Background: an optimization exercise with open tools, aiming at small area and a short achievable clock period. Do not read the settings as production practice. In this exercise RTL edits were held to simulation tests only and were not proved equivalent to the original. The series may have gaps, and a smaller design here may also do less where the tests do not look. Power figures rest on the tool's default switching activity, not on a simulated workload.

$ cat flow/design.v
module coeff_rom (
    input wire [3:0] phase,       
    input wire [2:0] tap_index,   
    output reg signed [15:0] coeff
);
    always @(*) begin
        case (phase)
            4'd0: case (tap_index)
                0: coeff = 16'sd218;   1: coeff = -379;   2: coeff = -2418;  3: coeff = 9643;
                4: coeff = 20288;      5: coeff = 6490;   6: coeff = -953;   7: coeff = -120;
            endcase
            4'd1: case (tap_index)
                0: coeff = 216;    1: coeff = -483;   2: coeff = -2134;  3: coeff = 10584;
                4: coeff = 19996;  5: coeff = 5695;   6: coeff = -1022;  7: coeff = -84;
            endcase
            4'd2: case (tap_index)
                0: coeff = 211;    1: coeff = -582;   2: coeff = -1810;  3: coeff = 11502;
                4: coeff = 19642;  5: coeff = 4927;   6: coeff = -1072;  7: coeff = -49;
            endcase
            4'd3: case (tap_index)
                0: coeff = 203;    1: coeff = -676;   2: coeff = -1447;  3: coeff = 12394;
                4: coeff = 19229;  5: coeff = 4185;   6: coeff = -1104;  7: coeff = -16;
            endcase
            4'd4: case (tap_index)
                0: coeff = 193;    1: coeff = -764;   2: coeff = -1045;  3: coeff = 13257;
                4: coeff = 18758;  5: coeff = 3472;   6: coeff = -1119;  7: coeff = 16;
            endcase
            4'd5: case (tap_index)
                0: coeff = 179;    1: coeff = -844;   2: coeff = -605;   3: coeff = 14088;
                4: coeff = 18233;  5: coeff = 2790;   6: coeff = -1119;  7: coeff = 46;
            endcase
            4'd6: case (tap_index)
                0: coeff = 163;    1: coeff = -917;   2: coeff = -128;   3: coeff = 14884;
                4: coeff = 17656;  5: coeff = 2139;   6: coeff = -1103;  7: coeff = 74;
            endcase
            4'd7: case (tap_index)
                0: coeff = 145;    1: coeff = -980;   2: coeff = 386;    3: coeff = 15641;
                4: coeff = 17030;  5: coeff = 1520;   6: coeff = -1074;  7: coeff = 100;
            endcase
            4'd8: case (tap_index)
                0: coeff = 124;    1: coeff = -1033;  2: coeff = 936;    3: coeff = 16357;
                4: coeff = 16357;  5: coeff = 936;    6: coeff = -1033;  7: coeff = 124;
            endcase
            4'd9: case (tap_index)
                0: coeff = 100;    1: coeff = -1074;  2: coeff = 1520;   3: coeff = 17030;
                4: coeff = 15641;  5: coeff = 386;    6: coeff = -980;   7: coeff = 145;
            endcase
            4'd10: case (tap_index)
                0: coeff = 74;     1: coeff = -1103;  2: coeff = 2139;   3: coeff = 17656;
                4: coeff = 14884;  5: coeff = -128;   6: coeff = -917;   7: coeff = 163;
            endcase
            4'd11: case (tap_index)
                0: coeff = 46;     1: coeff = -1119;  2: coeff = 2790;   3: coeff = 18233;
                4: coeff = 14088;  5: coeff = -605;   6: coeff = -844;   7: coeff = 179;
            endcase
            4'd12: case (tap_index)
                0: coeff = 16;     1: coeff = -1119;  2: coeff = 3472;   3: coeff = 18758;
                4: coeff = 13257;  5: coeff = -1045;  6: coeff = -764;   7: coeff = 193;
            endcase
            4'd13: case (tap_index)
                0: coeff = -16;    1: coeff = -1104;  2: coeff = 4185;   3: coeff = 19229;
                4: coeff = 12394;  5: coeff = -1447;  6: coeff = -676;   7: coeff = 203;
            endcase
            4'd14: case (tap_index)
                0: coeff = -49;    1: coeff = -1072;  2: coeff = 4927;   3: coeff = 19642;
                4: coeff = 11502;  5: coeff = -1810;  6: coeff = -582;   7: coeff = 211;
            endcase
            4'd15: case (tap_index)
                0: coeff = -84;    1: coeff = -1022;  2: coeff = 5695;   3: coeff = 19996;
                4: coeff = 10584;  5: coeff = -2134;  6: coeff = -483;   7: coeff = 216;
            endcase
            default: coeff = 16'sd0;
        endcase
    end
endmodule
module polyphase_upsampler (
    input wire clk,
    input wire reset_n,
    input wire signed [15:0] in_sample,
    input wire               valid_in,      
    output reg signed [15:0] out_sample,
	 output reg valid_out
);
    parameter UPSAMPLE_NUM = 274;
    parameter UPSAMPLE_DEN = 170;  
    reg [15:0] phase_accum;
    wire [3:0] phase_index = phase_accum[15:12];  
    reg signed [15:0] sample_buf [0:7];
    reg [2:0] wr_ptr;
    wire signed [15:0] coeff;
    reg [2:0] tap_index;
    coeff_rom coeffs (
        .phase(phase_index),
        .tap_index(tap_index),
        .coeff(coeff)
    );
    reg signed [31:0] acc;
    reg [2:0] mac_ptr;
    reg [2:0] rd_index;
    reg signed [15:0] sample_val;
    reg mac_active;
    always @(posedge clk) begin
			valid_out <= 0;
        if (!reset_n) begin
            wr_ptr <= 0;
            mac_ptr <= 0;
            phase_accum <= 0;
            mac_active <= 0;
            acc <= 0;
            out_sample <= 0;
            tap_index <= 0;
            rd_index <= 0;
            sample_val <= 0;
            sample_buf[0] <= 0; sample_buf[1] <= 0; sample_buf[2] <= 0; sample_buf[3] <= 0;
            sample_buf[4] <= 0; sample_buf[5] <= 0; sample_buf[6] <= 0; sample_buf[7] <= 0;
        end else begin
            if (valid_in) begin
                sample_buf[wr_ptr] <= in_sample;
                wr_ptr <= wr_ptr + 1;
                phase_accum <= phase_accum + UPSAMPLE_NUM;
            end
            if (!mac_active && (phase_accum >= UPSAMPLE_DEN)) begin
                mac_active <= 1;
                mac_ptr <= 0;
                acc <= 0;
            end
            if (mac_active) begin
                tap_index <= mac_ptr;
                rd_index <= wr_ptr - mac_ptr - 1;
                sample_val <= sample_buf[rd_index & 3'b111];
                acc <= acc + sample_val * coeff;
                mac_ptr <= mac_ptr + 1;
                if (mac_ptr == 7) begin
							valid_out <= 1;
							mac_active <= 0;
							out_sample <= acc[30:15];   
							phase_accum <= phase_accum - UPSAMPLE_DEN;
                end
            end
        end
    end
endmodule
module output_conversion (
    input  wire        clk,
    input  wire        reset_n,
    input  wire signed [15:0] sample_L,
    input  wire               valid_L,
    input  wire signed [15:0] sample_R,
    input  wire               valid_R,
    input  wire [7:0]  volume,
    input  wire        mute,
    output reg signed [15:0] out_L,
    output reg signed [15:0] out_R,
    output reg               valid_out
);
    wire signed [15:0] up_L, up_R;
    wire valid_up_L, valid_up_R;
    polyphase_upsampler up_left (
        .clk(clk),
        .reset_n(reset_n),
        .in_sample(sample_L),
        .valid_in(valid_L),
        .out_sample(up_L),
        .valid_out(valid_up_L)
    );
    polyphase_upsampler up_right (
        .clk(clk),
        .reset_n(reset_n),
        .in_sample(sample_R),
        .valid_in(valid_R),
        .out_sample(up_R),
        .valid_out(valid_up_R)
    );
    wire signed [23:0] scaled_L = (mute) ? 24'sd0 : (up_L * volume);
    wire signed [23:0] scaled_R = (mute) ? 24'sd0 : (up_R * volume);
    always @(posedge clk) begin
        if (!reset_n) begin
            out_L <= 0;
            out_R <= 0;
            valid_out <= 0;
        end else if (valid_up_L && valid_up_R) begin
            out_L <= scaled_L >>> 8;
            out_R <= scaled_R >>> 8;
            valid_out <= 1;
        end else begin
            valid_out <= 0;
        end
    end
endmodule
$ cat flow/run.sh
#!/bin/bash
# synth_recipe.tcl (not shown) runs the flow's synth.tcl, then flattens the netlist and writes it again
# the make line also repeats each setting of config.mk as NAME=value (left out here)
make -C /OpenROAD-flow-scripts/flow DESIGN_CONFIG=/design/flow/config.mk WORK_HOME=/design/flow/orfs CLKGATE_MAP_FILE= SYNTH_SCRIPT=/design/flow/synth_recipe.tcl finish
$ cat flow/config.mk
export PLATFORM = sky130hd
export DESIGN_NAME = output_conversion
export DESIGN_NICKNAME = output_conversion
export VERILOG_FILES = /design/flow/design.v
export SDC_FILE = /design/flow/constraint.sdc
export NUM_CORES = 4
export LEC_CHECK = 0
export CAP_MARGIN = 20
export CORE_MARGIN = 2
export CORE_UTILIZATION = 40
export SLEW_MARGIN = 20
$ cat flow/constraint.sdc
create_clock -name core_clock -period 8.0 [get_ports {clk}]
set_input_delay 1.6000 -clock core_clock [delete_from_list [all_inputs] [get_ports {clk}]]
set_output_delay 1.6000 -clock core_clock [all_outputs]
set_load 0.01 [all_outputs]
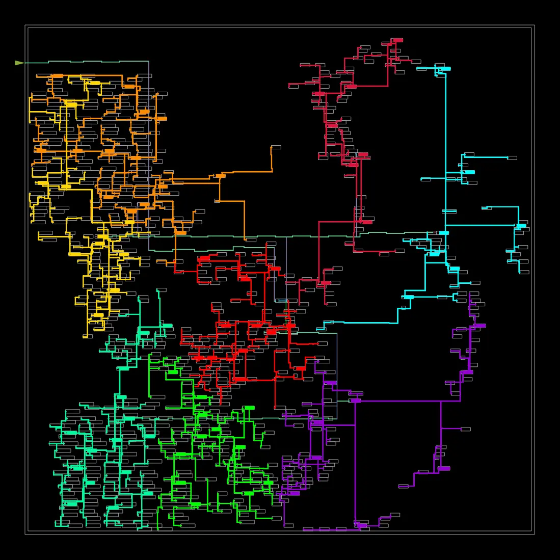
**Above:** run 1 (clock tree after CTS).
H-tree levels: 3
CTS Buf Count: 89

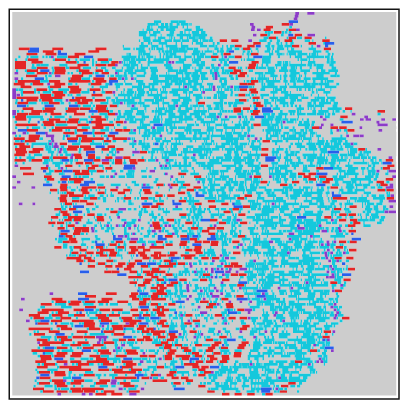
**Above:** run 1 (placement by cell class).
Drawn at 1 px/µm. Fill, decap, tap and diode cells in grey.
cyan -> all other logic  # cells 4917, share of their area 63%
blue -> clock drivers and dummy loads  # cells 165, share of their area 4.9%
purple -> other buffers and delay cells  # cells 332, share of their area 4.4%
red -> flip-flops  # cells 753, share of their area 28%

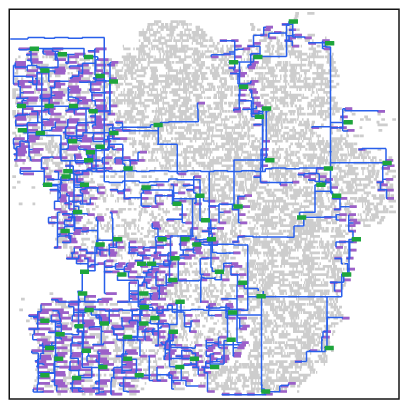
**Above:** run 1 (routed clock nets over the placement).
Drawn at 1 px/µm.
blue -> clock wires  # length 11000 µm
green -> cells driving clock nets  # count 89
purple -> flip-flops  # count 753
routed clock nets = 90

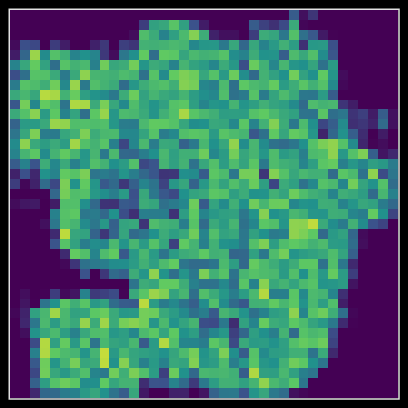
**Above:** run 1 (cell density map).
Drawn at 1 px/µm. The die is cut into 39 by 39 equal tiles; dark purple is low, yellow is high, 0 to 100% covered.
fullest tile = 91%
nearly empty tiles = 20%
mean over tiles = 43%

==> run_results.csv, run 1 <==
group,metric,value,unit
cts,cts_buffer_depth,3,
cts,clk_pin_slew,60,ps
critical_path,path_common_cell,"fa_1",
floorplan,rows,141,
critical_path,worst-path-buf-inv,6,
critical_path,startpoint_type,"flop",
sta,max_slew_margin,0.226,
synthesis,yosysSeqAreaShare,0.299,
sta,fin_tns_setup,0,ps
critical_path,r2r_start,"up_left.phase_accum[15]",
global_routing,use_met3,0.0381,
floorplan,die_w,388,µm
final_layout,largest_class,"multi-input combinational cells",
synthesis,yosysTopAreaCellShare,0.250,
synthesis,ys_ff_latch,753,
power_and_ir_drop,pwr-share-comb,0.463,
global_routing,grt-ovfl-total,0,
critical_path,crit_path_max_fanout,15,
worst_hold_path,hold_path_class,"flop to flop",
route,first_iter_violations,2898,
run_status,status,"finished clean",
critical_path,path_class,"flop to flop",
place,portBuffers,77,
final_layout,register_area,17700,µm²
global_routing,busiest_layer,"met2",
power_and_ir_drop,leakage,29.9,nW
synthesis,yosysMostFrequentCell,"inv_1",
sta,layout_setup_ws,336,ps
route,route.met3.wl,10000,µm
global_routing,grt_util_met1,0.314,
synthesis,yosys.area_share.simple,0.166,
floorplan,start_util,0.401,
synthesis,synth-edff-count,256,
synthesis,synth_area_per_cell,9.90,µm²
global_routing,antenna_found_initial,3,
synthesis,synthXorXnorAreaFrac,0.0200,
sta,worstMarginPinSlew,1160,ps
route,wl,168000,µm
critical_path,r2r_cells,27,
synthesis,syn_area,59100,µm²
critical_path,reg2reg_slack,340,ps
power_and_ir_drop,p_int,10.1,mW
power_and_ir_drop,seq_cell_power,4.49,mW
power_and_ir_drop,vdd_drop_max,222,µV
power_and_ir_drop,power_frac_clock,0.263,
sta,skew,57.3,ps
route,postRouteAntennaNets,0,
final_layout,multi_input_area_share,0.557,
power_and_ir_drop,seqPwrFrac,0.274,
power_and_ir_drop,clk-power,4.30,mW
final_layout,inv_count,906,
synthesis,synth_commonest_cells,"inv_1 (901), fa_1 (738), nand2_1 (684)",
synthesis,synth_area_leaders,"fa_1 (25%), dfxtp_1 (17%), edfxtp_1 (13%)",
place,dp_cells,7926,
route,wl_per_cell,20.7,µm
critical_path,timing.rr.end,"up_left.acc[30]",
**Run 1: pin map**

Drawn at 1 px/µm. Pins as bars across the die edge, other pins in grey.
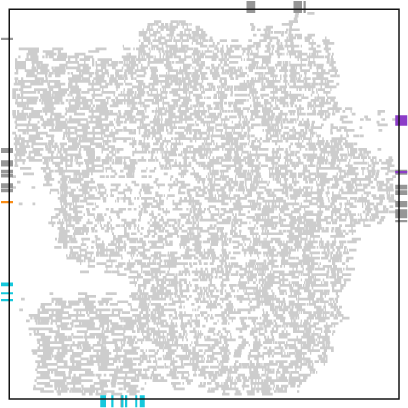

--- run 2 (changed files replaced; the others as in run 1) ---
==> flow/design.v <==
module coeff_rom (
    input wire [3:0] phase,
    input wire [2:0] tap_index,
    output reg [23:0] booth
);
    always @(*) begin
        case ({phase, tap_index})
            7'd0: booth = 24'h001aae;  
            7'd1: booth = 24'h005c09;  
            7'd2: booth = 24'h155c46;  
            7'd3: booth = 24'h38ab6d;  
            7'd4: booth = 24'h245200;  
            7'd5: booth = 24'h0b12ae;  
            7'd6: booth = 24'h028215;  
            7'd7: booth = 24'h000c70;  
            7'd8: booth = 24'h001ab0;  
            7'd9: booth = 24'h0060a9;  
            7'd10: booth = 24'h150b6e;  
            7'd11: booth = 24'h3712b0;  
            7'd12: booth = 24'h2460a8;  
            7'd13: booth = 24'h056205;  
            7'd14: booth = 24'h02800e;  
            7'd15: booth = 24'h000b68;  
            7'd16: booth = 24'h001a4d;  
            7'd17: booth = 24'h02aa2e;  
            7'd18: booth = 24'h031146;  
            7'd19: booth = 24'h369146;  
            7'd20: booth = 24'h269a2e;  
            7'd21: booth = 24'h04d205;  
            7'd22: booth = 24'h028a40;  
            7'd23: booth = 24'h000a45;  
            7'd24: booth = 24'h001a6d;  
            7'd25: booth = 24'h0292a8;  
            7'd26: booth = 24'h02e2b1;  
            7'd27: booth = 24'h34056e;  
            7'd28: booth = 24'h26d0a9;  
            7'd29: booth = 24'h0402b1;  
            7'd30: booth = 24'h028b40;  
            7'd31: booth = 24'h000140;  
            7'd32: booth = 24'h001a01;  
            7'd33: booth = 24'h029008;  
            7'd34: booth = 24'h02816d;  
            7'd35: booth = 24'h348a71;  
            7'd36: booth = 24'h271216;  
            7'd37: booth = 24'h06ac40;  
            7'd38: booth = 24'h028b81;  
            7'd39: booth = 24'h000040;  
            7'd40: booth = 24'h001b4d;  
            7'd41: booth = 24'h029b48;  
            7'd42: booth = 24'h02ab8d;  
            7'd43: booth = 24'h355070;  
            7'd44: booth = 24'h215231;  
            7'd45: booth = 24'h06d196;  
            7'd46: booth = 24'h028b81;  
            7'd47: booth = 24'h000346;  
            7'd48: booth = 24'h001b8d;  
            7'd49: booth = 24'h02856d;  
            7'd50: booth = 24'h000c00;  
            7'd51: booth = 24'h22e388;  
            7'd52: booth = 24'h209030;  
            7'd53: booth = 24'h0702ad;  
            7'd54: booth = 24'h028b41;  
            7'd55: booth = 24'h00026e;  
            7'd56: booth = 24'h001c41;  
            7'd57: booth = 24'h028368;  
            7'd58: booth = 24'h002c0e;  
            7'd59: booth = 24'h2290b1;  
            7'd60: booth = 24'h20dc16;  
            7'd61: booth = 24'h00a140;  
            7'd62: booth = 24'h028a46;  
            7'd63: booth = 24'h000588;  
            7'd64: booth = 24'h000428;  
            7'd65: booth = 24'h028155;  
            7'd66: booth = 24'h008b70;  
            7'd67: booth = 24'h200189;  
            7'd68: booth = 24'h200189;  
            7'd69: booth = 24'h008b70;  
            7'd70: booth = 24'h028155;  
            7'd71: booth = 24'h000428;  
            7'd72: booth = 24'h000588;  
            7'd73: booth = 24'h028a46;  
            7'd74: booth = 24'h00a140;  
            7'd75: booth = 24'h20dc16;  
            7'd76: booth = 24'h2290b1;  
            7'd77: booth = 24'h002c0e;  
            7'd78: booth = 24'h028368;  
            7'd79: booth = 24'h001c41;  
            7'd80: booth = 24'h00026e;  
            7'd81: booth = 24'h028b41;  
            7'd82: booth = 24'h0702ad;  
            7'd83: booth = 24'h209030;  
            7'd84: booth = 24'h22e388;  
            7'd85: booth = 24'h000c00;  
            7'd86: booth = 24'h02856d;  
            7'd87: booth = 24'h001b8d;  
            7'd88: booth = 24'h000346;  
            7'd89: booth = 24'h028b81;  
            7'd90: booth = 24'h06d196;  
            7'd91: booth = 24'h215231;  
            7'd92: booth = 24'h355070;  
            7'd93: booth = 24'h02ab8d;  
            7'd94: booth = 24'h029b48;  
            7'd95: booth = 24'h001b4d;  
            7'd96: booth = 24'h000040;  
            7'd97: booth = 24'h028b81;  
            7'd98: booth = 24'h06ac40;  
            7'd99: booth = 24'h271216;  
            7'd100: booth = 24'h348a71;  
            7'd101: booth = 24'h02816d;  
            7'd102: booth = 24'h029008;  
            7'd103: booth = 24'h001a01;  
            7'd104: booth = 24'h000140;  
            7'd105: booth = 24'h028b40;  
            7'd106: booth = 24'h0402b1;  
            7'd107: booth = 24'h26d0a9;  
            7'd108: booth = 24'h34056e;  
            7'd109: booth = 24'h02e2b1;  
            7'd110: booth = 24'h0292a8;  
            7'd111: booth = 24'h001a6d;  
            7'd112: booth = 24'h000a45;  
            7'd113: booth = 24'h028a40;  
            7'd114: booth = 24'h04d205;  
            7'd115: booth = 24'h269a2e;  
            7'd116: booth = 24'h369146;  
            7'd117: booth = 24'h031146;  
            7'd118: booth = 24'h02aa2e;  
            7'd119: booth = 24'h001a4d;  
            7'd120: booth = 24'h000b68;  
            7'd121: booth = 24'h02800e;  
            7'd122: booth = 24'h056205;  
            7'd123: booth = 24'h2460a8;  
            7'd124: booth = 24'h3712b0;  
            7'd125: booth = 24'h150b6e;  
            7'd126: booth = 24'h0060a9;  
            7'd127: booth = 24'h001ab0;  
            default: booth = 24'h000000;
        endcase
    end
endmodule
module booth_mult (
    input wire [15:0] x,
    input wire [23:0] b,
    output wire [30:0] s,
    output wire [30:0] c
);
    wire m1, m2, m3, m4, m5, m6, m7, m8, m9, m10, m11, m12, m13, m14, m15, m16, m17, m18, m19, m20, m21, m22, m23, m24, m25, m26, m27, m28, m29, m30, m31, m32, m33, m34, m35, m36, m37, m38, m39, m40, m41, m42, m43, m44, m45, m46, m47, m48, m49, m50, m51, m52, m53, m54, m55, m56, m57, m58, m59, m60, m61, m62, m63, m64, m65, m66, m67, m68, m69, m70, m71, m72, m73, m74, m75, m76, m77, m78, m79, m80, m81, m82, m83, m84, m85, m86, m87, m88, m89, m90, m91, m92, m93, m94, m95, m96, m97, m98, m99, m100, m101, m102, m103, m104, m105, m106, m107, m108, m109, m110, m111, m112, m113, m114, m115, m116, m117, m118, m119, m120, m121, m122, m123, m124, m125, m126, m127, m128, m129, m130, m131, m132, m133, m134, m135, m136, m137, m138, m139, m140, m141, m142, m143, m144, m145, m146, m147, m148, m149, m150, m151, m152, m153, m154, m155, m156, m157, m158, m159, m160, m161, m162, m163, m164, m165, m166, m167, m168, m169, m170, m171, m172, m173, m174, m175, m176, m177, m178, m179, m180, m181, m182, m183, m184, m185, m186, m187, m188, m189, m190, m191, m192, m193, m194, m195, m196, m197, m198, m199, m200, m201, m202, m203, m204, m205, m206, m207, m208, m209, m210, m211, m212, m213, m214, m215, m216, m217, m218, m219, m220, m221, m222, m223, m224, m225, m226, m227, m228, m229, m230, m231, m232, m233, m234, m235, m236, m237, m238, m239, m240, m241, m242, m243, m244, m245, m246, m247, m248, m249, m250, m251, m252, m253, m254, m255, m256, m257, m258, m259, m260, m261, m262, m263, m264, m265, m266, m267, m268, m269, m270, m271, m272, m273, m274, m275, m276, m277, m278, m279, m280, m281, m282, m283, m284, m285, m286, m287, m288, m289, m290, m291, m292, m293, m294, m295, m296, m297, m298, m299, m300, m301, m302, m303, m304, m305, m306, m307, m308, m309, m310, m311, m312, m313, m314, m315, m316, m317, m318, m319, m320, m321, m322, m323, m324, m325, m326, m327, m328, m329, m330, m331, m332, m333, m334, m335, m336, m337, m338, m339, m340, m341, m342, m343, m344, m345, m346, m347, m348, m349, m350, m351, m352, m353, m354, m355, m356, m357;
    assign m1 = (b[0] & x[0]) ^ b[2];
    assign m2 = ((b[0] & x[1]) | (b[1] & x[0])) ^ b[2];
    assign m3 = ((b[0] & x[2]) | (b[1] & x[1])) ^ b[2];
    assign m4 = ((b[0] & x[3]) | (b[1] & x[2])) ^ b[2];
    assign m5 = ((b[0] & x[4]) | (b[1] & x[3])) ^ b[2];
    assign m6 = ((b[0] & x[5]) | (b[1] & x[4])) ^ b[2];
    assign m7 = ((b[0] & x[6]) | (b[1] & x[5])) ^ b[2];
    assign m8 = ((b[0] & x[7]) | (b[1] & x[6])) ^ b[2];
    assign m9 = ((b[0] & x[8]) | (b[1] & x[7])) ^ b[2];
    assign m10 = ((b[0] & x[9]) | (b[1] & x[8])) ^ b[2];
    assign m11 = ((b[0] & x[10]) | (b[1] & x[9])) ^ b[2];
    assign m12 = ((b[0] & x[11]) | (b[1] & x[10])) ^ b[2];
    assign m13 = ((b[0] & x[12]) | (b[1] & x[11])) ^ b[2];
    assign m14 = ((b[0] & x[13]) | (b[1] & x[12])) ^ b[2];
    assign m15 = ((b[0] & x[14]) | (b[1] & x[13])) ^ b[2];
    assign m16 = ((b[0] & x[15]) | (b[1] & x[14])) ^ b[2];
    assign m17 = ~(((b[0] & x[15]) | (b[1] & x[15])) ^ b[2]);
    assign m18 = (b[3] & x[0]) ^ b[5];
    assign m19 = ((b[3] & x[1]) | (b[4] & x[0])) ^ b[5];
    assign m20 = ((b[3] & x[2]) | (b[4] & x[1])) ^ b[5];
    assign m21 = ((b[3] & x[3]) | (b[4] & x[2])) ^ b[5];
    assign m22 = ((b[3] & x[4]) | (b[4] & x[3])) ^ b[5];
    assign m23 = ((b[3] & x[5]) | (b[4] & x[4])) ^ b[5];
    assign m24 = ((b[3] & x[6]) | (b[4] & x[5])) ^ b[5];
    assign m25 = ((b[3] & x[7]) | (b[4] & x[6])) ^ b[5];
    assign m26 = ((b[3] & x[8]) | (b[4] & x[7])) ^ b[5];
    assign m27 = ((b[3] & x[9]) | (b[4] & x[8])) ^ b[5];
    assign m28 = ((b[3] & x[10]) | (b[4] & x[9])) ^ b[5];
    assign m29 = ((b[3] & x[11]) | (b[4] & x[10])) ^ b[5];
    assign m30 = ((b[3] & x[12]) | (b[4] & x[11])) ^ b[5];
    assign m31 = ((b[3] & x[13]) | (b[4] & x[12])) ^ b[5];
    assign m32 = ((b[3] & x[14]) | (b[4] & x[13])) ^ b[5];
    assign m33 = ((b[3] & x[15]) | (b[4] & x[14])) ^ b[5];
    assign m34 = ~(((b[3] & x[15]) | (b[4] & x[15])) ^ b[5]);
    assign m35 = (b[6] & x[0]) ^ b[8];
    assign m36 = ((b[6] & x[1]) | (b[7] & x[0])) ^ b[8];
    assign m37 = ((b[6] & x[2]) | (b[7] & x[1])) ^ b[8];
    assign m38 = ((b[6] & x[3]) | (b[7] & x[2])) ^ b[8];
    assign m39 = ((b[6] & x[4]) | (b[7] & x[3])) ^ b[8];
    assign m40 = ((b[6] & x[5]) | (b[7] & x[4])) ^ b[8];
    assign m41 = ((b[6] & x[6]) | (b[7] & x[5])) ^ b[8];
    assign m42 = ((b[6] & x[7]) | (b[7] & x[6])) ^ b[8];
    assign m43 = ((b[6] & x[8]) | (b[7] & x[7])) ^ b[8];
    assign m44 = ((b[6] & x[9]) | (b[7] & x[8])) ^ b[8];
    assign m45 = ((b[6] & x[10]) | (b[7] & x[9])) ^ b[8];
    assign m46 = ((b[6] & x[11]) | (b[7] & x[10])) ^ b[8];
    assign m47 = ((b[6] & x[12]) | (b[7] & x[11])) ^ b[8];
    assign m48 = ((b[6] & x[13]) | (b[7] & x[12])) ^ b[8];
    assign m49 = ((b[6] & x[14]) | (b[7] & x[13])) ^ b[8];
    assign m50 = ((b[6] & x[15]) | (b[7] & x[14])) ^ b[8];
    assign m51 = ~(((b[6] & x[15]) | (b[7] & x[15])) ^ b[8]);
    assign m52 = (b[9] & x[0]) ^ b[11];
    assign m53 = ((b[9] & x[1]) | (b[10] & x[0])) ^ b[11];
    assign m54 = ((b[9] & x[2]) | (b[10] & x[1])) ^ b[11];
    assign m55 = ((b[9] & x[3]) | (b[10] & x[2])) ^ b[11];
    assign m56 = ((b[9] & x[4]) | (b[10] & x[3])) ^ b[11];
    assign m57 = ((b[9] & x[5]) | (b[10] & x[4])) ^ b[11];
    assign m58 = ((b[9] & x[6]) | (b[10] & x[5])) ^ b[11];
    assign m59 = ((b[9] & x[7]) | (b[10] & x[6])) ^ b[11];
    assign m60 = ((b[9] & x[8]) | (b[10] & x[7])) ^ b[11];
    assign m61 = ((b[9] & x[9]) | (b[10] & x[8])) ^ b[11];
    assign m62 = ((b[9] & x[10]) | (b[10] & x[9])) ^ b[11];
    assign m63 = ((b[9] & x[11]) | (b[10] & x[10])) ^ b[11];
    assign m64 = ((b[9] & x[12]) | (b[10] & x[11])) ^ b[11];
    assign m65 = ((b[9] & x[13]) | (b[10] & x[12])) ^ b[11];
    assign m66 = ((b[9] & x[14]) | (b[10] & x[13])) ^ b[11];
    assign m67 = ((b[9] & x[15]) | (b[10] & x[14])) ^ b[11];
    assign m68 = ~(((b[9] & x[15]) | (b[10] & x[15])) ^ b[11]);
    assign m69 = (b[12] & x[0]) ^ b[14];
    assign m70 = ((b[12] & x[1]) | (b[13] & x[0])) ^ b[14];
    assign m71 = ((b[12] & x[2]) | (b[13] & x[1])) ^ b[14];
    assign m72 = ((b[12] & x[3]) | (b[13] & x[2])) ^ b[14];
    assign m73 = ((b[12] & x[4]) | (b[13] & x[3])) ^ b[14];
    assign m74 = ((b[12] & x[5]) | (b[13] & x[4])) ^ b[14];
    assign m75 = ((b[12] & x[6]) | (b[13] & x[5])) ^ b[14];
    assign m76 = ((b[12] & x[7]) | (b[13] & x[6])) ^ b[14];
    assign m77 = ((b[12] & x[8]) | (b[13] & x[7])) ^ b[14];
    assign m78 = ((b[12] & x[9]) | (b[13] & x[8])) ^ b[14];
    assign m79 = ((b[12] & x[10]) | (b[13] & x[9])) ^ b[14];
    assign m80 = ((b[12] & x[11]) | (b[13] & x[10])) ^ b[14];
    assign m81 = ((b[12] & x[12]) | (b[13] & x[11])) ^ b[14];
    assign m82 = ((b[12] & x[13]) | (b[13] & x[12])) ^ b[14];
    assign m83 = ((b[12] & x[14]) | (b[13] & x[13])) ^ b[14];
    assign m84 = ((b[12] & x[15]) | (b[13] & x[14])) ^ b[14];
    assign m85 = ~(((b[12] & x[15]) | (b[13] & x[15])) ^ b[14]);
    assign m86 = (b[15] & x[0]) ^ b[17];
    assign m87 = ((b[15] & x[1]) | (b[16] & x[0])) ^ b[17];
    assign m88 = ((b[15] & x[2]) | (b[16] & x[1])) ^ b[17];
    assign m89 = ((b[15] & x[3]) | (b[16] & x[2])) ^ b[17];
    assign m90 = ((b[15] & x[4]) | (b[16] & x[3])) ^ b[17];
    assign m91 = ((b[15] & x[5]) | (b[16] & x[4])) ^ b[17];
    assign m92 = ((b[15] & x[6]) | (b[16] & x[5])) ^ b[17];
    assign m93 = ((b[15] & x[7]) | (b[16] & x[6])) ^ b[17];
    assign m94 = ((b[15] & x[8]) | (b[16] & x[7])) ^ b[17];
    assign m95 = ((b[15] & x[9]) | (b[16] & x[8])) ^ b[17];
    assign m96 = ((b[15] & x[10]) | (b[16] & x[9])) ^ b[17];
    assign m97 = ((b[15] & x[11]) | (b[16] & x[10])) ^ b[17];
    assign m98 = ((b[15] & x[12]) | (b[16] & x[11])) ^ b[17];
    assign m99 = ((b[15] & x[13]) | (b[16] & x[12])) ^ b[17];
    assign m100 = ((b[15] & x[14]) | (b[16] & x[13])) ^ b[17];
    assign m101 = ((b[15] & x[15]) | (b[16] & x[14])) ^ b[17];
    assign m102 = ~(((b[15] & x[15]) | (b[16] & x[15])) ^ b[17]);
    assign m103 = (b[18] & x[0]) ^ b[20];
    assign m104 = ((b[18] & x[1]) | (b[19] & x[0])) ^ b[20];
    assign m105 = ((b[18] & x[2]) | (b[19] & x[1])) ^ b[20];
    assign m106 = ((b[18] & x[3]) | (b[19] & x[2])) ^ b[20];
    assign m107 = ((b[18] & x[4]) | (b[19] & x[3])) ^ b[20];
    assign m108 = ((b[18] & x[5]) | (b[19] & x[4])) ^ b[20];
    assign m109 = ((b[18] & x[6]) | (b[19] & x[5])) ^ b[20];
    assign m110 = ((b[18] & x[7]) | (b[19] & x[6])) ^ b[20];
    assign m111 = ((b[18] & x[8]) | (b[19] & x[7])) ^ b[20];
    assign m112 = ((b[18] & x[9]) | (b[19] & x[8])) ^ b[20];
    assign m113 = ((b[18] & x[10]) | (b[19] & x[9])) ^ b[20];
    assign m114 = ((b[18] & x[11]) | (b[19] & x[10])) ^ b[20];
    assign m115 = ((b[18] & x[12]) | (b[19] & x[11])) ^ b[20];
    assign m116 = ((b[18] & x[13]) | (b[19] & x[12])) ^ b[20];
    assign m117 = ((b[18] & x[14]) | (b[19] & x[13])) ^ b[20];
    assign m118 = ((b[18] & x[15]) | (b[19] & x[14])) ^ b[20];
    assign m119 = ~(((b[18] & x[15]) | (b[19] & x[15])) ^ b[20]);
    assign m120 = (b[21] & x[0]) ^ b[23];
    assign m121 = ((b[21] & x[1]) | (b[22] & x[0])) ^ b[23];
    assign m122 = ((b[21] & x[2]) | (b[22] & x[1])) ^ b[23];
    assign m123 = ((b[21] & x[3]) | (b[22] & x[2])) ^ b[23];
    assign m124 = ((b[21] & x[4]) | (b[22] & x[3])) ^ b[23];
    assign m125 = ((b[21] & x[5]) | (b[22] & x[4])) ^ b[23];
    assign m126 = ((b[21] & x[6]) | (b[22] & x[5])) ^ b[23];
    assign m127 = ((b[21] & x[7]) | (b[22] & x[6])) ^ b[23];
    assign m128 = ((b[21] & x[8]) | (b[22] & x[7])) ^ b[23];
    assign m129 = ((b[21] & x[9]) | (b[22] & x[8])) ^ b[23];
    assign m130 = ((b[21] & x[10]) | (b[22] & x[9])) ^ b[23];
    assign m131 = ((b[21] & x[11]) | (b[22] & x[10])) ^ b[23];
    assign m132 = ((b[21] & x[12]) | (b[22] & x[11])) ^ b[23];
    assign m133 = ((b[21] & x[13]) | (b[22] & x[12])) ^ b[23];
    assign m134 = ((b[21] & x[14]) | (b[22] & x[13])) ^ b[23];
    assign m135 = ((b[21] & x[15]) | (b[22] & x[14])) ^ b[23];
    assign m136 = ~(((b[21] & x[15]) | (b[22] & x[15])) ^ b[23]);
    assign m137 = m11 ^ m26;
    assign m138 = m11 & m26;
    assign m139 = m12 ^ m27;
    assign m140 = m12 & m27;
    assign m141 = m13 ^ m28 ^ m43;
    assign m142 = (m13 & m28) | (m13 & m43) | (m28 & m43);
    assign m143 = m58 ^ m73;
    assign m144 = m58 & m73;
    assign m145 = m14 ^ m29 ^ m44;
    assign m146 = (m14 & m29) | (m14 & m44) | (m29 & m44);
    assign m147 = m59 ^ m74;
    assign m148 = m59 & m74;
    assign m149 = m15 ^ m30 ^ m45;
    assign m150 = (m15 & m30) | (m15 & m45) | (m30 & m45);
    assign m151 = m60 ^ m75 ^ m90;
    assign m152 = (m60 & m75) | (m60 & m90) | (m75 & m90);
    assign m153 = m105 ^ m120;
    assign m154 = m105 & m120;
    assign m155 = m16 ^ m31 ^ m46;
    assign m156 = (m16 & m31) | (m16 & m46) | (m31 & m46);
    assign m157 = m61 ^ m76 ^ m91;
    assign m158 = (m61 & m76) | (m61 & m91) | (m76 & m91);
    assign m159 = m106 ^ m121;
    assign m160 = m106 & m121;
    assign m161 = m17 ^ m32 ^ m47;
    assign m162 = (m17 & m32) | (m17 & m47) | (m32 & m47);
    assign m163 = m62 ^ m77 ^ m92;
    assign m164 = (m62 & m77) | (m62 & m92) | (m77 & m92);
    assign m165 = ~(m107 ^ m122);
    assign m166 = m107 | m122;
    assign m167 = m33 ^ m48 ^ m63;
    assign m168 = (m33 & m48) | (m33 & m63) | (m48 & m63);
    assign m169 = m78 ^ m93 ^ m108;
    assign m170 = (m78 & m93) | (m78 & m108) | (m93 & m108);
    assign m171 = ~m123;
    assign m172 = m34 ^ m49 ^ m64;
    assign m173 = (m34 & m49) | (m34 & m64) | (m49 & m64);
    assign m174 = m79 ^ m94 ^ m109;
    assign m175 = (m79 & m94) | (m79 & m109) | (m94 & m109);
    assign m176 = m50 ^ m65 ^ m80;
    assign m177 = (m50 & m65) | (m50 & m80) | (m65 & m80);
    assign m178 = m95 ^ m110;
    assign m179 = m95 & m110;
    assign m180 = m51 ^ m66 ^ m81;
    assign m181 = (m51 & m66) | (m51 & m81) | (m66 & m81);
    assign m182 = m67 ^ m82;
    assign m183 = m67 & m82;
    assign m184 = m7 ^ m22;
    assign m185 = m7 & m22;
    assign m186 = m8 ^ m23;
    assign m187 = m8 & m23;
    assign m188 = m9 ^ m24 ^ m39;
    assign m189 = (m9 & m24) | (m9 & m39) | (m24 & m39);
    assign m190 = m54 ^ m69;
    assign m191 = m54 & m69;
    assign m192 = m10 ^ m25 ^ m40;
    assign m193 = (m10 & m25) | (m10 & m40) | (m25 & m40);
    assign m194 = m55 ^ m70;
    assign m195 = m55 & m70;
    assign m196 = m137 ^ m41 ^ m56;
    assign m197 = (m137 & m41) | (m137 & m56) | (m41 & m56);
    assign m198 = m71 ^ m86 ^ b[17];
    assign m199 = (m71 & m86) | (m71 & b[17]) | (m86 & b[17]);
    assign m200 = m138 ^ m139 ^ m42;
    assign m201 = (m138 & m139) | (m138 & m42) | (m139 & m42);
    assign m202 = m57 ^ m72 ^ m87;
    assign m203 = (m57 & m72) | (m57 & m87) | (m72 & m87);
    assign m204 = m140 ^ m141 ^ m143;
    assign m205 = (m140 & m141) | (m140 & m143) | (m141 & m143);
    assign m206 = m88 ^ m103 ^ b[20];
    assign m207 = (m88 & m103) | (m88 & b[20]) | (m103 & b[20]);
    assign m208 = m142 ^ m144 ^ m145;
    assign m209 = (m142 & m144) | (m142 & m145) | (m144 & m145);
    assign m210 = m147 ^ m89 ^ m104;
    assign m211 = (m147 & m89) | (m147 & m104) | (m89 & m104);
    assign m212 = m146 ^ m148 ^ m149;
    assign m213 = (m146 & m148) | (m146 & m149) | (m148 & m149);
    assign m214 = m151 ^ m153 ^ b[23];
    assign m215 = (m151 & m153) | (m151 & b[23]) | (m153 & b[23]);
    assign m216 = m150 ^ m152 ^ m154;
    assign m217 = (m150 & m152) | (m150 & m154) | (m152 & m154);
    assign m218 = m155 ^ m157 ^ m159;
    assign m219 = (m155 & m157) | (m155 & m159) | (m157 & m159);
    assign m220 = m156 ^ m158 ^ m160;
    assign m221 = (m156 & m158) | (m156 & m160) | (m158 & m160);
    assign m222 = m161 ^ m163 ^ m165;
    assign m223 = (m161 & m163) | (m161 & m165) | (m163 & m165);
    assign m224 = m162 ^ m164 ^ m166;
    assign m225 = (m162 & m164) | (m162 & m166) | (m164 & m166);
    assign m226 = m167 ^ m169 ^ m171;
    assign m227 = (m167 & m169) | (m167 & m171) | (m169 & m171);
    assign m228 = m168 ^ m170 ^ m123;
    assign m229 = (m168 & m170) | (m168 & m123) | (m170 & m123);
    assign m230 = m172 ^ m174 ^ m124;
    assign m231 = (m172 & m174) | (m172 & m124) | (m174 & m124);
    assign m232 = m173 ^ m175 ^ m176;
    assign m233 = (m173 & m175) | (m173 & m176) | (m175 & m176);
    assign m234 = ~(m178 ^ m125);
    assign m235 = m178 | m125;
    assign m236 = m177 ^ m179 ^ m180;
    assign m237 = (m177 & m179) | (m177 & m180) | (m179 & m180);
    assign m238 = m96 ^ m111 ^ m126;
    assign m239 = (m96 & m111) | (m96 & m126) | (m111 & m126);
    assign m240 = m181 ^ m182 ^ m97;
    assign m241 = (m181 & m182) | (m181 & m97) | (m182 & m97);
    assign m242 = ~(m112 ^ m127);
    assign m243 = m112 | m127;
    assign m244 = m183 ^ m68 ^ m83;
    assign m245 = (m183 & m68) | (m183 & m83) | (m68 & m83);
    assign m246 = m98 ^ m113 ^ m128;
    assign m247 = (m98 & m113) | (m98 & m128) | (m113 & m128);
    assign m248 = m84 ^ m99 ^ m114;
    assign m249 = (m84 & m99) | (m84 & m114) | (m99 & m114);
    assign m250 = ~m129;
    assign m251 = m85 ^ m100 ^ m115;
    assign m252 = (m85 & m100) | (m85 & m115) | (m100 & m115);
    assign m253 = m101 ^ m116;
    assign m254 = m101 & m116;
    assign m255 = m5 ^ m20;
    assign m256 = m5 & m20;
    assign m257 = m6 ^ m21;
    assign m258 = m6 & m21;
    assign m259 = m184 ^ m37 ^ m52;
    assign m260 = (m184 & m37) | (m184 & m52) | (m37 & m52);
    assign m261 = m185 ^ m186 ^ m38;
    assign m262 = (m185 & m186) | (m185 & m38) | (m186 & m38);
    assign m263 = m187 ^ m188 ^ m190;
    assign m264 = (m187 & m188) | (m187 & m190) | (m188 & m190);
    assign m265 = m189 ^ m191 ^ m192;
    assign m266 = (m189 & m191) | (m189 & m192) | (m191 & m192);
    assign m267 = m193 ^ m195 ^ m196;
    assign m268 = (m193 & m195) | (m193 & m196) | (m195 & m196);
    assign m269 = m197 ^ m199 ^ m200;
    assign m270 = (m197 & m199) | (m197 & m200) | (m199 & m200);
    assign m271 = m201 ^ m203 ^ m204;
    assign m272 = (m201 & m203) | (m201 & m204) | (m203 & m204);
    assign m273 = m205 ^ m207 ^ m208;
    assign m274 = (m205 & m207) | (m205 & m208) | (m207 & m208);
    assign m275 = m209 ^ m211 ^ m212;
    assign m276 = (m209 & m211) | (m209 & m212) | (m211 & m212);
    assign m277 = m213 ^ m215 ^ m216;
    assign m278 = (m213 & m215) | (m213 & m216) | (m215 & m216);
    assign m279 = m217 ^ m219 ^ m220;
    assign m280 = (m217 & m219) | (m217 & m220) | (m219 & m220);
    assign m281 = m221 ^ m223 ^ m224;
    assign m282 = (m221 & m223) | (m221 & m224) | (m223 & m224);
    assign m283 = m225 ^ m227 ^ m228;
    assign m284 = (m225 & m227) | (m225 & m228) | (m227 & m228);
    assign m285 = m229 ^ m231 ^ m232;
    assign m286 = (m229 & m231) | (m229 & m232) | (m231 & m232);
    assign m287 = m233 ^ m235 ^ m236;
    assign m288 = (m233 & m235) | (m233 & m236) | (m235 & m236);
    assign m289 = m237 ^ m239 ^ m240;
    assign m290 = (m237 & m239) | (m237 & m240) | (m239 & m240);
    assign m291 = m241 ^ m243 ^ m244;
    assign m292 = (m241 & m243) | (m241 & m244) | (m243 & m244);
    assign m293 = m245 ^ m247 ^ m248;
    assign m294 = (m245 & m247) | (m245 & m248) | (m247 & m248);
    assign m295 = m249 ^ m129 ^ m251;
    assign m296 = (m249 & m129) | (m249 & m251) | (m129 & m251);
    assign m297 = m252 ^ m253 ^ m131;
    assign m298 = (m252 & m253) | (m252 & m131) | (m253 & m131);
    assign m299 = m254 ^ m102 ^ m117;
    assign m300 = (m254 & m102) | (m254 & m117) | (m102 & m117);
    assign m301 = m118 ^ m133;
    assign m302 = m118 & m133;
    assign m303 = m3 ^ m18;
    assign m304 = m3 & m18;
    assign m305 = m4 ^ m19;
    assign m306 = m4 & m19;
    assign m307 = m255 ^ m35 ^ b[8];
    assign m308 = (m255 & m35) | (m255 & b[8]) | (m35 & b[8]);
    assign m309 = m256 ^ m257 ^ m36;
    assign m310 = (m256 & m257) | (m256 & m36) | (m257 & m36);
    assign m311 = m258 ^ m259 ^ b[11];
    assign m312 = (m258 & m259) | (m258 & b[11]) | (m259 & b[11]);
    assign m313 = m260 ^ m261 ^ m53;
    assign m314 = (m260 & m261) | (m260 & m53) | (m261 & m53);
    assign m315 = m262 ^ m263 ^ b[14];
    assign m316 = (m262 & m263) | (m262 & b[14]) | (m263 & b[14]);
    assign m317 = m264 ^ m265 ^ m194;
    assign m318 = (m264 & m265) | (m264 & m194) | (m265 & m194);
    assign m319 = m266 ^ m267 ^ m198;
    assign m320 = (m266 & m267) | (m266 & m198) | (m267 & m198);
    assign m321 = m268 ^ m269 ^ m202;
    assign m322 = (m268 & m269) | (m268 & m202) | (m269 & m202);
    assign m323 = m270 ^ m271 ^ m206;
    assign m324 = (m270 & m271) | (m270 & m206) | (m271 & m206);
    assign m325 = m272 ^ m273 ^ m210;
    assign m326 = (m272 & m273) | (m272 & m210) | (m273 & m210);
    assign m327 = m274 ^ m275 ^ m214;
    assign m328 = (m274 & m275) | (m274 & m214) | (m275 & m214);
    assign m329 = m276 ^ m277 ^ m218;
    assign m330 = (m276 & m277) | (m276 & m218) | (m277 & m218);
    assign m331 = m278 ^ m279 ^ m222;
    assign m332 = (m278 & m279) | (m278 & m222) | (m279 & m222);
    assign m333 = m280 ^ m281 ^ m226;
    assign m334 = (m280 & m281) | (m280 & m226) | (m281 & m226);
    assign m335 = m282 ^ m283 ^ m230;
    assign m336 = (m282 & m283) | (m282 & m230) | (m283 & m230);
    assign m337 = m284 ^ m285 ^ m234;
    assign m338 = (m284 & m285) | (m284 & m234) | (m285 & m234);
    assign m339 = m286 ^ m287 ^ m238;
    assign m340 = (m286 & m287) | (m286 & m238) | (m287 & m238);
    assign m341 = m288 ^ m289 ^ m242;
    assign m342 = (m288 & m289) | (m288 & m242) | (m289 & m242);
    assign m343 = m290 ^ m291 ^ m246;
    assign m344 = (m290 & m291) | (m290 & m246) | (m291 & m246);
    assign m345 = m292 ^ m293 ^ m250;
    assign m346 = (m292 & m293) | (m292 & m250) | (m293 & m250);
    assign m347 = m294 ^ m295 ^ m130;
    assign m348 = (m294 & m295) | (m294 & m130) | (m295 & m130);
    assign m349 = ~(m296 ^ m297);
    assign m350 = m296 | m297;
    assign m351 = m298 ^ m299 ^ m132;
    assign m352 = (m298 & m299) | (m298 & m132) | (m299 & m132);
    assign m353 = ~(m300 ^ m301);
    assign m354 = m300 | m301;
    assign m355 = m302 ^ m119 ^ m134;
    assign m356 = (m302 & m119) | (m302 & m134) | (m119 & m134);
    assign m357 = ~m135;
    assign s = {m135, m356, m354, m352, m350, m348, m346, m344, m342, m340, m338, m336, m334, m332, m330, m328, m326, m324, m322, m320, m318, m316, m314, m312, m310, m308, m306, m304, m303, m2, m1};
    assign c = {m136, m357, m355, m353, m351, m349, m347, m345, m343, m341, m339, m337, m335, m333, m331, m329, m327, m325, m323, m321, m319, m317, m315, m313, m311, m309, m307, m305, b[5], 1'b0, b[2]};
endmodule
module polyphase_upsampler (
    input wire clk,
    input wire reset_n,
    input wire signed [15:0] in_sample,
    input wire               valid_in,
    output reg signed [15:0] out_sample,
    output reg valid_out
);
    parameter UPSAMPLE_NUM = 274;
    parameter UPSAMPLE_DEN = 170;
    reg [15:0] phase_accum;
    reg signed [15:0] sample_buf [0:7];
    reg [2:0] wr_ptr;
    reg [2:0] tap_index;
    reg [2:0] mac_ptr;
    reg [2:0] rd_index;
    reg signed [15:0] sample_val;
    reg mac_active;
    reg [23:0] coeff_b;
    reg [30:0] prod_s, prod_c;
    reg [30:0] acc;
    wire last = mac_active && (mac_ptr == 3'd7);
    reg [15:0] phase_next;
    reg [2:0] tap_next;
    always @(*) begin
        if (!reset_n) phase_next = 16'd0;
        else if (last) phase_next = phase_accum - UPSAMPLE_DEN;
        else if (valid_in) phase_next = phase_accum + UPSAMPLE_NUM;
        else phase_next = phase_accum;
        if (!reset_n) tap_next = 3'd0;
        else if (mac_active) tap_next = mac_ptr;
        else tap_next = tap_index;
    end
    wire [23:0] coeff_b_next;
    coeff_rom coeffs (
        .phase(phase_next[15:12]),
        .tap_index(tap_next),
        .booth(coeff_b_next)
    );
    wire [30:0] ps, pc;
    booth_mult mult (
        .x(sample_val),
        .b(coeff_b),
        .s(ps),
        .c(pc)
    );
    wire [30:0] acc_in = (mac_ptr == 3'd1) ? 31'd0 : acc;
    wire [30:0] csa_s = acc_in ^ prod_s ^ prod_c;
    wire [30:0] csa_c = (acc_in & prod_s) | (acc_in & prod_c) | (prod_s & prod_c);
    wire [30:0] sum = csa_s + {csa_c[29:0], 1'b0};
    always @(posedge clk) begin
        phase_accum <= phase_next;
        tap_index <= tap_next;
        coeff_b <= coeff_b_next;
        prod_s <= ps;
        prod_c <= pc;
        acc <= sum;
        valid_out <= 0;
        if (!reset_n) begin
            wr_ptr <= 0;
            mac_ptr <= 0;
            mac_active <= 0;
            out_sample <= 0;
            rd_index <= 0;
            sample_val <= 0;
            sample_buf[0] <= 0; sample_buf[1] <= 0; sample_buf[2] <= 0; sample_buf[3] <= 0;
            sample_buf[4] <= 0; sample_buf[5] <= 0; sample_buf[6] <= 0; sample_buf[7] <= 0;
        end else begin
            if (valid_in) begin
                sample_buf[wr_ptr] <= in_sample;
                wr_ptr <= wr_ptr + 1;
            end
            if (!mac_active && (phase_accum >= UPSAMPLE_DEN)) begin
                mac_active <= 1;
                mac_ptr <= 0;
            end
            if (mac_active) begin
                rd_index <= wr_ptr - mac_ptr - 1;
                sample_val <= sample_buf[rd_index];
                mac_ptr <= mac_ptr + 1;
                if (mac_ptr == 7) begin
                    valid_out <= 1;
                    mac_active <= 0;
                    out_sample <= sum[30:15];
                end
            end
        end
    end
endmodule
module output_conversion (
    input  wire        clk,
    input  wire        reset_n,
    input  wire signed [15:0] sample_L,
    input  wire               valid_L,
    input  wire signed [15:0] sample_R,
    input  wire               valid_R,
    input  wire [7:0]  volume,
    input  wire        mute,
    output reg signed [15:0] out_L,
    output reg signed [15:0] out_R,
    output reg               valid_out
);
    wire signed [15:0] up_L, up_R;
    wire valid_up_L, valid_up_R;
    polyphase_upsampler up_left (
        .clk(clk), .reset_n(reset_n),
        .in_sample(sample_L), .valid_in(valid_L),
        .out_sample(up_L), .valid_out(valid_up_L)
    );
    polyphase_upsampler up_right (
        .clk(clk), .reset_n(reset_n),
        .in_sample(sample_R), .valid_in(valid_R),
        .out_sample(up_R), .valid_out(valid_up_R)
    );
    wire [23:0] vs_L, vc_L, vs_R, vc_R;
    vol_mult mul_L (.a(up_L), .b(volume), .s(vs_L), .c(vc_L));
    vol_mult mul_R (.a(up_R), .b(volume), .s(vs_R), .c(vc_R));
    wire [23:0] scaled_L = vs_L + vc_L;
    wire [23:0] scaled_R = vs_R + vc_R;
    always @(posedge clk) begin
        if (!reset_n) begin
            out_L <= 0;
            out_R <= 0;
            valid_out <= 0;
        end else if (valid_up_L && valid_up_R) begin
            out_L <= mute ? 16'd0 : scaled_L[23:8];
            out_R <= mute ? 16'd0 : scaled_R[23:8];
            valid_out <= 1;
        end else begin
            valid_out <= 0;
        end
    end
endmodule
module vol_mult (
    input wire [15:0] a,
    input wire [7:0] b,
    output wire [23:0] s,
    output wire [23:0] c
);
    wire v1, v2, v3, v4, v5, v6, v7, v8, v9, v10, v11, v12, v13, v14, v15, v16, v17, v18, v19, v20, v21, v22, v23, v24, v25, v26, v27, v28, v29, v30, v31, v32, v33, v34, v35, v36, v37, v38, v39, v40, v41, v42, v43, v44, v45, v46, v47, v48, v49, v50, v51, v52, v53, v54, v55, v56, v57, v58, v59, v60, v61, v62, v63, v64, v65, v66, v67, v68, v69, v70, v71, v72, v73, v74, v75, v76, v77, v78, v79, v80, v81, v82, v83, v84, v85, v86, v87, v88, v89, v90, v91, v92, v93, v94, v95, v96, v97, v98, v99, v100, v101, v102, v103, v104, v105, v106, v107, v108, v109, v110, v111, v112, v113, v114, v115, v116, v117, v118, v119, v120, v121, v122, v123, v124, v125, v126, v127, v128, v129, v130, v131, v132, v133, v134, v135, v136, v137, v138, v139, v140, v141, v142, v143, v144, v145, v146, v147, v148, v149, v150, v151, v152, v153, v154, v155, v156, v157, v158, v159, v160, v161, v162, v163, v164, v165, v166, v167, v168, v169, v170, v171, v172, v173, v174, v175, v176, v177, v178, v179, v180, v181, v182, v183, v184, v185, v186, v187, v188, v189, v190, v191, v192, v193, v194, v195, v196, v197, v198, v199, v200, v201, v202, v203, v204, v205, v206, v207, v208, v209, v210, v211, v212, v213, v214, v215, v216, v217, v218, v219, v220, v221, v222, v223, v224, v225, v226, v227, v228, v229, v230, v231, v232, v233, v234, v235, v236, v237, v238, v239, v240, v241, v242, v243, v244, v245, v246, v247, v248, v249, v250, v251, v252, v253, v254, v255, v256, v257, v258, v259, v260, v261, v262, v263, v264, v265, v266, v267, v268, v269, v270, v271, v272, v273, v274, v275, v276, v277, v278, v279, v280, v281, v282, v283, v284, v285, v286, v287, v288, v289, v290, v291, v292, v293, v294, v295, v296, v297, v298, v299, v300, v301, v302, v303, v304, v305, v306, v307, v308;
    assign v1 = a[0] & b[0];
    assign v2 = a[1] & b[0];
    assign v3 = a[2] & b[0];
    assign v4 = a[3] & b[0];
    assign v5 = a[4] & b[0];
    assign v6 = a[5] & b[0];
    assign v7 = a[6] & b[0];
    assign v8 = a[7] & b[0];
    assign v9 = a[8] & b[0];
    assign v10 = a[9] & b[0];
    assign v11 = a[10] & b[0];
    assign v12 = a[11] & b[0];
    assign v13 = a[12] & b[0];
    assign v14 = a[13] & b[0];
    assign v15 = a[14] & b[0];
    assign v16 = a[15] & b[0];
    assign v17 = a[0] & b[1];
    assign v18 = a[1] & b[1];
    assign v19 = a[2] & b[1];
    assign v20 = a[3] & b[1];
    assign v21 = a[4] & b[1];
    assign v22 = a[5] & b[1];
    assign v23 = a[6] & b[1];
    assign v24 = a[7] & b[1];
    assign v25 = a[8] & b[1];
    assign v26 = a[9] & b[1];
    assign v27 = a[10] & b[1];
    assign v28 = a[11] & b[1];
    assign v29 = a[12] & b[1];
    assign v30 = a[13] & b[1];
    assign v31 = a[14] & b[1];
    assign v32 = a[15] & b[1];
    assign v33 = a[0] & b[2];
    assign v34 = a[1] & b[2];
    assign v35 = a[2] & b[2];
    assign v36 = a[3] & b[2];
    assign v37 = a[4] & b[2];
    assign v38 = a[5] & b[2];
    assign v39 = a[6] & b[2];
    assign v40 = a[7] & b[2];
    assign v41 = a[8] & b[2];
    assign v42 = a[9] & b[2];
    assign v43 = a[10] & b[2];
    assign v44 = a[11] & b[2];
    assign v45 = a[12] & b[2];
    assign v46 = a[13] & b[2];
    assign v47 = a[14] & b[2];
    assign v48 = a[15] & b[2];
    assign v49 = a[0] & b[3];
    assign v50 = a[1] & b[3];
    assign v51 = a[2] & b[3];
    assign v52 = a[3] & b[3];
    assign v53 = a[4] & b[3];
    assign v54 = a[5] & b[3];
    assign v55 = a[6] & b[3];
    assign v56 = a[7] & b[3];
    assign v57 = a[8] & b[3];
    assign v58 = a[9] & b[3];
    assign v59 = a[10] & b[3];
    assign v60 = a[11] & b[3];
    assign v61 = a[12] & b[3];
    assign v62 = a[13] & b[3];
    assign v63 = a[14] & b[3];
    assign v64 = a[15] & b[3];
    assign v65 = a[0] & b[4];
    assign v66 = a[1] & b[4];
    assign v67 = a[2] & b[4];
    assign v68 = a[3] & b[4];
    assign v69 = a[4] & b[4];
    assign v70 = a[5] & b[4];
    assign v71 = a[6] & b[4];
    assign v72 = a[7] & b[4];
    assign v73 = a[8] & b[4];
    assign v74 = a[9] & b[4];
    assign v75 = a[10] & b[4];
    assign v76 = a[11] & b[4];
    assign v77 = a[12] & b[4];
    assign v78 = a[13] & b[4];
    assign v79 = a[14] & b[4];
    assign v80 = a[15] & b[4];
    assign v81 = a[0] & b[5];
    assign v82 = a[1] & b[5];
    assign v83 = a[2] & b[5];
    assign v84 = a[3] & b[5];
    assign v85 = a[4] & b[5];
    assign v86 = a[5] & b[5];
    assign v87 = a[6] & b[5];
    assign v88 = a[7] & b[5];
    assign v89 = a[8] & b[5];
    assign v90 = a[9] & b[5];
    assign v91 = a[10] & b[5];
    assign v92 = a[11] & b[5];
    assign v93 = a[12] & b[5];
    assign v94 = a[13] & b[5];
    assign v95 = a[14] & b[5];
    assign v96 = a[15] & b[5];
    assign v97 = a[0] & b[6];
    assign v98 = a[1] & b[6];
    assign v99 = a[2] & b[6];
    assign v100 = a[3] & b[6];
    assign v101 = a[4] & b[6];
    assign v102 = a[5] & b[6];
    assign v103 = a[6] & b[6];
    assign v104 = a[7] & b[6];
    assign v105 = a[8] & b[6];
    assign v106 = a[9] & b[6];
    assign v107 = a[10] & b[6];
    assign v108 = a[11] & b[6];
    assign v109 = a[12] & b[6];
    assign v110 = a[13] & b[6];
    assign v111 = a[14] & b[6];
    assign v112 = a[15] & b[6];
    assign v113 = a[0] & b[7];
    assign v114 = a[1] & b[7];
    assign v115 = a[2] & b[7];
    assign v116 = a[3] & b[7];
    assign v117 = a[4] & b[7];
    assign v118 = a[5] & b[7];
    assign v119 = a[6] & b[7];
    assign v120 = a[7] & b[7];
    assign v121 = a[8] & b[7];
    assign v122 = a[9] & b[7];
    assign v123 = a[10] & b[7];
    assign v124 = a[11] & b[7];
    assign v125 = a[12] & b[7];
    assign v126 = a[13] & b[7];
    assign v127 = a[14] & b[7];
    assign v128 = a[15] & b[7];
    assign v129 = v7 ^ v22;
    assign v130 = v7 & v22;
    assign v131 = v8 ^ v23 ^ v38;
    assign v132 = (v8 & v23) | (v8 & v38) | (v23 & v38);
    assign v133 = v53 ^ v68;
    assign v134 = v53 & v68;
    assign v135 = v9 ^ v24 ^ v39;
    assign v136 = (v9 & v24) | (v9 & v39) | (v24 & v39);
    assign v137 = v54 ^ v69 ^ v84;
    assign v138 = (v54 & v69) | (v54 & v84) | (v69 & v84);
    assign v139 = v10 ^ v25 ^ v40;
    assign v140 = (v10 & v25) | (v10 & v40) | (v25 & v40);
    assign v141 = v55 ^ v70 ^ v85;
    assign v142 = (v55 & v70) | (v55 & v85) | (v70 & v85);
    assign v143 = v11 ^ v26 ^ v41;
    assign v144 = (v11 & v26) | (v11 & v41) | (v26 & v41);
    assign v145 = v56 ^ v71 ^ v86;
    assign v146 = (v56 & v71) | (v56 & v86) | (v71 & v86);
    assign v147 = v12 ^ v27 ^ v42;
    assign v148 = (v12 & v27) | (v12 & v42) | (v27 & v42);
    assign v149 = v57 ^ v72 ^ v87;
    assign v150 = (v57 & v72) | (v57 & v87) | (v72 & v87);
    assign v151 = v13 ^ v28 ^ v43;
    assign v152 = (v13 & v28) | (v13 & v43) | (v28 & v43);
    assign v153 = v58 ^ v73 ^ v88;
    assign v154 = (v58 & v73) | (v58 & v88) | (v73 & v88);
    assign v155 = v14 ^ v29 ^ v44;
    assign v156 = (v14 & v29) | (v14 & v44) | (v29 & v44);
    assign v157 = v59 ^ v74 ^ v89;
    assign v158 = (v59 & v74) | (v59 & v89) | (v74 & v89);
    assign v159 = v15 ^ v30 ^ v45;
    assign v160 = (v15 & v30) | (v15 & v45) | (v30 & v45);
    assign v161 = v60 ^ v75 ^ v90;
    assign v162 = (v60 & v75) | (v60 & v90) | (v75 & v90);
    assign v163 = v16 ^ v31 ^ v46;
    assign v164 = (v16 & v31) | (v16 & v46) | (v31 & v46);
    assign v165 = v61 ^ v76 ^ v91;
    assign v166 = (v61 & v76) | (v61 & v91) | (v76 & v91);
    assign v167 = v32 ^ v47 ^ v62;
    assign v168 = (v32 & v47) | (v32 & v62) | (v47 & v62);
    assign v169 = v77 ^ v92;
    assign v170 = v77 & v92;
    assign v171 = v48 ^ v63 ^ v78;
    assign v172 = (v48 & v63) | (v48 & v78) | (v63 & v78);
    assign v173 = v5 ^ v20;
    assign v174 = v5 & v20;
    assign v175 = v6 ^ v21 ^ v36;
    assign v176 = (v6 & v21) | (v6 & v36) | (v21 & v36);
    assign v177 = v51 ^ v66;
    assign v178 = v51 & v66;
    assign v179 = v129 ^ v37 ^ v52;
    assign v180 = (v129 & v37) | (v129 & v52) | (v37 & v52);
    assign v181 = v67 ^ v82 ^ v97;
    assign v182 = (v67 & v82) | (v67 & v97) | (v82 & v97);
    assign v183 = v130 ^ v131 ^ v133;
    assign v184 = (v130 & v131) | (v130 & v133) | (v131 & v133);
    assign v185 = v83 ^ v98 ^ v113;
    assign v186 = (v83 & v98) | (v83 & v113) | (v98 & v113);
    assign v187 = v132 ^ v134 ^ v135;
    assign v188 = (v132 & v134) | (v132 & v135) | (v134 & v135);
    assign v189 = v137 ^ v99 ^ v114;
    assign v190 = (v137 & v99) | (v137 & v114) | (v99 & v114);
    assign v191 = v136 ^ v138 ^ v139;
    assign v192 = (v136 & v138) | (v136 & v139) | (v138 & v139);
    assign v193 = v141 ^ v100 ^ v115;
    assign v194 = (v141 & v100) | (v141 & v115) | (v100 & v115);
    assign v195 = v140 ^ v142 ^ v143;
    assign v196 = (v140 & v142) | (v140 & v143) | (v142 & v143);
    assign v197 = v145 ^ v101 ^ v116;
    assign v198 = (v145 & v101) | (v145 & v116) | (v101 & v116);
    assign v199 = v144 ^ v146 ^ v147;
    assign v200 = (v144 & v146) | (v144 & v147) | (v146 & v147);
    assign v201 = v149 ^ v102 ^ v117;
    assign v202 = (v149 & v102) | (v149 & v117) | (v102 & v117);
    assign v203 = v148 ^ v150 ^ v151;
    assign v204 = (v148 & v150) | (v148 & v151) | (v150 & v151);
    assign v205 = v153 ^ v103 ^ v118;
    assign v206 = (v153 & v103) | (v153 & v118) | (v103 & v118);
    assign v207 = v152 ^ v154 ^ v155;
    assign v208 = (v152 & v154) | (v152 & v155) | (v154 & v155);
    assign v209 = v157 ^ v104 ^ v119;
    assign v210 = (v157 & v104) | (v157 & v119) | (v104 & v119);
    assign v211 = v156 ^ v158 ^ v159;
    assign v212 = (v156 & v158) | (v156 & v159) | (v158 & v159);
    assign v213 = v161 ^ v105 ^ v120;
    assign v214 = (v161 & v105) | (v161 & v120) | (v105 & v120);
    assign v215 = v160 ^ v162 ^ v163;
    assign v216 = (v160 & v162) | (v160 & v163) | (v162 & v163);
    assign v217 = v165 ^ v106 ^ v121;
    assign v218 = (v165 & v106) | (v165 & v121) | (v106 & v121);
    assign v219 = v164 ^ v166 ^ v167;
    assign v220 = (v164 & v166) | (v164 & v167) | (v166 & v167);
    assign v221 = v169 ^ v107 ^ v122;
    assign v222 = (v169 & v107) | (v169 & v122) | (v107 & v122);
    assign v223 = v168 ^ v170 ^ v171;
    assign v224 = (v168 & v170) | (v168 & v171) | (v170 & v171);
    assign v225 = v93 ^ v108 ^ v123;
    assign v226 = (v93 & v108) | (v93 & v123) | (v108 & v123);
    assign v227 = v172 ^ v64 ^ v79;
    assign v228 = (v172 & v64) | (v172 & v79) | (v64 & v79);
    assign v229 = v94 ^ v109 ^ v124;
    assign v230 = (v94 & v109) | (v94 & v124) | (v109 & v124);
    assign v231 = v80 ^ v95 ^ v110;
    assign v232 = (v80 & v95) | (v80 & v110) | (v95 & v110);
    assign v233 = v4 ^ v19;
    assign v234 = v4 & v19;
    assign v235 = v173 ^ v35 ^ v50;
    assign v236 = (v173 & v35) | (v173 & v50) | (v35 & v50);
    assign v237 = v174 ^ v175 ^ v177;
    assign v238 = (v174 & v175) | (v174 & v177) | (v175 & v177);
    assign v239 = v176 ^ v178 ^ v179;
    assign v240 = (v176 & v178) | (v176 & v179) | (v178 & v179);
    assign v241 = v180 ^ v182 ^ v183;
    assign v242 = (v180 & v182) | (v180 & v183) | (v182 & v183);
    assign v243 = v184 ^ v186 ^ v187;
    assign v244 = (v184 & v186) | (v184 & v187) | (v186 & v187);
    assign v245 = v188 ^ v190 ^ v191;
    assign v246 = (v188 & v190) | (v188 & v191) | (v190 & v191);
    assign v247 = v192 ^ v194 ^ v195;
    assign v248 = (v192 & v194) | (v192 & v195) | (v194 & v195);
    assign v249 = v196 ^ v198 ^ v199;
    assign v250 = (v196 & v198) | (v196 & v199) | (v198 & v199);
    assign v251 = v200 ^ v202 ^ v203;
    assign v252 = (v200 & v202) | (v200 & v203) | (v202 & v203);
    assign v253 = v204 ^ v206 ^ v207;
    assign v254 = (v204 & v206) | (v204 & v207) | (v206 & v207);
    assign v255 = v208 ^ v210 ^ v211;
    assign v256 = (v208 & v210) | (v208 & v211) | (v210 & v211);
    assign v257 = v212 ^ v214 ^ v215;
    assign v258 = (v212 & v214) | (v212 & v215) | (v214 & v215);
    assign v259 = v216 ^ v218 ^ v219;
    assign v260 = (v216 & v218) | (v216 & v219) | (v218 & v219);
    assign v261 = v220 ^ v222 ^ v223;
    assign v262 = (v220 & v222) | (v220 & v223) | (v222 & v223);
    assign v263 = v224 ^ v226 ^ v227;
    assign v264 = (v224 & v226) | (v224 & v227) | (v226 & v227);
    assign v265 = v228 ^ v230 ^ v231;
    assign v266 = (v228 & v230) | (v228 & v231) | (v230 & v231);
    assign v267 = v232 ^ v96 ^ v111;
    assign v268 = (v232 & v96) | (v232 & v111) | (v96 & v111);
    assign v269 = v3 ^ v18;
    assign v270 = v3 & v18;
    assign v271 = v233 ^ v34 ^ v49;
    assign v272 = (v233 & v34) | (v233 & v49) | (v34 & v49);
    assign v273 = v234 ^ v235 ^ v65;
    assign v274 = (v234 & v235) | (v234 & v65) | (v235 & v65);
    assign v275 = v236 ^ v237 ^ v81;
    assign v276 = (v236 & v237) | (v236 & v81) | (v237 & v81);
    assign v277 = v238 ^ v239 ^ v181;
    assign v278 = (v238 & v239) | (v238 & v181) | (v239 & v181);
    assign v279 = v240 ^ v241 ^ v185;
    assign v280 = (v240 & v241) | (v240 & v185) | (v241 & v185);
    assign v281 = v242 ^ v243 ^ v189;
    assign v282 = (v242 & v243) | (v242 & v189) | (v243 & v189);
    assign v283 = v244 ^ v245 ^ v193;
    assign v284 = (v244 & v245) | (v244 & v193) | (v245 & v193);
    assign v285 = v246 ^ v247 ^ v197;
    assign v286 = (v246 & v247) | (v246 & v197) | (v247 & v197);
    assign v287 = v248 ^ v249 ^ v201;
    assign v288 = (v248 & v249) | (v248 & v201) | (v249 & v201);
    assign v289 = v250 ^ v251 ^ v205;
    assign v290 = (v250 & v251) | (v250 & v205) | (v251 & v205);
    assign v291 = v252 ^ v253 ^ v209;
    assign v292 = (v252 & v253) | (v252 & v209) | (v253 & v209);
    assign v293 = v254 ^ v255 ^ v213;
    assign v294 = (v254 & v255) | (v254 & v213) | (v255 & v213);
    assign v295 = v256 ^ v257 ^ v217;
    assign v296 = (v256 & v257) | (v256 & v217) | (v257 & v217);
    assign v297 = v258 ^ v259 ^ v221;
    assign v298 = (v258 & v259) | (v258 & v221) | (v259 & v221);
    assign v299 = v260 ^ v261 ^ v225;
    assign v300 = (v260 & v261) | (v260 & v225) | (v261 & v225);
    assign v301 = v262 ^ v263 ^ v229;
    assign v302 = (v262 & v263) | (v262 & v229) | (v263 & v229);
    assign v303 = v264 ^ v265 ^ v125;
    assign v304 = (v264 & v265) | (v264 & v125) | (v265 & v125);
    assign v305 = v266 ^ v267 ^ v126;
    assign v306 = (v266 & v267) | (v266 & v126) | (v267 & v126);
    assign v307 = v268 ^ v112 ^ v127;
    assign v308 = (v268 & v112) | (v268 & v127) | (v112 & v127);
    assign s = {1'b0, v308, v306, v304, v302, v300, v298, v296, v294, v292, v290, v288, v286, v284, v282, v280, v278, v276, v274, v272, v270, v269, v2, v1};
    assign c = {1'b0, v128, v307, v305, v303, v301, v299, v297, v295, v293, v291, v289, v287, v285, v283, v281, v279, v277, v275, v273, v271, v33, v17, 1'b0};
endmodule
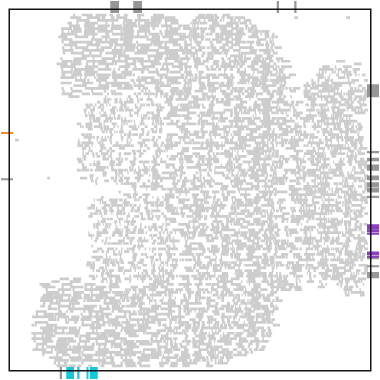
**Above:** run 2 (pin map).
Drawn at 1 px/µm. Pins as bars across the die edge, other pins in grey.
orange -> `valid_R`  # pins 1, direction input, edge left
cyan -> `sample_L`  # pins 16, direction input, edge bottom
purple -> `volume`  # pins 8, direction input, edge right
all pins by edge = 41 right, 18 top, 17 bottom, 2 left

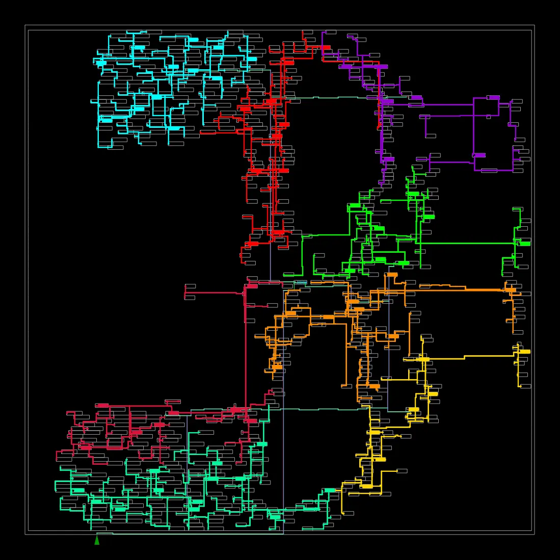
**Above:** run 2 (clock tree after CTS).
FF+latch count: 639
Sink Count: 639

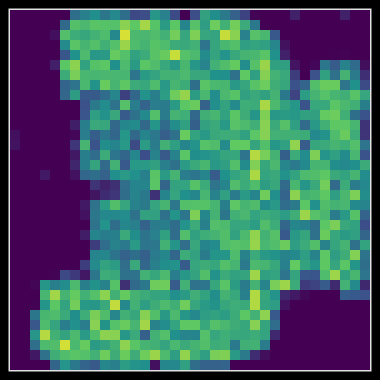
**Above:** run 2 (cell density map).
Drawn at 1 px/µm. The die is cut into 36 by 36 equal tiles; dark purple is low, yellow is high, 0 to 100% covered.
fullest tile = 94%
tiles over 75% full = 6.9%
mean over tiles = 41%
nearly empty tiles = 24%
emptiest ninth of the die = middle left

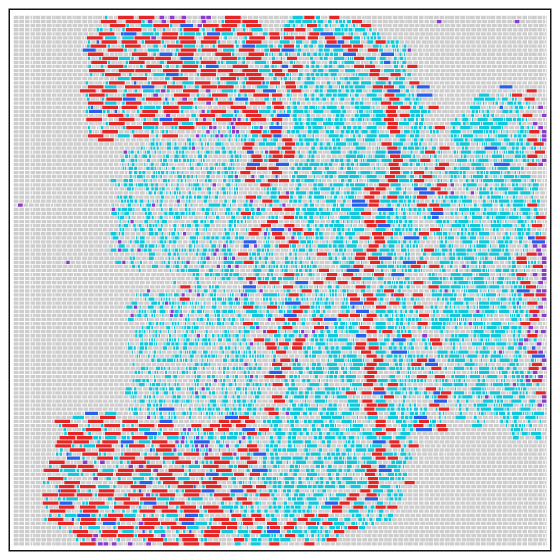
**Above:** run 2 (placement by cell class).
Drawn at 1.5 px/µm. Fill, decap, tap and diode cells in grey.
cyan -> all other logic  # cells 4276, share of their area 63%
purple -> other buffers and delay cells  # cells 186, share of their area 3.0%
red -> flip-flops  # cells 639, share of their area 29%
blue -> clock drivers and dummy loads  # cells 134, share of their area 4.9%

==> run_results.csv, run 2 <==
group,metric,value,unit
critical_path,startpoint_type,"input pin",
cts,clk_pin_slew,60,ps
cts,cts_buffer_depth,3,
worst_hold_path,hold_path_class,"flop to flop",
power_and_ir_drop,pwr-share-comb,0.476,
synthesis,synth-edff-count,256,
power_and_ir_drop,leakage,22.3,nW
route,route.met3.wl,10600,µm
route,first_iter_violations,3946,
route,postRouteAntennaNets,0,
final_layout,largest_class,"multi-input combinational cells",
global_routing,antenna_found_initial,5,
sta,fin_tns_setup,0,ps
run_status,status,"finished clean",
synthesis,synth_area_leaders,"fa_1 (15%), edfxtp_1 (15%), dfxtp_1 (15%)",
critical_path,r2r_start,"up_left.mac_active",
final_layout,multi_input_area_share,0.575,
synthesis,yosysSeqAreaShare,0.303,
cts,cts_buffers,75,
power_and_ir_drop,vdd_drop_max,222,µV
critical_path,worst-path-buf-inv,3,
floorplan,die_w,360,µm
synthesis,synthXorXnorAreaFrac,0.0622,
synthesis,synth_area_per_cell,9.51,µm²
global_routing,grt_util_met1,0.301,
final_layout,inv_count,512,
route,wl_per_cell,20.0,µm
sta,layout_setup_ws,1550,ps
synthesis,synth_commonest_cells,"and2_1 (550), inv_1 (500), fa_1 (392)",
synthesis,yosysTopAreaCellShare,0.155,
synthesis,yosysMostFrequentCell,"and2_1",
power_and_ir_drop,clk-power,3.60,mW
critical_path,path_class,"input pin to flop",
power_and_ir_drop,power_frac_clock,0.236,
sta,worstMarginPinSlew,1110,ps
critical_path,r2r_cells,11,
floorplan,rows,130,
route,wl,138000,µm
synthesis,yosys.area_share.simple,0.152,
place,dp_cells,6751,
critical_path,crit_path_max_fanout,22,
global_routing,grt-ovfl-total,0,
critical_path,path_common_cell,"fa_1",
global_routing,use_met3,0.0369,
critical_path,reg2reg_slack,2900,ps
**Run 2: routed clock nets over the placement**

Drawn at 1 px/µm.
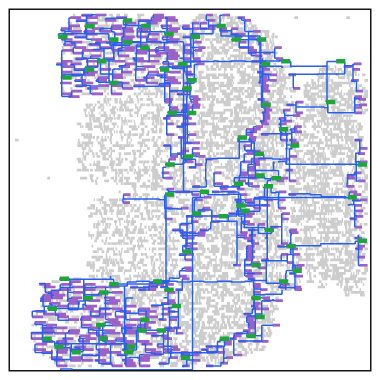

## Run 3: what changed since run 2
--- a/flow/config.mk
+++ b/flow/config.mk
@@ -7,2 +7,3 @@
 export LEC_CHECK = 0
+export ABC_CLOCK_PERIOD_IN_PS = 4000
 export CAP_MARGIN = 20
@@ -10,2 +11,3 @@
 export CORE_UTILIZATION = 40
+export SETUP_SLACK_MARGIN = 3.5
 export SLEW_MARGIN = 20
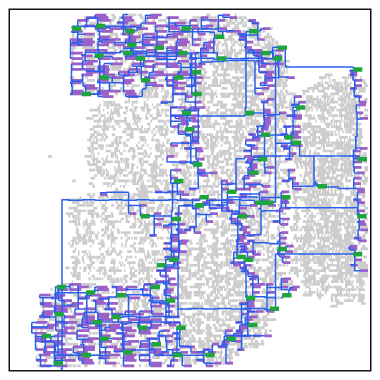
**Above:** run 3 (routed clock nets over the placement).
Drawn at 1 px/µm.
Clock Latency Late Sink: 690 ps
clk_skew: 44.8 ps
clk pwr: 3.52 mW
Clock power frac: 0.229

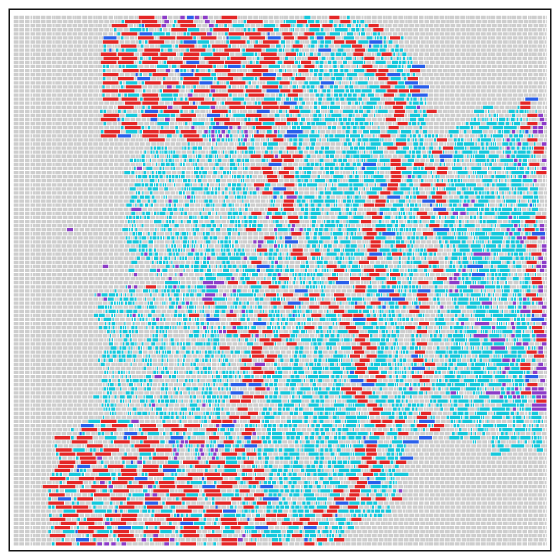
**Above:** run 3 (placement by cell class).
Drawn at 1.5 px/µm. Fill, decap, tap and diode cells in grey.
cyan -> all other logic  # cells 4276, share of their area 63%
purple -> other buffers and delay cells  # cells 232, share of their area 4.3%
blue -> clock drivers and dummy loads  # cells 138, share of their area 4.7%
red -> flip-flops  # cells 639, share of their area 28%

==> run_results.csv, run 3 <==
group,metric,value,unit
critical_path,timing.rr.end,"out_L[14]",
floorplan,die_w,360,µm
synthesis,synth-adder-area-share,0.207,
synthesis,synth_area_leaders,"fa_1 (15%), edfxtp_1 (15%), dfxtp_1 (15%)",
run_status,status,"finished clean",
place,dp_cells,6739,
power_and_ir_drop,vdd_drop_max,185,µV
final_layout,seq_cell_count,639,
global_routing,grt_pass1_wl,223000,µm
global_routing,use_met3,0.0402,
synthesis,syn_inst,5328,
synthesis,yosysMostFrequentCell,"and2_1",
final_layout,num-fill-cells,11700,
critical_path,startpoint,"volume[2]",
floorplan,die_y,360,µm
place,portBuffers,77,
sta,fmax,195,MHz
sta,hold_viol_final,0,
route,route.met3.wl,10900,µm
sta,fin_hold_ws,438,ps
synthesis,syn_area,50700,µm²
critical_path,r2r_start,"up_left.out_sample[13]",
final_layout,n_clock_buffer,100,
worst_hold_path,hold_end,"out_L[11]",
critical_path,reg2reg_slack,3420,ps
final_layout,areaGrowthSynthToFinish,12.6,%
synthesis,yosysSeqAreaShare,0.303,
final_layout,multi_input_cells,3764,
floorplan,start_util,0.403,
sta,layout_setup_ws,2880,ps
final_layout,fin_cells,6940,
final_layout,largest_class,"multi-input combinational cells",
synthesis,synth_cell_type_count,95,
critical_path,r2r_cells,15,
route,drt-met1-wl,61700,µm
cts,cts-resized-gates,164,
final_layout,final_util,0.454,
final_layout,inv_count,512,
critical_path,cp-endpoint,"out_R[14]",
critical_path,path_common_cell,"fa_1",
synthesis,synth_commonest_cells,"and2_1 (550), inv_1 (500), fa_1 (392)",
power_and_ir_drop,swShare,0.392,
critical_path,startpoint_type,"input pin",
final_layout,register_area,15400,µm²
global_routing,grt_use_total,0.212,
route,drc,0,
route,wl,140000,µm
global_routing,antenna_found_initial,10,
critical_path,end_kind,"flop",
critical_path,critical_path_arrival,5630,ps
final_layout,multi_input_area_share,0.573,
final_layout,reg.largest.list,"up_left.sample_buf (128), up_right.sample_buf (128)",
critical_path,path_class,"input pin to flop",
synthesis,ys.flop_type,"dfxtp_1",
critical_path,worst-path-buf-inv,3,
final_layout,antenna_cells,5,
critical_path,max_stage_delay,540,ps
critical_path,slowest_stage,"fa_1",
global_routing,grt_max_degree,125,
critical_path,crit_path_max_fanout,7,
final_layout,drive_gt1_frac,0.108,
cts,hold_buffers,0,
power_and_ir_drop,pwr-share-comb,0.486,
sta,min_period,5120,ps
final_layout,fin_area,57100,µm²
route,first_iter_violations,3865,
sta,worstMarginPinSlew,1110,ps
cts,clk_pin_slew,50,ps
cts,cts_setup_buffers,26,
route,wl_per_cell,20.1,µm
route,drt-pass1-iter-count,7,
synthesis,synthXorXnorAreaFrac,0.0622,
sta,setup-violations-final,0,
worst_hold_path,hold_path_class,"flop to flop",
final_layout,buf_share,0.0414,
critical_path,path_depth,16,
global_routing,grt_util_met1,0.291,
sta,fin_tns_setup,0,ps
critical_path,crit_chain,"buf_16, and2_4, fa_1, inv_1, fa_1, inv_1, fa_1, fa_1, ha_4, a211o_1, a211oi_4, o311a_4, o31a_1, o31ai_2, xnor2_1, o21ai_1",
cts,clock-sinks,639,
synthesis,synth-edff-count,256,
route,drt-vias-per-instance,5.66,
place,dp_slack,984,ps
power_and_ir_drop,power_density,270,nW/µm²
sta,maxSlewViolCount,0,
global_routing,busiest_layer,"met2",
critical_path,cp_data_required_time,8510,ps
floorplan,die-area,130000,µm²
synthesis,yosys.area_share.simple,0.152,
synthesis,yosys.area.top_type,"fa_1",
floorplan,tap_cells,1650,
floorplan,io_pins,78,
global_routing,grt-ovfl-total,0,
floorplan,rows,130,
route,top_layer,"met5",
route,met2_length,62800,µm
power_and_ir_drop,power_top_consumer,"combinational logic",
synthesis,yosysTopAreaCellShare,0.155,
synthesis,synth_area_per_cell,9.51,µm²
power_and_ir_drop,p_sw,6.03,mW
power_and_ir_drop,leakage,22.7,nW
cts,cts_buffer_depth,3,
final_layout,clock_area_frac,0.0453,
route,postRouteAntennaNets,0,
power_and_ir_drop,power.total,15.4,mW
synthesis,yosysWarnings,3,
final_layout,final_common_cell,"and2_1",
final_layout,num-nets-final,5873,
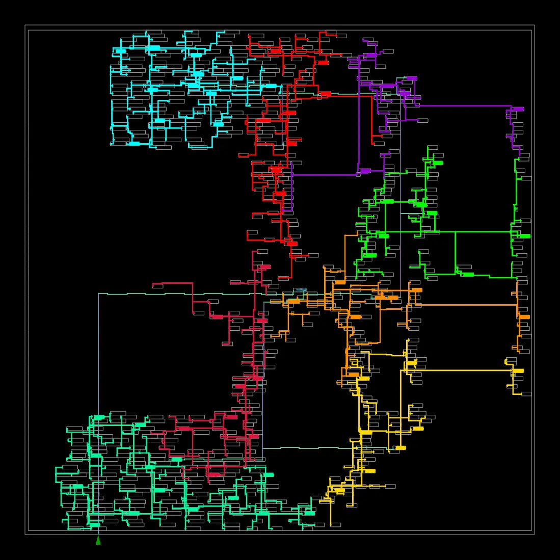
**Above:** run 3 (clock tree after CTS).
CTS Buf Count: 75
Clock Root Buffer: clkbuf_16

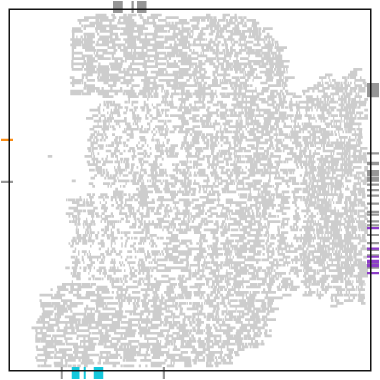
**Above:** run 3 (pin map).
Drawn at 1 px/µm. Pins as bars across the die edge, other pins in grey.
purple -> `volume`  # pins 8, direction input, edge right
cyan -> `sample_L`  # pins 16, direction input, edge bottom
orange -> `valid_R`  # pins 1, direction input, edge left
all pins by edge = 42 right, 18 bottom, 16 top, 2 left

**Run 3: cell density map**

Drawn at 1 px/µm. The die is cut into 36 by 36 equal tiles; dark purple is low, yellow is high, 0 to 100% covered.
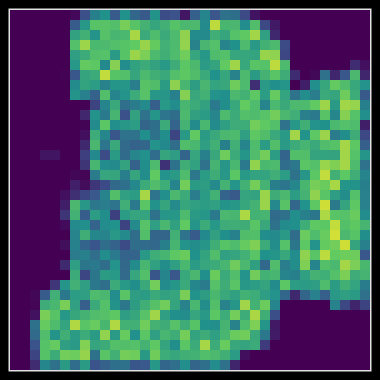

--- run 4: outline of the changes from run 3 ---
flow/design.v: 957 -> 936 lines; modules unchanged: 1
  mac_tree: new, 494 lines
  polyphase_upsampler: edited, 89 -> 99 lines
  output_conversion: edited, 44 -> 45 lines
  vol_mult: edited, 318 -> 159 lines
  removed: booth_mult
==> module output_conversion as of run 4 <==
module output_conversion (
    input  wire        clk,
    input  wire        reset_n,
    input  wire signed [15:0] sample_L,
    input  wire               valid_L,
    input  wire signed [15:0] sample_R,
    input  wire               valid_R,
    input  wire [7:0]  volume,
    input  wire        mute,
    output reg signed [15:0] out_L,
    output reg signed [15:0] out_R,
    output reg               valid_out
);
    wire signed [15:0] up_L, up_R;
    wire [17:0] up3_L, up3_R;
    wire valid_up_L, valid_up_R;
    polyphase_upsampler up_left (
        .clk(clk), .reset_n(reset_n),
        .in_sample(sample_L), .valid_in(valid_L),
        .out_sample(up_L), .out_sample_x3(up3_L), .valid_out(valid_up_L)
    );
    polyphase_upsampler up_right (
        .clk(clk), .reset_n(reset_n),
        .in_sample(sample_R), .valid_in(valid_R),
        .out_sample(up_R), .out_sample_x3(up3_R), .valid_out(valid_up_R)
    );
    wire [23:0] vs_L, vc_L, vs_R, vc_R;
    vol_mult mul_L (.u1(up_L), .u3(up3_L), .v(volume), .s(vs_L), .c(vc_L));
    vol_mult mul_R (.u1(up_R), .u3(up3_R), .v(volume), .s(vs_R), .c(vc_R));
    wire [23:0] scaled_L = vs_L + vc_L;
    wire [23:0] scaled_R = vs_R + vc_R;
    always @(posedge clk) begin
        if (!reset_n) begin
            out_L <= 0;
            out_R <= 0;
            valid_out <= 0;
        end else if (valid_up_L && valid_up_R) begin
            out_L <= mute ? 16'd0 : scaled_L[23:8];
            out_R <= mute ? 16'd0 : scaled_R[23:8];
            valid_out <= 1;
        end else begin
            valid_out <= 0;
        end
    end
endmodule
==> module polyphase_upsampler as of run 4 <==
module polyphase_upsampler (
    input wire clk,
    input wire reset_n,
    input wire signed [15:0] in_sample,
    input wire               valid_in,
    output reg signed [15:0] out_sample,
    output reg [17:0]        out_sample_x3,    
    output reg valid_out
);
    parameter UPSAMPLE_NUM = 274;
    parameter UPSAMPLE_DEN = 170;
    reg [15:0] phase_accum;
    reg [127:0] sample_buf;           
    reg [2:0] wr_ptr;
    reg [2:0] tap_index;
    reg [2:0] mac_ptr;
    reg [2:0] rd_index;
    reg signed [15:0] sample_val;
    reg mac_active;
    reg [23:0] coeff_b;
    reg [30:0] acc_s;
    reg [30:0] acc_c;
    reg acc_clr;
    wire last = mac_active && (mac_ptr == 3'd7);
    wire start = !mac_active && (phase_accum >= UPSAMPLE_DEN);
    reg [15:0] phase_next;
    reg [2:0] tap_next;
    reg [2:0] mac_ptr_next;
    always @(*) begin
        if (!reset_n) phase_next = 16'd0;
        else if (last) phase_next = phase_accum - UPSAMPLE_DEN;
        else if (valid_in) phase_next = phase_accum + UPSAMPLE_NUM;
        else phase_next = phase_accum;
        if (!reset_n) tap_next = 3'd0;
        else if (mac_active) tap_next = mac_ptr;
        else tap_next = tap_index;
        if (!reset_n || start) mac_ptr_next = 3'd0;
        else if (mac_active) mac_ptr_next = mac_ptr + 3'd1;
        else mac_ptr_next = mac_ptr;
    end
    wire [23:0] coeff_b_next;
    coeff_rom coeffs (
        .phase(phase_next[15:12]),
        .tap_index(tap_next),
        .booth(coeff_b_next)
    );
    wire [30:0] ts;
    wire [30:0] tc;
    mac_tree mac (
        .x(sample_val),
        .b(coeff_b),
        .as(acc_s & {31{~acc_clr}}),
        .ac(acc_c & {31{~acc_clr}}),
        .s(ts),
        .c(tc)
    );
    wire [30:0] sum = acc_s + acc_c;
    wire [15:0] up = sum[30:15];
    wire [15:0] din = in_sample & {16{reset_n}};
    integer i;
    always @(posedge clk) begin
        for (i = 0; i < 8; i = i + 1)
            if (!reset_n || (valid_in && wr_ptr == i))
                sample_buf[16*i +: 16] <= din;
    end
    always @(posedge clk) begin
        phase_accum <= phase_next;
        tap_index <= tap_next;
        mac_ptr <= mac_ptr_next;
        coeff_b <= coeff_b_next;
        acc_clr <= (mac_ptr_next == 3'd0);
        acc_s <= ts;
        acc_c <= tc;
        if (last) begin
            out_sample <= up;
            out_sample_x3 <= {2'b00, up} + {1'b0, up, 1'b0};
        end
        valid_out <= 0;
        if (!reset_n) begin
            wr_ptr <= 0;
            mac_active <= 0;
            rd_index <= 0;
            sample_val <= 0;
        end else begin
            if (valid_in)
                wr_ptr <= wr_ptr + 1;
            if (start)
                mac_active <= 1;
            if (mac_active) begin
                rd_index <= wr_ptr - mac_ptr - 1;
                sample_val <= sample_buf[16*rd_index +: 16];
                if (mac_ptr == 7) begin
                    valid_out <= 1;
                    mac_active <= 0;
                end
            end
        end
    end
endmodule
--- a/flow/config.mk
+++ b/flow/config.mk
@@ -6,8 +6,7 @@
 export NUM_CORES = 4
 export LEC_CHECK = 0
-export ABC_CLOCK_PERIOD_IN_PS = 4000
 export CAP_MARGIN = 20
 export CORE_MARGIN = 2
 export CORE_UTILIZATION = 40
-export SETUP_SLACK_MARGIN = 3.5
+export SETUP_SLACK_MARGIN = 4.5
 export SLEW_MARGIN = 20
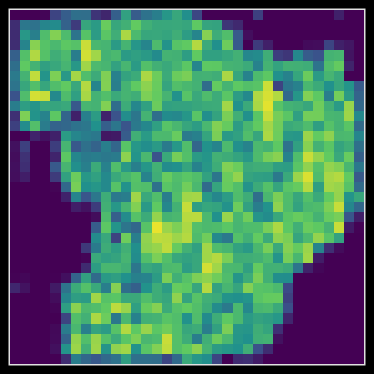
**Above:** run 4 (cell density map).
Drawn at 1 px/µm. The die is cut into 35 by 35 equal tiles; dark purple is low, yellow is high, 0 to 100% covered.
Final Util: 0.494
core area: 122000 µm²
Initial Util: 0.403

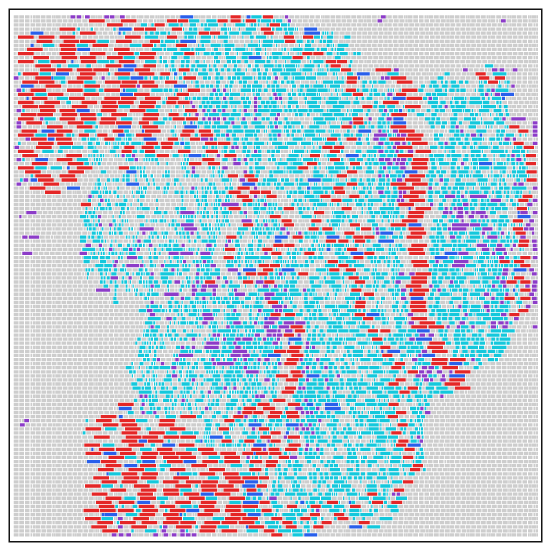
**Above:** run 4 (placement by cell class).
Drawn at 1.5 px/µm. Fill, decap, tap and diode cells in grey.
Seq area share: 0.263
num rows: 128
post-layout instance area: 60100 µm²

==> run_results.csv, run 4 <==
group,metric,value,unit
run_status,status,"finished clean",
critical_path,reg2reg_slack,3070,ps
global_routing,grt_max_degree,69,
synthesis,synth_cell_type_count,104,
floorplan,die_y,354,µm
critical_path,startpoint_type,"input pin",
synthesis,yosys.area.top_type,"edfxtp_1",
global_routing,grt_util_met1,0.314,
critical_path,startpoint,"volume[2]",
route,met2_length,63200,µm
synthesis,yosysMostFrequentCell,"inv_1",
final_layout,num-nets-final,5768,
worst_hold_path,hold_end,"out_R[14]",
synthesis,synth_area_leaders,"edfxtp_1 (20%), fa_1 (14%), dfxtp_1 (12%)",
route,drc,0,
power_and_ir_drop,power_top_consumer,"combinational logic",
sta,fin_tns_setup,0,ps
sta,fmax,198,MHz
synthesis,synth-edff-count,322,
critical_path,worst-path-buf-inv,2,
global_routing,antenna_found_initial,2,
cts,cts-root-buf,"clkbuf_16",
final_layout,final_common_cell,"inv_1",
critical_path,max_stage_delay,540,ps
final_layout,buf_share,0.0857,
route,postRouteAntennaNets,0,
route,wl_per_cell,21.1,µm
synthesis,syn_area,49000,µm²
final_layout,drive_gt1_frac,0.244,
floorplan,tap_cells,1625,
final_layout,antenna_cells,0,
route,drt-met1-wl,63500,µm
critical_path,critical_path_arrival,5600,ps
final_layout,multi_input_cells,3453,
sta,layout_setup_ws,2950,ps
final_layout,clock_area_frac,0.0408,
power_and_ir_drop,clk-power,3.36,mW
synthesis,synth_commonest_cells,"inv_1 (474), fa_1 (340), edfxtp_1 (322)",
synthesis,yosysSeqAreaShare,0.318,
floorplan,die-area,125000,µm²
synthesis,synth-adder-area-share,0.204,
synthesis,yosysTopAreaCellShare,0.197,
cts,clk_pin_slew,60,ps
critical_path,cp-endpoint,"out_R[15]",
final_layout,register_area,15800,µm²
critical_path,crit_chain,"buf_16, buf_12, mux2_4, a22o_1, fa_1, fa_1, ha_4, a21o_1, a21oi_4, nor3b_4, o31ai_4, o2111ai_2, o211ai_2, o41a_1, a21o_1, a21oi_2, xnor2_1, o21ai_1",
final_layout,reg.largest.list,"up_left.sample_buf (128), up_right.sample_buf (128)",
place,dp_cells,6338,
final_layout,fin_cells,6813,
route,wl,144000,µm
global_routing,grt_use_total,0.219,
place,portBuffers,77,
floorplan,die_w,354,µm
critical_path,timing.rr.end,"up_left.out_sample_x3[9]",
floorplan,io_pins,78,
global_routing,grt_pass1_wl,221000,µm
sta,worstMarginPinSlew,969,ps
place,dp_slack,1310,ps
final_layout,inv_count,492,
critical_path,crit_path_max_fanout,5,
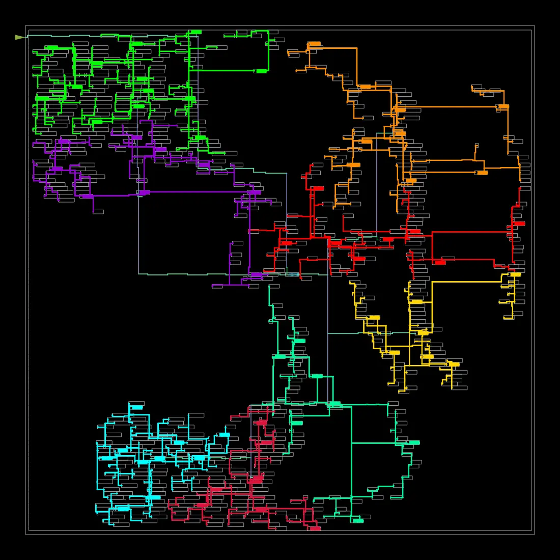
**Above:** run 4 (clock tree after CTS).
Sink Count: 617
FF+latch count: 617
CTS Buf Count: 72

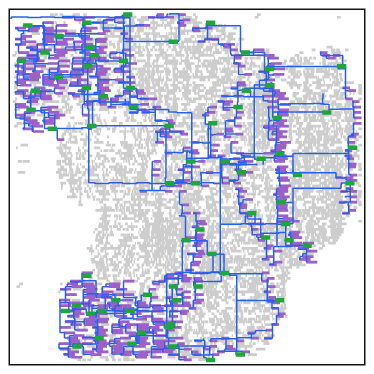
**Above:** run 4 (routed clock nets over the placement).
Drawn at 1 px/µm.
green -> cells driving clock nets  # count 72
blue -> clock wires  # length 8680 µm
purple -> flip-flops  # count 617
routed clock nets = 73
flops lie = all over the die

**Run 4: pin map**

Drawn at 1 px/µm. Pins as bars across the die edge, other pins in grey.
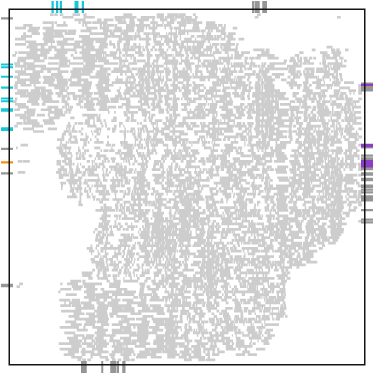

## Run 5: what changed since run 4
--- a/flow/config.mk
+++ b/flow/config.mk
@@ -9,3 +9,3 @@
 export CORE_MARGIN = 2
-export CORE_UTILIZATION = 40
+export CORE_UTILIZATION = 60
 export SETUP_SLACK_MARGIN = 4.5
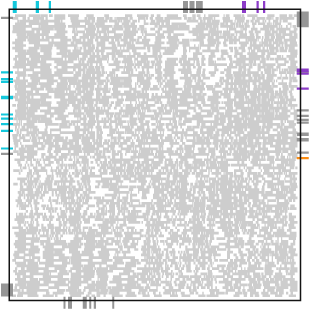
**Above:** run 5 (pin map).
Drawn at 1 px/µm. Pins as bars across the die edge, other pins in grey.
Die W: 290 µm
port buffer count: 77
DIE HEIGHT: 290 µm

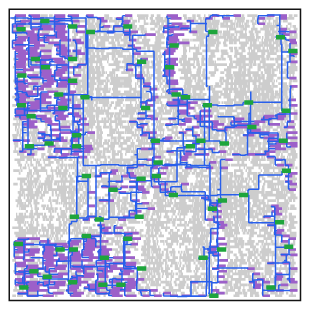
**Above:** run 5 (routed clock nets over the placement).
Drawn at 1 px/µm.
purple -> flip-flops  # count 617
green -> cells driving clock nets  # count 69
blue -> clock wires  # length 8220 µm
routed clock nets = 70
flops lie = all over the die

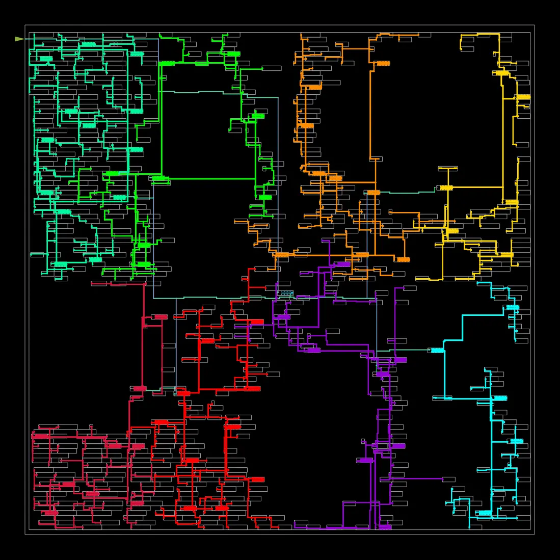
**Above:** run 5 (clock tree after CTS).
CTS Buf Count: 69

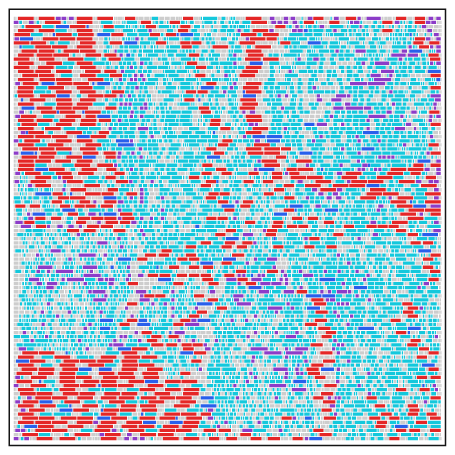
**Above:** run 5 (placement by cell class).
Drawn at 1.5 px/µm. Fill, decap, tap and diode cells in grey.
post-layout instance area: 58900 µm²
Final Util: 0.730

==> run_results.csv, run 5 <==
group,metric,value,unit
run_status,status,"finished clean",
power_and_ir_drop,power_top_consumer,"combinational logic",
sta,worstMarginPinSlew,1010,ps
final_layout,register_area,15800,µm²
route,drc,0,
power_and_ir_drop,clk-power,3.25,mW
synthesis,yosysSeqAreaShare,0.318,
critical_path,critical_path_arrival,5550,ps
cts,clock-sinks,617,
synthesis,synth_cell_type_count,104,
floorplan,core-area,80700,µm²
place,dp_cells,5767,
route,postRouteAntennaNets,0,
synthesis,synth_commonest_cells,"inv_1 (474), fa_1 (340), edfxtp_1 (322)",
worst_hold_path,hold_end,"out_R[15]",
final_layout,num-nets-final,5725,
synthesis,synth_area_leaders,"edfxtp_1 (20%), fa_1 (14%), dfxtp_1 (12%)",
synthesis,synth-adder-area-share,0.204,
floorplan,die-area,84000,µm²
critical_path,startpoint_type,"input pin",
critical_path,timing.rr.end,"up_left.out_sample_x3[15]",
final_layout,seq_area_frac,0.268,
critical_path,max_stage_delay,560,ps
final_layout,multi_input_cells,3451,
floorplan,io_pins,78,
global_routing,grt_use_total,0.340,
final_layout,antenna_cells,1,
critical_path,startpoint,"volume[4]",
final_layout,seq_cell_count,617,
synthesis,syn_area,49000,µm²
global_routing,grt_pass1_wl,227000,µm
critical_path,crit_chain,"buf_16, mux2_4, a22o_1, fa_1, fa_1, ha_4, a21o_1, a21oi_4, nor3b_4, o31ai_4, o2111ai_4, o211ai_2, o41a_1, a21o_1, a21oi_2, xnor2_1, o21ai_1",
critical_path,cp-endpoint,"out_R[15]",
cts,cts-root-buf,"clkbuf_16",
synthesis,yosysMostFrequentCell,"inv_1",
final_layout,drive_gt1_frac,0.231,
critical_path,worst-path-buf-inv,1,
sta,fmax,197,MHz
floorplan,tap_cells,1060,
route,wl_per_cell,23.7,µm
cts,clk_pin_slew,50,ps
floorplan,start_util,0.608,
floorplan,rows,104,
synthesis,synth-edff-count,322,
route,wl,147000,µm
**Run 5: cell density map**

Drawn at 1 px/µm. The die is cut into 29 by 29 equal tiles; dark purple is low, yellow is high, 0 to 100% covered.
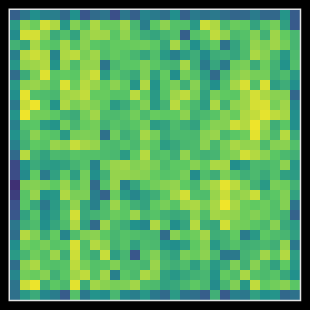

## Run 6: what changed since run 5
--- a/flow/design.v
+++ b/flow/design.v
@@ -741,4 +741,4 @@
     input  wire        mute,
-    output reg signed [15:0] out_L,
-    output reg signed [15:0] out_R,
+    output wire signed [15:0] out_L,
+    output wire signed [15:0] out_R,
     output reg               valid_out
@@ -761,12 +761,20 @@
     vol_mult mul_R (.u1(up_R), .u3(up3_R), .v(volume), .s(vs_R), .c(vc_R));
-    wire [23:0] scaled_L = vs_L + vc_L;
-    wire [23:0] scaled_R = vs_R + vc_R;
+    wire [8:0] low_L = vs_L[7:0] + vc_L[7:0];
+    wire [8:0] low_R = vs_R[7:0] + vc_R[7:0];
+    reg [15:0] hs_L, hc_L, hs_R, hc_R;
+    reg ci_L, ci_R;
+    assign out_L = hs_L + hc_L + {15'd0, ci_L};
+    assign out_R = hs_R + hc_R + {15'd0, ci_R};
     always @(posedge clk) begin
         if (!reset_n) begin
-            out_L <= 0;
-            out_R <= 0;
+            hs_L <= 0; hc_L <= 0; ci_L <= 0;
+            hs_R <= 0; hc_R <= 0; ci_R <= 0;
             valid_out <= 0;
         end else if (valid_up_L && valid_up_R) begin
-            out_L <= mute ? 16'd0 : scaled_L[23:8];
-            out_R <= mute ? 16'd0 : scaled_R[23:8];
+            hs_L <= mute ? 16'd0 : vs_L[23:8];
+            hc_L <= mute ? 16'd0 : vc_L[23:8];
+            ci_L <= mute ? 1'b0 : low_L[8];
+            hs_R <= mute ? 16'd0 : vs_R[23:8];
+            hc_R <= mute ? 16'd0 : vc_R[23:8];
+            ci_R <= mute ? 1'b0 : low_R[8];
             valid_out <= 1;
--- a/flow/config.mk
+++ b/flow/config.mk
@@ -9,4 +9,4 @@
 export CORE_MARGIN = 2
-export CORE_UTILIZATION = 60
-export SETUP_SLACK_MARGIN = 4.5
+export CORE_UTILIZATION = 40
+export SETUP_SLACK_MARGIN = 4.0
 export SLEW_MARGIN = 20
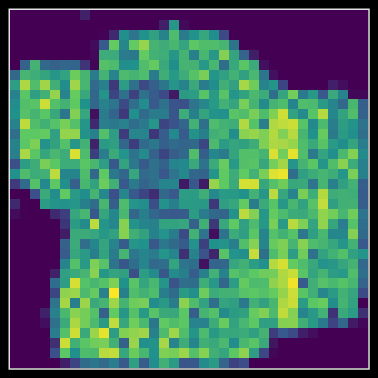
**Above:** run 6 (cell density map).
Drawn at 1 px/µm. The die is cut into 36 by 36 equal tiles; dark purple is low, yellow is high, 0 to 100% covered.
tiles over 75% full = 13%
mean over tiles = 43%
fullest tile = 100%
densest ninth of the die = middle right

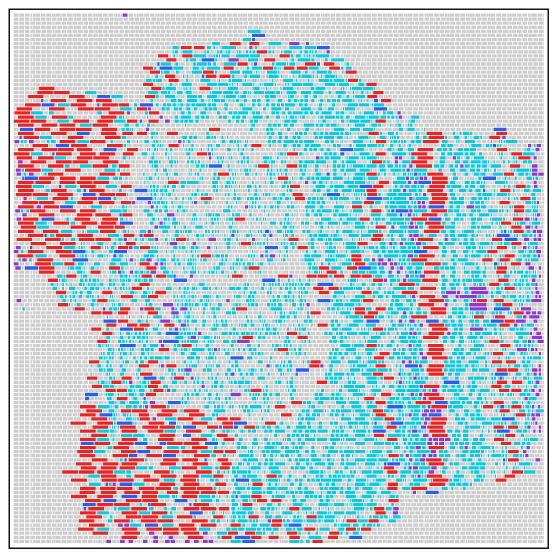
**Above:** run 6 (placement by cell class).
Drawn at 1.5 px/µm. Fill, decap, tap and diode cells in grey.
red -> flip-flops  # cells 649, share of their area 29%
cyan -> all other logic  # cells 4038, share of their area 61%
purple -> other buffers and delay cells  # cells 312, share of their area 5.3%
blue -> clock drivers and dummy loads  # cells 144, share of their area 4.8%

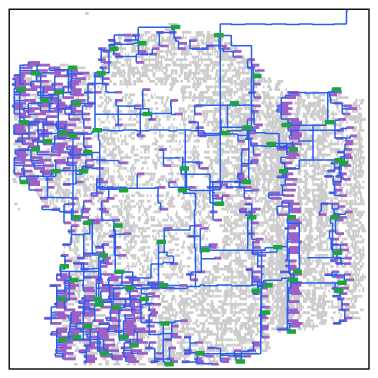
**Above:** run 6 (routed clock nets over the placement).
Drawn at 1 px/µm.
purple -> flip-flops  # count 649
green -> cells driving clock nets  # count 78
blue -> clock wires  # length 9720 µm
routed clock nets = 79
flops lie = all over the die

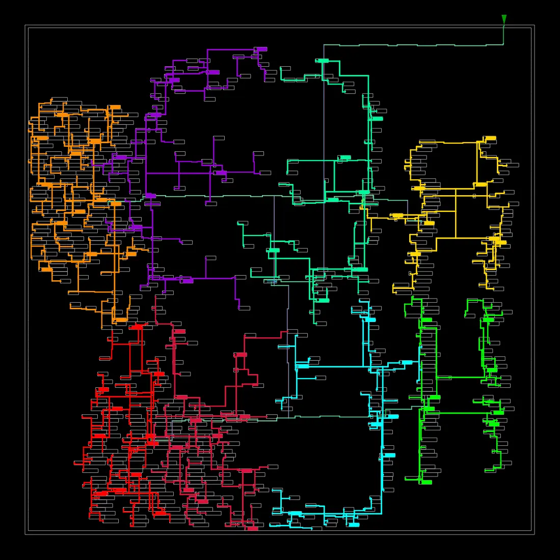
**Above:** run 6 (clock tree after CTS).
FF+latch count: 649
Sink Count: 649
CTS Buf Count: 78

==> run_results.csv, run 6 <==
group,metric,value,unit
run_status,status,"finished clean",
global_routing,use_met2,0.339,
critical_path,path_class,"flop to output pin",
power_and_ir_drop,vdd_drop_max,371,µV
synthesis,yosysWarnings,3,
power_and_ir_drop,power_frac_clock,0.168,
sta,setup-violations-final,0,
final_layout,reg.largest.list,"up_left.sample_buf (128), up_right.sample_buf (128)",
power_and_ir_drop,p_int,13.3,mW
critical_path,reg2reg_slack,3300,ps
synthesis,synth-adder-area-share,0.199,
power_and_ir_drop,power_top_consumer,"combinational logic",
sta,fin_hold_ws,468,ps
synthesis,syn_inst,5109,
sta,worstMarginPinSlew,1080,ps
synthesis,async_reset_ff_frac,0,
critical_path,crit_chain,"inv_2, fa_2, inv_2, fa_2, a21o_1, a21oi_2, o21ai_1, a21oi_2, o21ai_2, a21oi_2, o21ai_2, a21oi_2, o21bai_1, a21oi_2, nor4bb_1, or3_1, buf_2",
global_routing,use_met3,0.0332,
floorplan,core-area,125000,µm²
critical_path,r2r_start,"up_right.acc_c[7]",
final_layout,n_clock_buffer,94,
synthesis,synth_commonest_cells,"inv_1 (424), nor2_1 (350), fa_1 (343)",
route,top_layer,"met5",
floorplan,die-area,128000,µm²
final_layout,final_util,0.462,
synthesis,synth_cell_type_count,93,
synthesis,synthXorXnorAreaFrac,0.0609,
critical_path,max_stage_delay,340,ps
cts,cts-resized-gates,309,
job,cap_viol_max_count,0,
final_layout,drive_gt1_frac,0.176,
critical_path,worst-path-buf-inv,3,
power_and_ir_drop,seqPwrFrac,0.223,
route,postRouteAntennaNets,0,
synthesis,syn_area,50200,µm²
floorplan,tap_cells,1650,
route,drc,0,
synthesis,yosysMostFrequentCell,"inv_1",
place,place_hpwl,91900,µm
sta,layout_setup_ws,2990,ps
route,first_iter_violations,3193,
place,portBuffers,77,
critical_path,cp-endpoint,"out_R[14]",
global_routing,grt_use_total,0.213,
synthesis,synth.area.mux_share,0.0707,
place,dp_slack,2210,ps
sta,maxSlewViolCount,0,
place,dp_cells,6490,
final_layout,seq_area_frac,0.282,
power_and_ir_drop,power.total,21.9,mW
route,wl,139000,µm
worst_hold_path,hold_path_class,"flop to flop",
cts,hold_buffers,0,
floorplan,die_w,358,µm
route,drt-met1-wl,62400,µm
critical_path,path_common_cell,"a21oi_2",
route,wl_per_cell,20.5,µm
synthesis,synth_area_leaders,"edfxtp_1 (19%), fa_1 (14%), dfxtp_1 (13%)",
synthesis,synth-edff-count,322,
critical_path,startpoint_type,"flop",
place,place_congestion,0.962,
route,route.met3.wl,8650,µm
route,num_vias,38700,
route,met2_length,64100,µm
final_layout,multi_input_cells,3605,
power_and_ir_drop,pwr-share-comb,0.609,
final_layout,num-nets-final,5715,
sta,fin_tns_setup,0,ps
final_layout,register_area,16300,µm²
critical_path,timing.rr.end,"up_right.out_sample_x3[13]",
final_layout,inv_count,433,
sta,min_period,5010,ps
floorplan,die_y,358,µm
critical_path,path_depth,17,
sta,fmax,200,MHz
final_layout,n_all_buffers,312,
critical_path,critical_path_arrival,3410,ps
cts,cts_setup_buffers,106,
synthesis,yosysSeqAreaShare,0.323,
power_and_ir_drop,swShare,0.393,
floorplan,start_util,0.401,
synthesis,ys_ff_latch,649,
final_layout,fin_area,57800,µm²
synthesis,synth_compound_area_frac,0.171,
final_layout,fin_cells,6793,
power_and_ir_drop,seq_cell_power,4.87,mW
route,drt-pass1-iter-count,8,
global_routing,busiest_layer,"met2",
final_layout,clock_area_frac,0.0460,
global_routing,antenna_found_initial,1,
critical_path,startpoint,"hs_R[0]",
final_layout,antenna_cells,0,
sta,max_slew_margin,0.263,
global_routing,grt_max_degree,86,
floorplan,rows,130,
synthesis,ys.flop_type,"dfxtp_1",
final_layout,multi_input_area,32200,µm²
cts,cts-root-buf,"clkbuf_16",
floorplan,io_pins,78,
global_routing,grt_util_met1,0.296,
power_and_ir_drop,p_sw,8.58,mW
critical_path,cp_data_required_time,6400,ps
global_routing,grt_pass1_wl,220000,µm
sta,rsz0062_at_grt,"yes",
cts,clk_pin_slew,60,ps
power_and_ir_drop,clk-power,3.67,mW
critical_path,r2r_cells,25,
synthesis,yosys.area_share.simple,0.111,
**Run 6: pin map**

Drawn at 1 px/µm. Pins as bars across the die edge, other pins in grey.
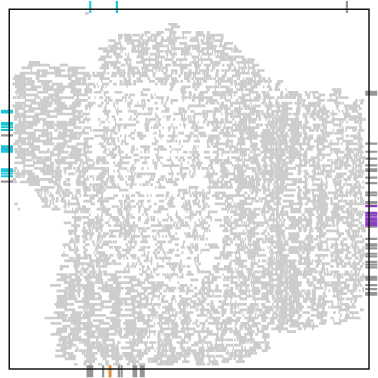

## Run 7: what changed since run 6
--- a/flow/design.v
+++ b/flow/design.v
@@ -639,3 +639,2 @@
     output reg signed [15:0] out_sample,
-    output reg [17:0]        out_sample_x3,    
     output reg valid_out
@@ -653,2 +652,3 @@
     reg [23:0] coeff_b;
+    reg ph_inc, ph_dec;
     reg [30:0] acc_s;
@@ -659,2 +659,3 @@
     reg [15:0] phase_next;
+    reg [3:0] phase_hi_next;
     reg [2:0] tap_next;
@@ -666,2 +667,6 @@
         else phase_next = phase_accum;
+        if (!reset_n) phase_hi_next = 4'd0;
+        else if (last) phase_hi_next = phase_accum[15:12] - {3'd0, ph_dec};
+        else if (valid_in) phase_hi_next = phase_accum[15:12] + {3'd0, ph_inc};
+        else phase_hi_next = phase_accum[15:12];
         if (!reset_n) tap_next = 3'd0;
@@ -675,3 +680,3 @@
     coeff_rom coeffs (
-        .phase(phase_next[15:12]),
+        .phase(phase_hi_next),
         .tap_index(tap_next),
@@ -690,3 +695,2 @@
     wire [30:0] sum = acc_s + acc_c;
-    wire [15:0] up = sum[30:15];
     wire [15:0] din = in_sample & {16{reset_n}};
@@ -700,2 +704,4 @@
         phase_accum <= phase_next;
+        ph_inc <= (phase_next[11:0] >= 12'd3822);
+        ph_dec <= (phase_next[11:0] < 12'd170);
         tap_index <= tap_next;
@@ -706,6 +712,3 @@
         acc_c <= tc;
-        if (last) begin
-            out_sample <= up;
-            out_sample_x3 <= {2'b00, up} + {1'b0, up, 1'b0};
-        end
+        out_sample <= sum[30:15];
         valid_out <= 0;
@@ -746,3 +749,2 @@
     wire signed [15:0] up_L, up_R;
-    wire [17:0] up3_L, up3_R;
     wire valid_up_L, valid_up_R;
@@ -751,3 +753,3 @@
         .in_sample(sample_L), .valid_in(valid_L),
-        .out_sample(up_L), .out_sample_x3(up3_L), .valid_out(valid_up_L)
+        .out_sample(up_L), .valid_out(valid_up_L)
     );
@@ -756,30 +758,54 @@
         .in_sample(sample_R), .valid_in(valid_R),
-        .out_sample(up_R), .out_sample_x3(up3_R), .valid_out(valid_up_R)
+        .out_sample(up_R), .valid_out(valid_up_R)
     );
-    wire [23:0] vs_L, vc_L, vs_R, vc_R;
-    vol_mult mul_L (.u1(up_L), .u3(up3_L), .v(volume), .s(vs_L), .c(vc_L));
-    vol_mult mul_R (.u1(up_R), .u3(up3_R), .v(volume), .s(vs_R), .c(vc_R));
-    wire [8:0] low_L = vs_L[7:0] + vc_L[7:0];
-    wire [8:0] low_R = vs_R[7:0] + vc_R[7:0];
-    reg [15:0] hs_L, hc_L, hs_R, hc_R;
-    reg ci_L, ci_R;
-    assign out_L = hs_L + hc_L + {15'd0, ci_L};
-    assign out_R = hs_R + hc_R + {15'd0, ci_R};
+    wire load = valid_up_L && valid_up_R;
+    out_stage st_L (.clk(clk), .reset_n(reset_n), .load(load), .mute(mute),
+                    .up(up_L), .volume(volume), .out(out_L));
+    out_stage st_R (.clk(clk), .reset_n(reset_n), .load(load), .mute(mute),
+                    .up(up_R), .volume(volume), .out(out_R));
     always @(posedge clk) begin
-        if (!reset_n) begin
-            hs_L <= 0; hc_L <= 0; ci_L <= 0;
-            hs_R <= 0; hc_R <= 0; ci_R <= 0;
-            valid_out <= 0;
-        end else if (valid_up_L && valid_up_R) begin
-            hs_L <= mute ? 16'd0 : vs_L[23:8];
-            hc_L <= mute ? 16'd0 : vc_L[23:8];
-            ci_L <= mute ? 1'b0 : low_L[8];
-            hs_R <= mute ? 16'd0 : vs_R[23:8];
-            hc_R <= mute ? 16'd0 : vc_R[23:8];
-            ci_R <= mute ? 1'b0 : low_R[8];
-            valid_out <= 1;
-        end else begin
-            valid_out <= 0;
+        if (!reset_n) valid_out <= 0;
+        else valid_out <= load;
+    end
+endmodule
+module out_stage (
+    input  wire        clk,
+    input  wire        reset_n,
+    input  wire        load,
+    input  wire        mute,
+    input  wire [15:0] up,
+    input  wire [7:0]  volume,
+    output wire [15:0] out
+);
+    wire [17:0] up3 = {2'b00, up} + {1'b0, up, 1'b0};
+    wire [23:0] vs, vc;
+    vol_mult mul (.u1(up), .u3(up3), .v(volume), .s(vs), .c(vc));
+    wire [8:0] low = {1'b0, vs[7:0]} + {1'b0, vc[7:0]};
+    wire [4:0] b0 = {1'b0, vs[11:8]}  + {1'b0, vc[11:8]};
+    wire [4:0] b1 = {1'b0, vs[15:12]} + {1'b0, vc[15:12]};
+    wire [4:0] b2 = {1'b0, vs[19:16]} + {1'b0, vc[19:16]};
+    wire [3:0] b3 = vs[23:20] + vc[23:20];
+    reg [15:0] bsum;
+    reg [2:0] bgen;
+    reg cin;
+    always @(posedge clk) begin
+        if (!reset_n || (load && mute)) begin
+            bsum <= 0;
+            bgen <= 0;
+            cin <= 0;
+        end else if (load) begin
+            bsum <= {b3, b2[3:0], b1[3:0], b0[3:0]};
+            bgen <= {b2[4], b1[4], b0[4]};
+            cin <= low[8];
         end
     end
+    wire p0 = &bsum[3:0];
+    wire p1 = &bsum[7:4];
+    wire p2 = &bsum[11:8];
+    wire c0 = cin;
+    wire c1 = bgen[0] | (p0 & cin);
+    wire c2 = bgen[1] | (p1 & bgen[0]) | (p1 & p0 & cin);
+    wire c3 = bgen[2] | (p2 & bgen[1]) | (p2 & p1 & bgen[0]) | (p2 & p1 & p0 & cin);
+    assign out = {bsum[15:12] + {3'd0, c3}, bsum[11:8] + {3'd0, c2},
+                  bsum[7:4] + {3'd0, c1}, bsum[3:0] + {3'd0, c0}};
 endmodule
--- a/flow/config.mk
+++ b/flow/config.mk
@@ -10,3 +10,3 @@
 export CORE_UTILIZATION = 40
-export SETUP_SLACK_MARGIN = 4.0
+export SETUP_SLACK_MARGIN = 4.3
 export SLEW_MARGIN = 20
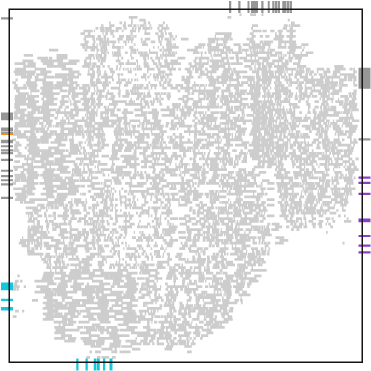
**Above:** run 7 (pin map).
Drawn at 1 px/µm. Pins as bars across the die edge, other pins in grey.
Die W: 351 µm
DIE HEIGHT: 351 µm

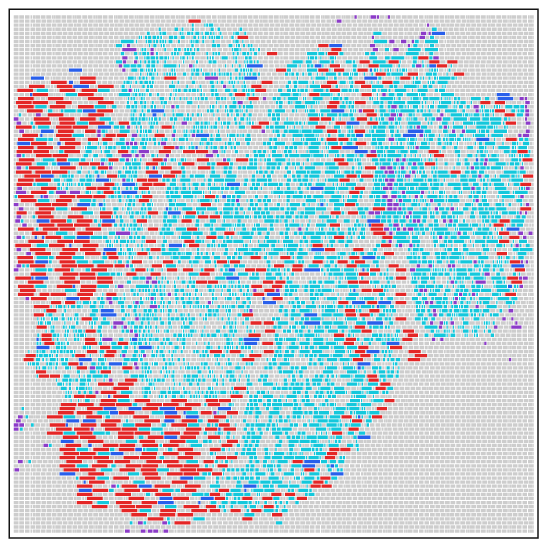
**Above:** run 7 (placement by cell class).
Drawn at 1.5 px/µm. Fill, decap, tap and diode cells in grey.
Seq area share: 0.264
post-layout instance area: 55700 µm²
core area: 120000 µm²
num rows: 127

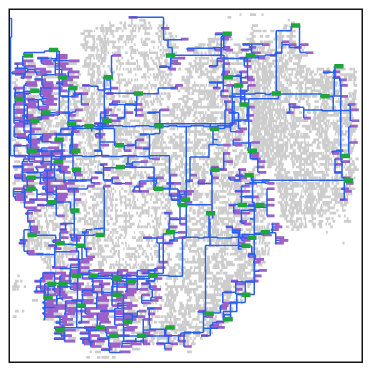
**Above:** run 7 (routed clock nets over the placement).
Drawn at 1 px/µm.
blue -> clock wires  # length 9190 µm
green -> cells driving clock nets  # count 74
purple -> flip-flops  # count 595
routed clock nets = 75

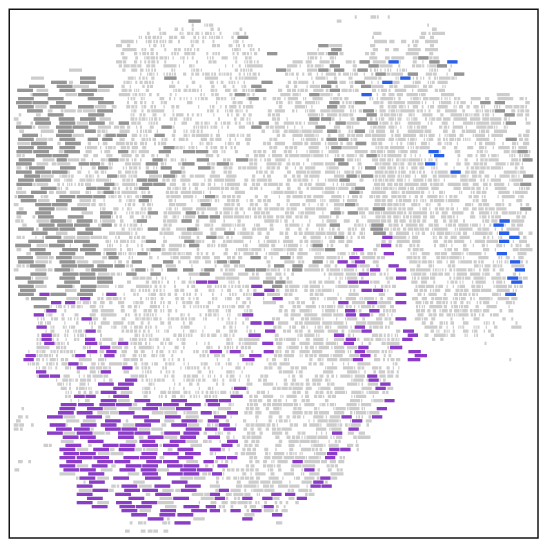
**Above:** run 7 (flops by top-level scope).
Drawn at 1.5 px/µm.
blue -> `st_L`  # sequential cells 20
purple -> `up_left`  # sequential cells 277

==> run_results.csv, run 7 <==
group,metric,value,unit
final_layout,inv_count,479,
power_and_ir_drop,power_frac_clock,0.174,
floorplan,tap_cells,1612,
critical_path,reg2reg_slack,3320,ps
final_layout,drive_gt1_frac,0.166,
synthesis,yosysMostFrequentCell,"inv_1",
critical_path,max_stage_delay,370,ps
place,portBuffers,77,
critical_path,worst-path-buf-inv,6,
critical_path,cp_data_required_time,8520,ps
global_routing,grt_use_total,0.219,
place,dp_slack,1980,ps
global_routing,grt-ovfl-total,0,
critical_path,r2r_cells,26,
power_and_ir_drop,p_int,12.0,mW
synthesis,synth-adder-area-share,0.216,
final_layout,reg.largest.list,"up_left.sample_buf (128), up_right.sample_buf (128)",
synthesis,synth_commonest_cells,"inv_1 (476), nand2_1 (434), clkbuf_1 (371)",
sta,maxSlewViolCount,0,
synthesis,yosysWarnings,4,
final_layout,num-fill-cells,11300,
power_and_ir_drop,clk-power,3.58,mW
synthesis,ys.flop_type,"dfxtp_1",
global_routing,grt_max_degree,77,
route,wl_per_cell,20.3,µm
power_and_ir_drop,vdd_drop_max,348,µV
place,place_congestion,0.931,
job,cap_viol_max_count,0,
cts,cts-root-buf,"clkbuf_16",
synthesis,yosysSeqAreaShare,0.300,
synthesis,synth-edff-count,256,
critical_path,path_class,"flop to flop",
synthesis,async_reset_ff_frac,0,
final_layout,n_clock_buffer,88,
global_routing,use_met2,0.342,
power_and_ir_drop,power_top_consumer,"combinational logic",
final_layout,register_area,14700,µm²
sta,skew,39.3,ps
sta,fmax,214,MHz
power_and_ir_drop,p_sw,8.57,mW
critical_path,cp-endpoint,"st_L.bsum[14]",
cts,cts_setup_buffers,86,
place,place_hpwl,90500,µm
synthesis,ys_ff_latch,595,
sta,fin_tns_setup,0,ps
route,wl,137000,µm
route,postRouteAntennaNets,0,
final_layout,num-nets-final,5754,
worst_hold_path,hold_path_class,"flop to flop",
route,drc,0,
route,num_vias,38800,
worst_hold_path,whs_path_depth,1,
critical_path,path_depth,26,
synthesis,yosys.area_share.simple,0.121,
route,route.met3.wl,10800,µm
power_and_ir_drop,seqPwrFrac,0.218,
final_layout,multi_input_area,32100,µm²
run_status,status,"finished clean",
sta,worstMarginPinSlew,1120,ps
synthesis,syn_inst,5168,
power_and_ir_drop,power.total,20.5,mW
synthesis,synth_area_leaders,"edfxtp_1 (16%), fa_1 (14%), dfxtp_1 (14%)",
route,met2_length,61500,µm
floorplan,start_util,0.403,
sta,min_period,4680,ps
critical_path,path_common_cell,"inv_2",
sta,setup-violations-final,0,
place,dp_cells,6493,
global_routing,grt_util_met1,0.305,
critical_path,r2r_start,"up_left.out_sample[1]",
sta,fin_hold_ws,459,ps
final_layout,multi_input_cells,3669,
route,drt-pass1-iter-count,10,
sta,max_slew_margin,0.251,
power_and_ir_drop,swShare,0.418,
cts,hold_buffers,0,
critical_path,timing.rr.end,"st_L.bsum[14]",
route,first_iter_violations,4303,
synthesis,syn_area,48300,µm²
global_routing,use_met3,0.0383,
critical_path,startpoint,"up_left.out_sample[1]",
final_layout,antenna_cells,0,
cts,clock-sinks,595,
critical_path,startpoint_type,"flop",
global_routing,antenna_found_initial,0,
synthesis,synth_cell_type_count,80,
floorplan,io_pins,78,
final_layout,clock_area_frac,0.0472,
synthesis,synth_compound_area_frac,0.167,
route,top_layer,"met4",
cts,tritoncts,"yes",
critical_path,critical_path_arrival,5200,ps
cts,clk_pin_slew,50,ps
power_and_ir_drop,seq_cell_power,4.47,mW
synthesis,synth.area.mux_share,0.0604,
route,drt-met1-wl,60700,µm
critical_path,cpLargestDelayFamily,"compound AO/OA/AOI/OAI gates",
final_layout,final_util,0.465,
final_layout,n_all_buffers,266,
cts,cts-resized-gates,405,
sta,layout_setup_ws,3320,ps
final_layout,seq_cell_count,595,
synthesis,synthXorXnorAreaFrac,0.0642,
global_routing,grt_pass1_wl,218000,µm
floorplan,die-area,124000,µm²

static timing again, ports no longer ideal:
The results above use ideal ports. As a check the final layouts listed here were re-extracted and re-timed, cells and wires unchanged.
Step 1, drivers: a clkbuf_16 drives clk and a buf_2 each remaining input, both assumed.
Step 2 moves the port delays by t, midway between the first and last clock arrival at a register: inputs arrive t later, outputs are due t later. That takes back most of the time a late clock gives input paths.
Slacks: ideal / step 1 / step 2; pairs: ideal / step 1.
run | t, ns | slack for setup (ns) | worst setup path at the end
run 1 | 0.775 | 0.336 / 0.336 / 0.336 | register to register
run 2 | 0.740 | 1.554 / 1.598 / 0.858 | input to register
run 3 | 0.755 | 2.881 / 2.742 / 1.987 | input to register
run 4 | 0.748 | 2.954 / 2.966 / 2.217 | input to register
run 5 | 0.697 | 2.935 / 2.862 / 2.165 | input to register
run 6 | 0.758 | 2.989 / 2.910 / 3.304 | register to register
run 7 | 0.741 | 3.325 / 3.325 / 2.722 | input to register
After both steps setup and hold are still met in every run listed. The setup slack of run 3, which loses most, moves by -0.139 ns with the drivers and by -0.894 ns with both steps.
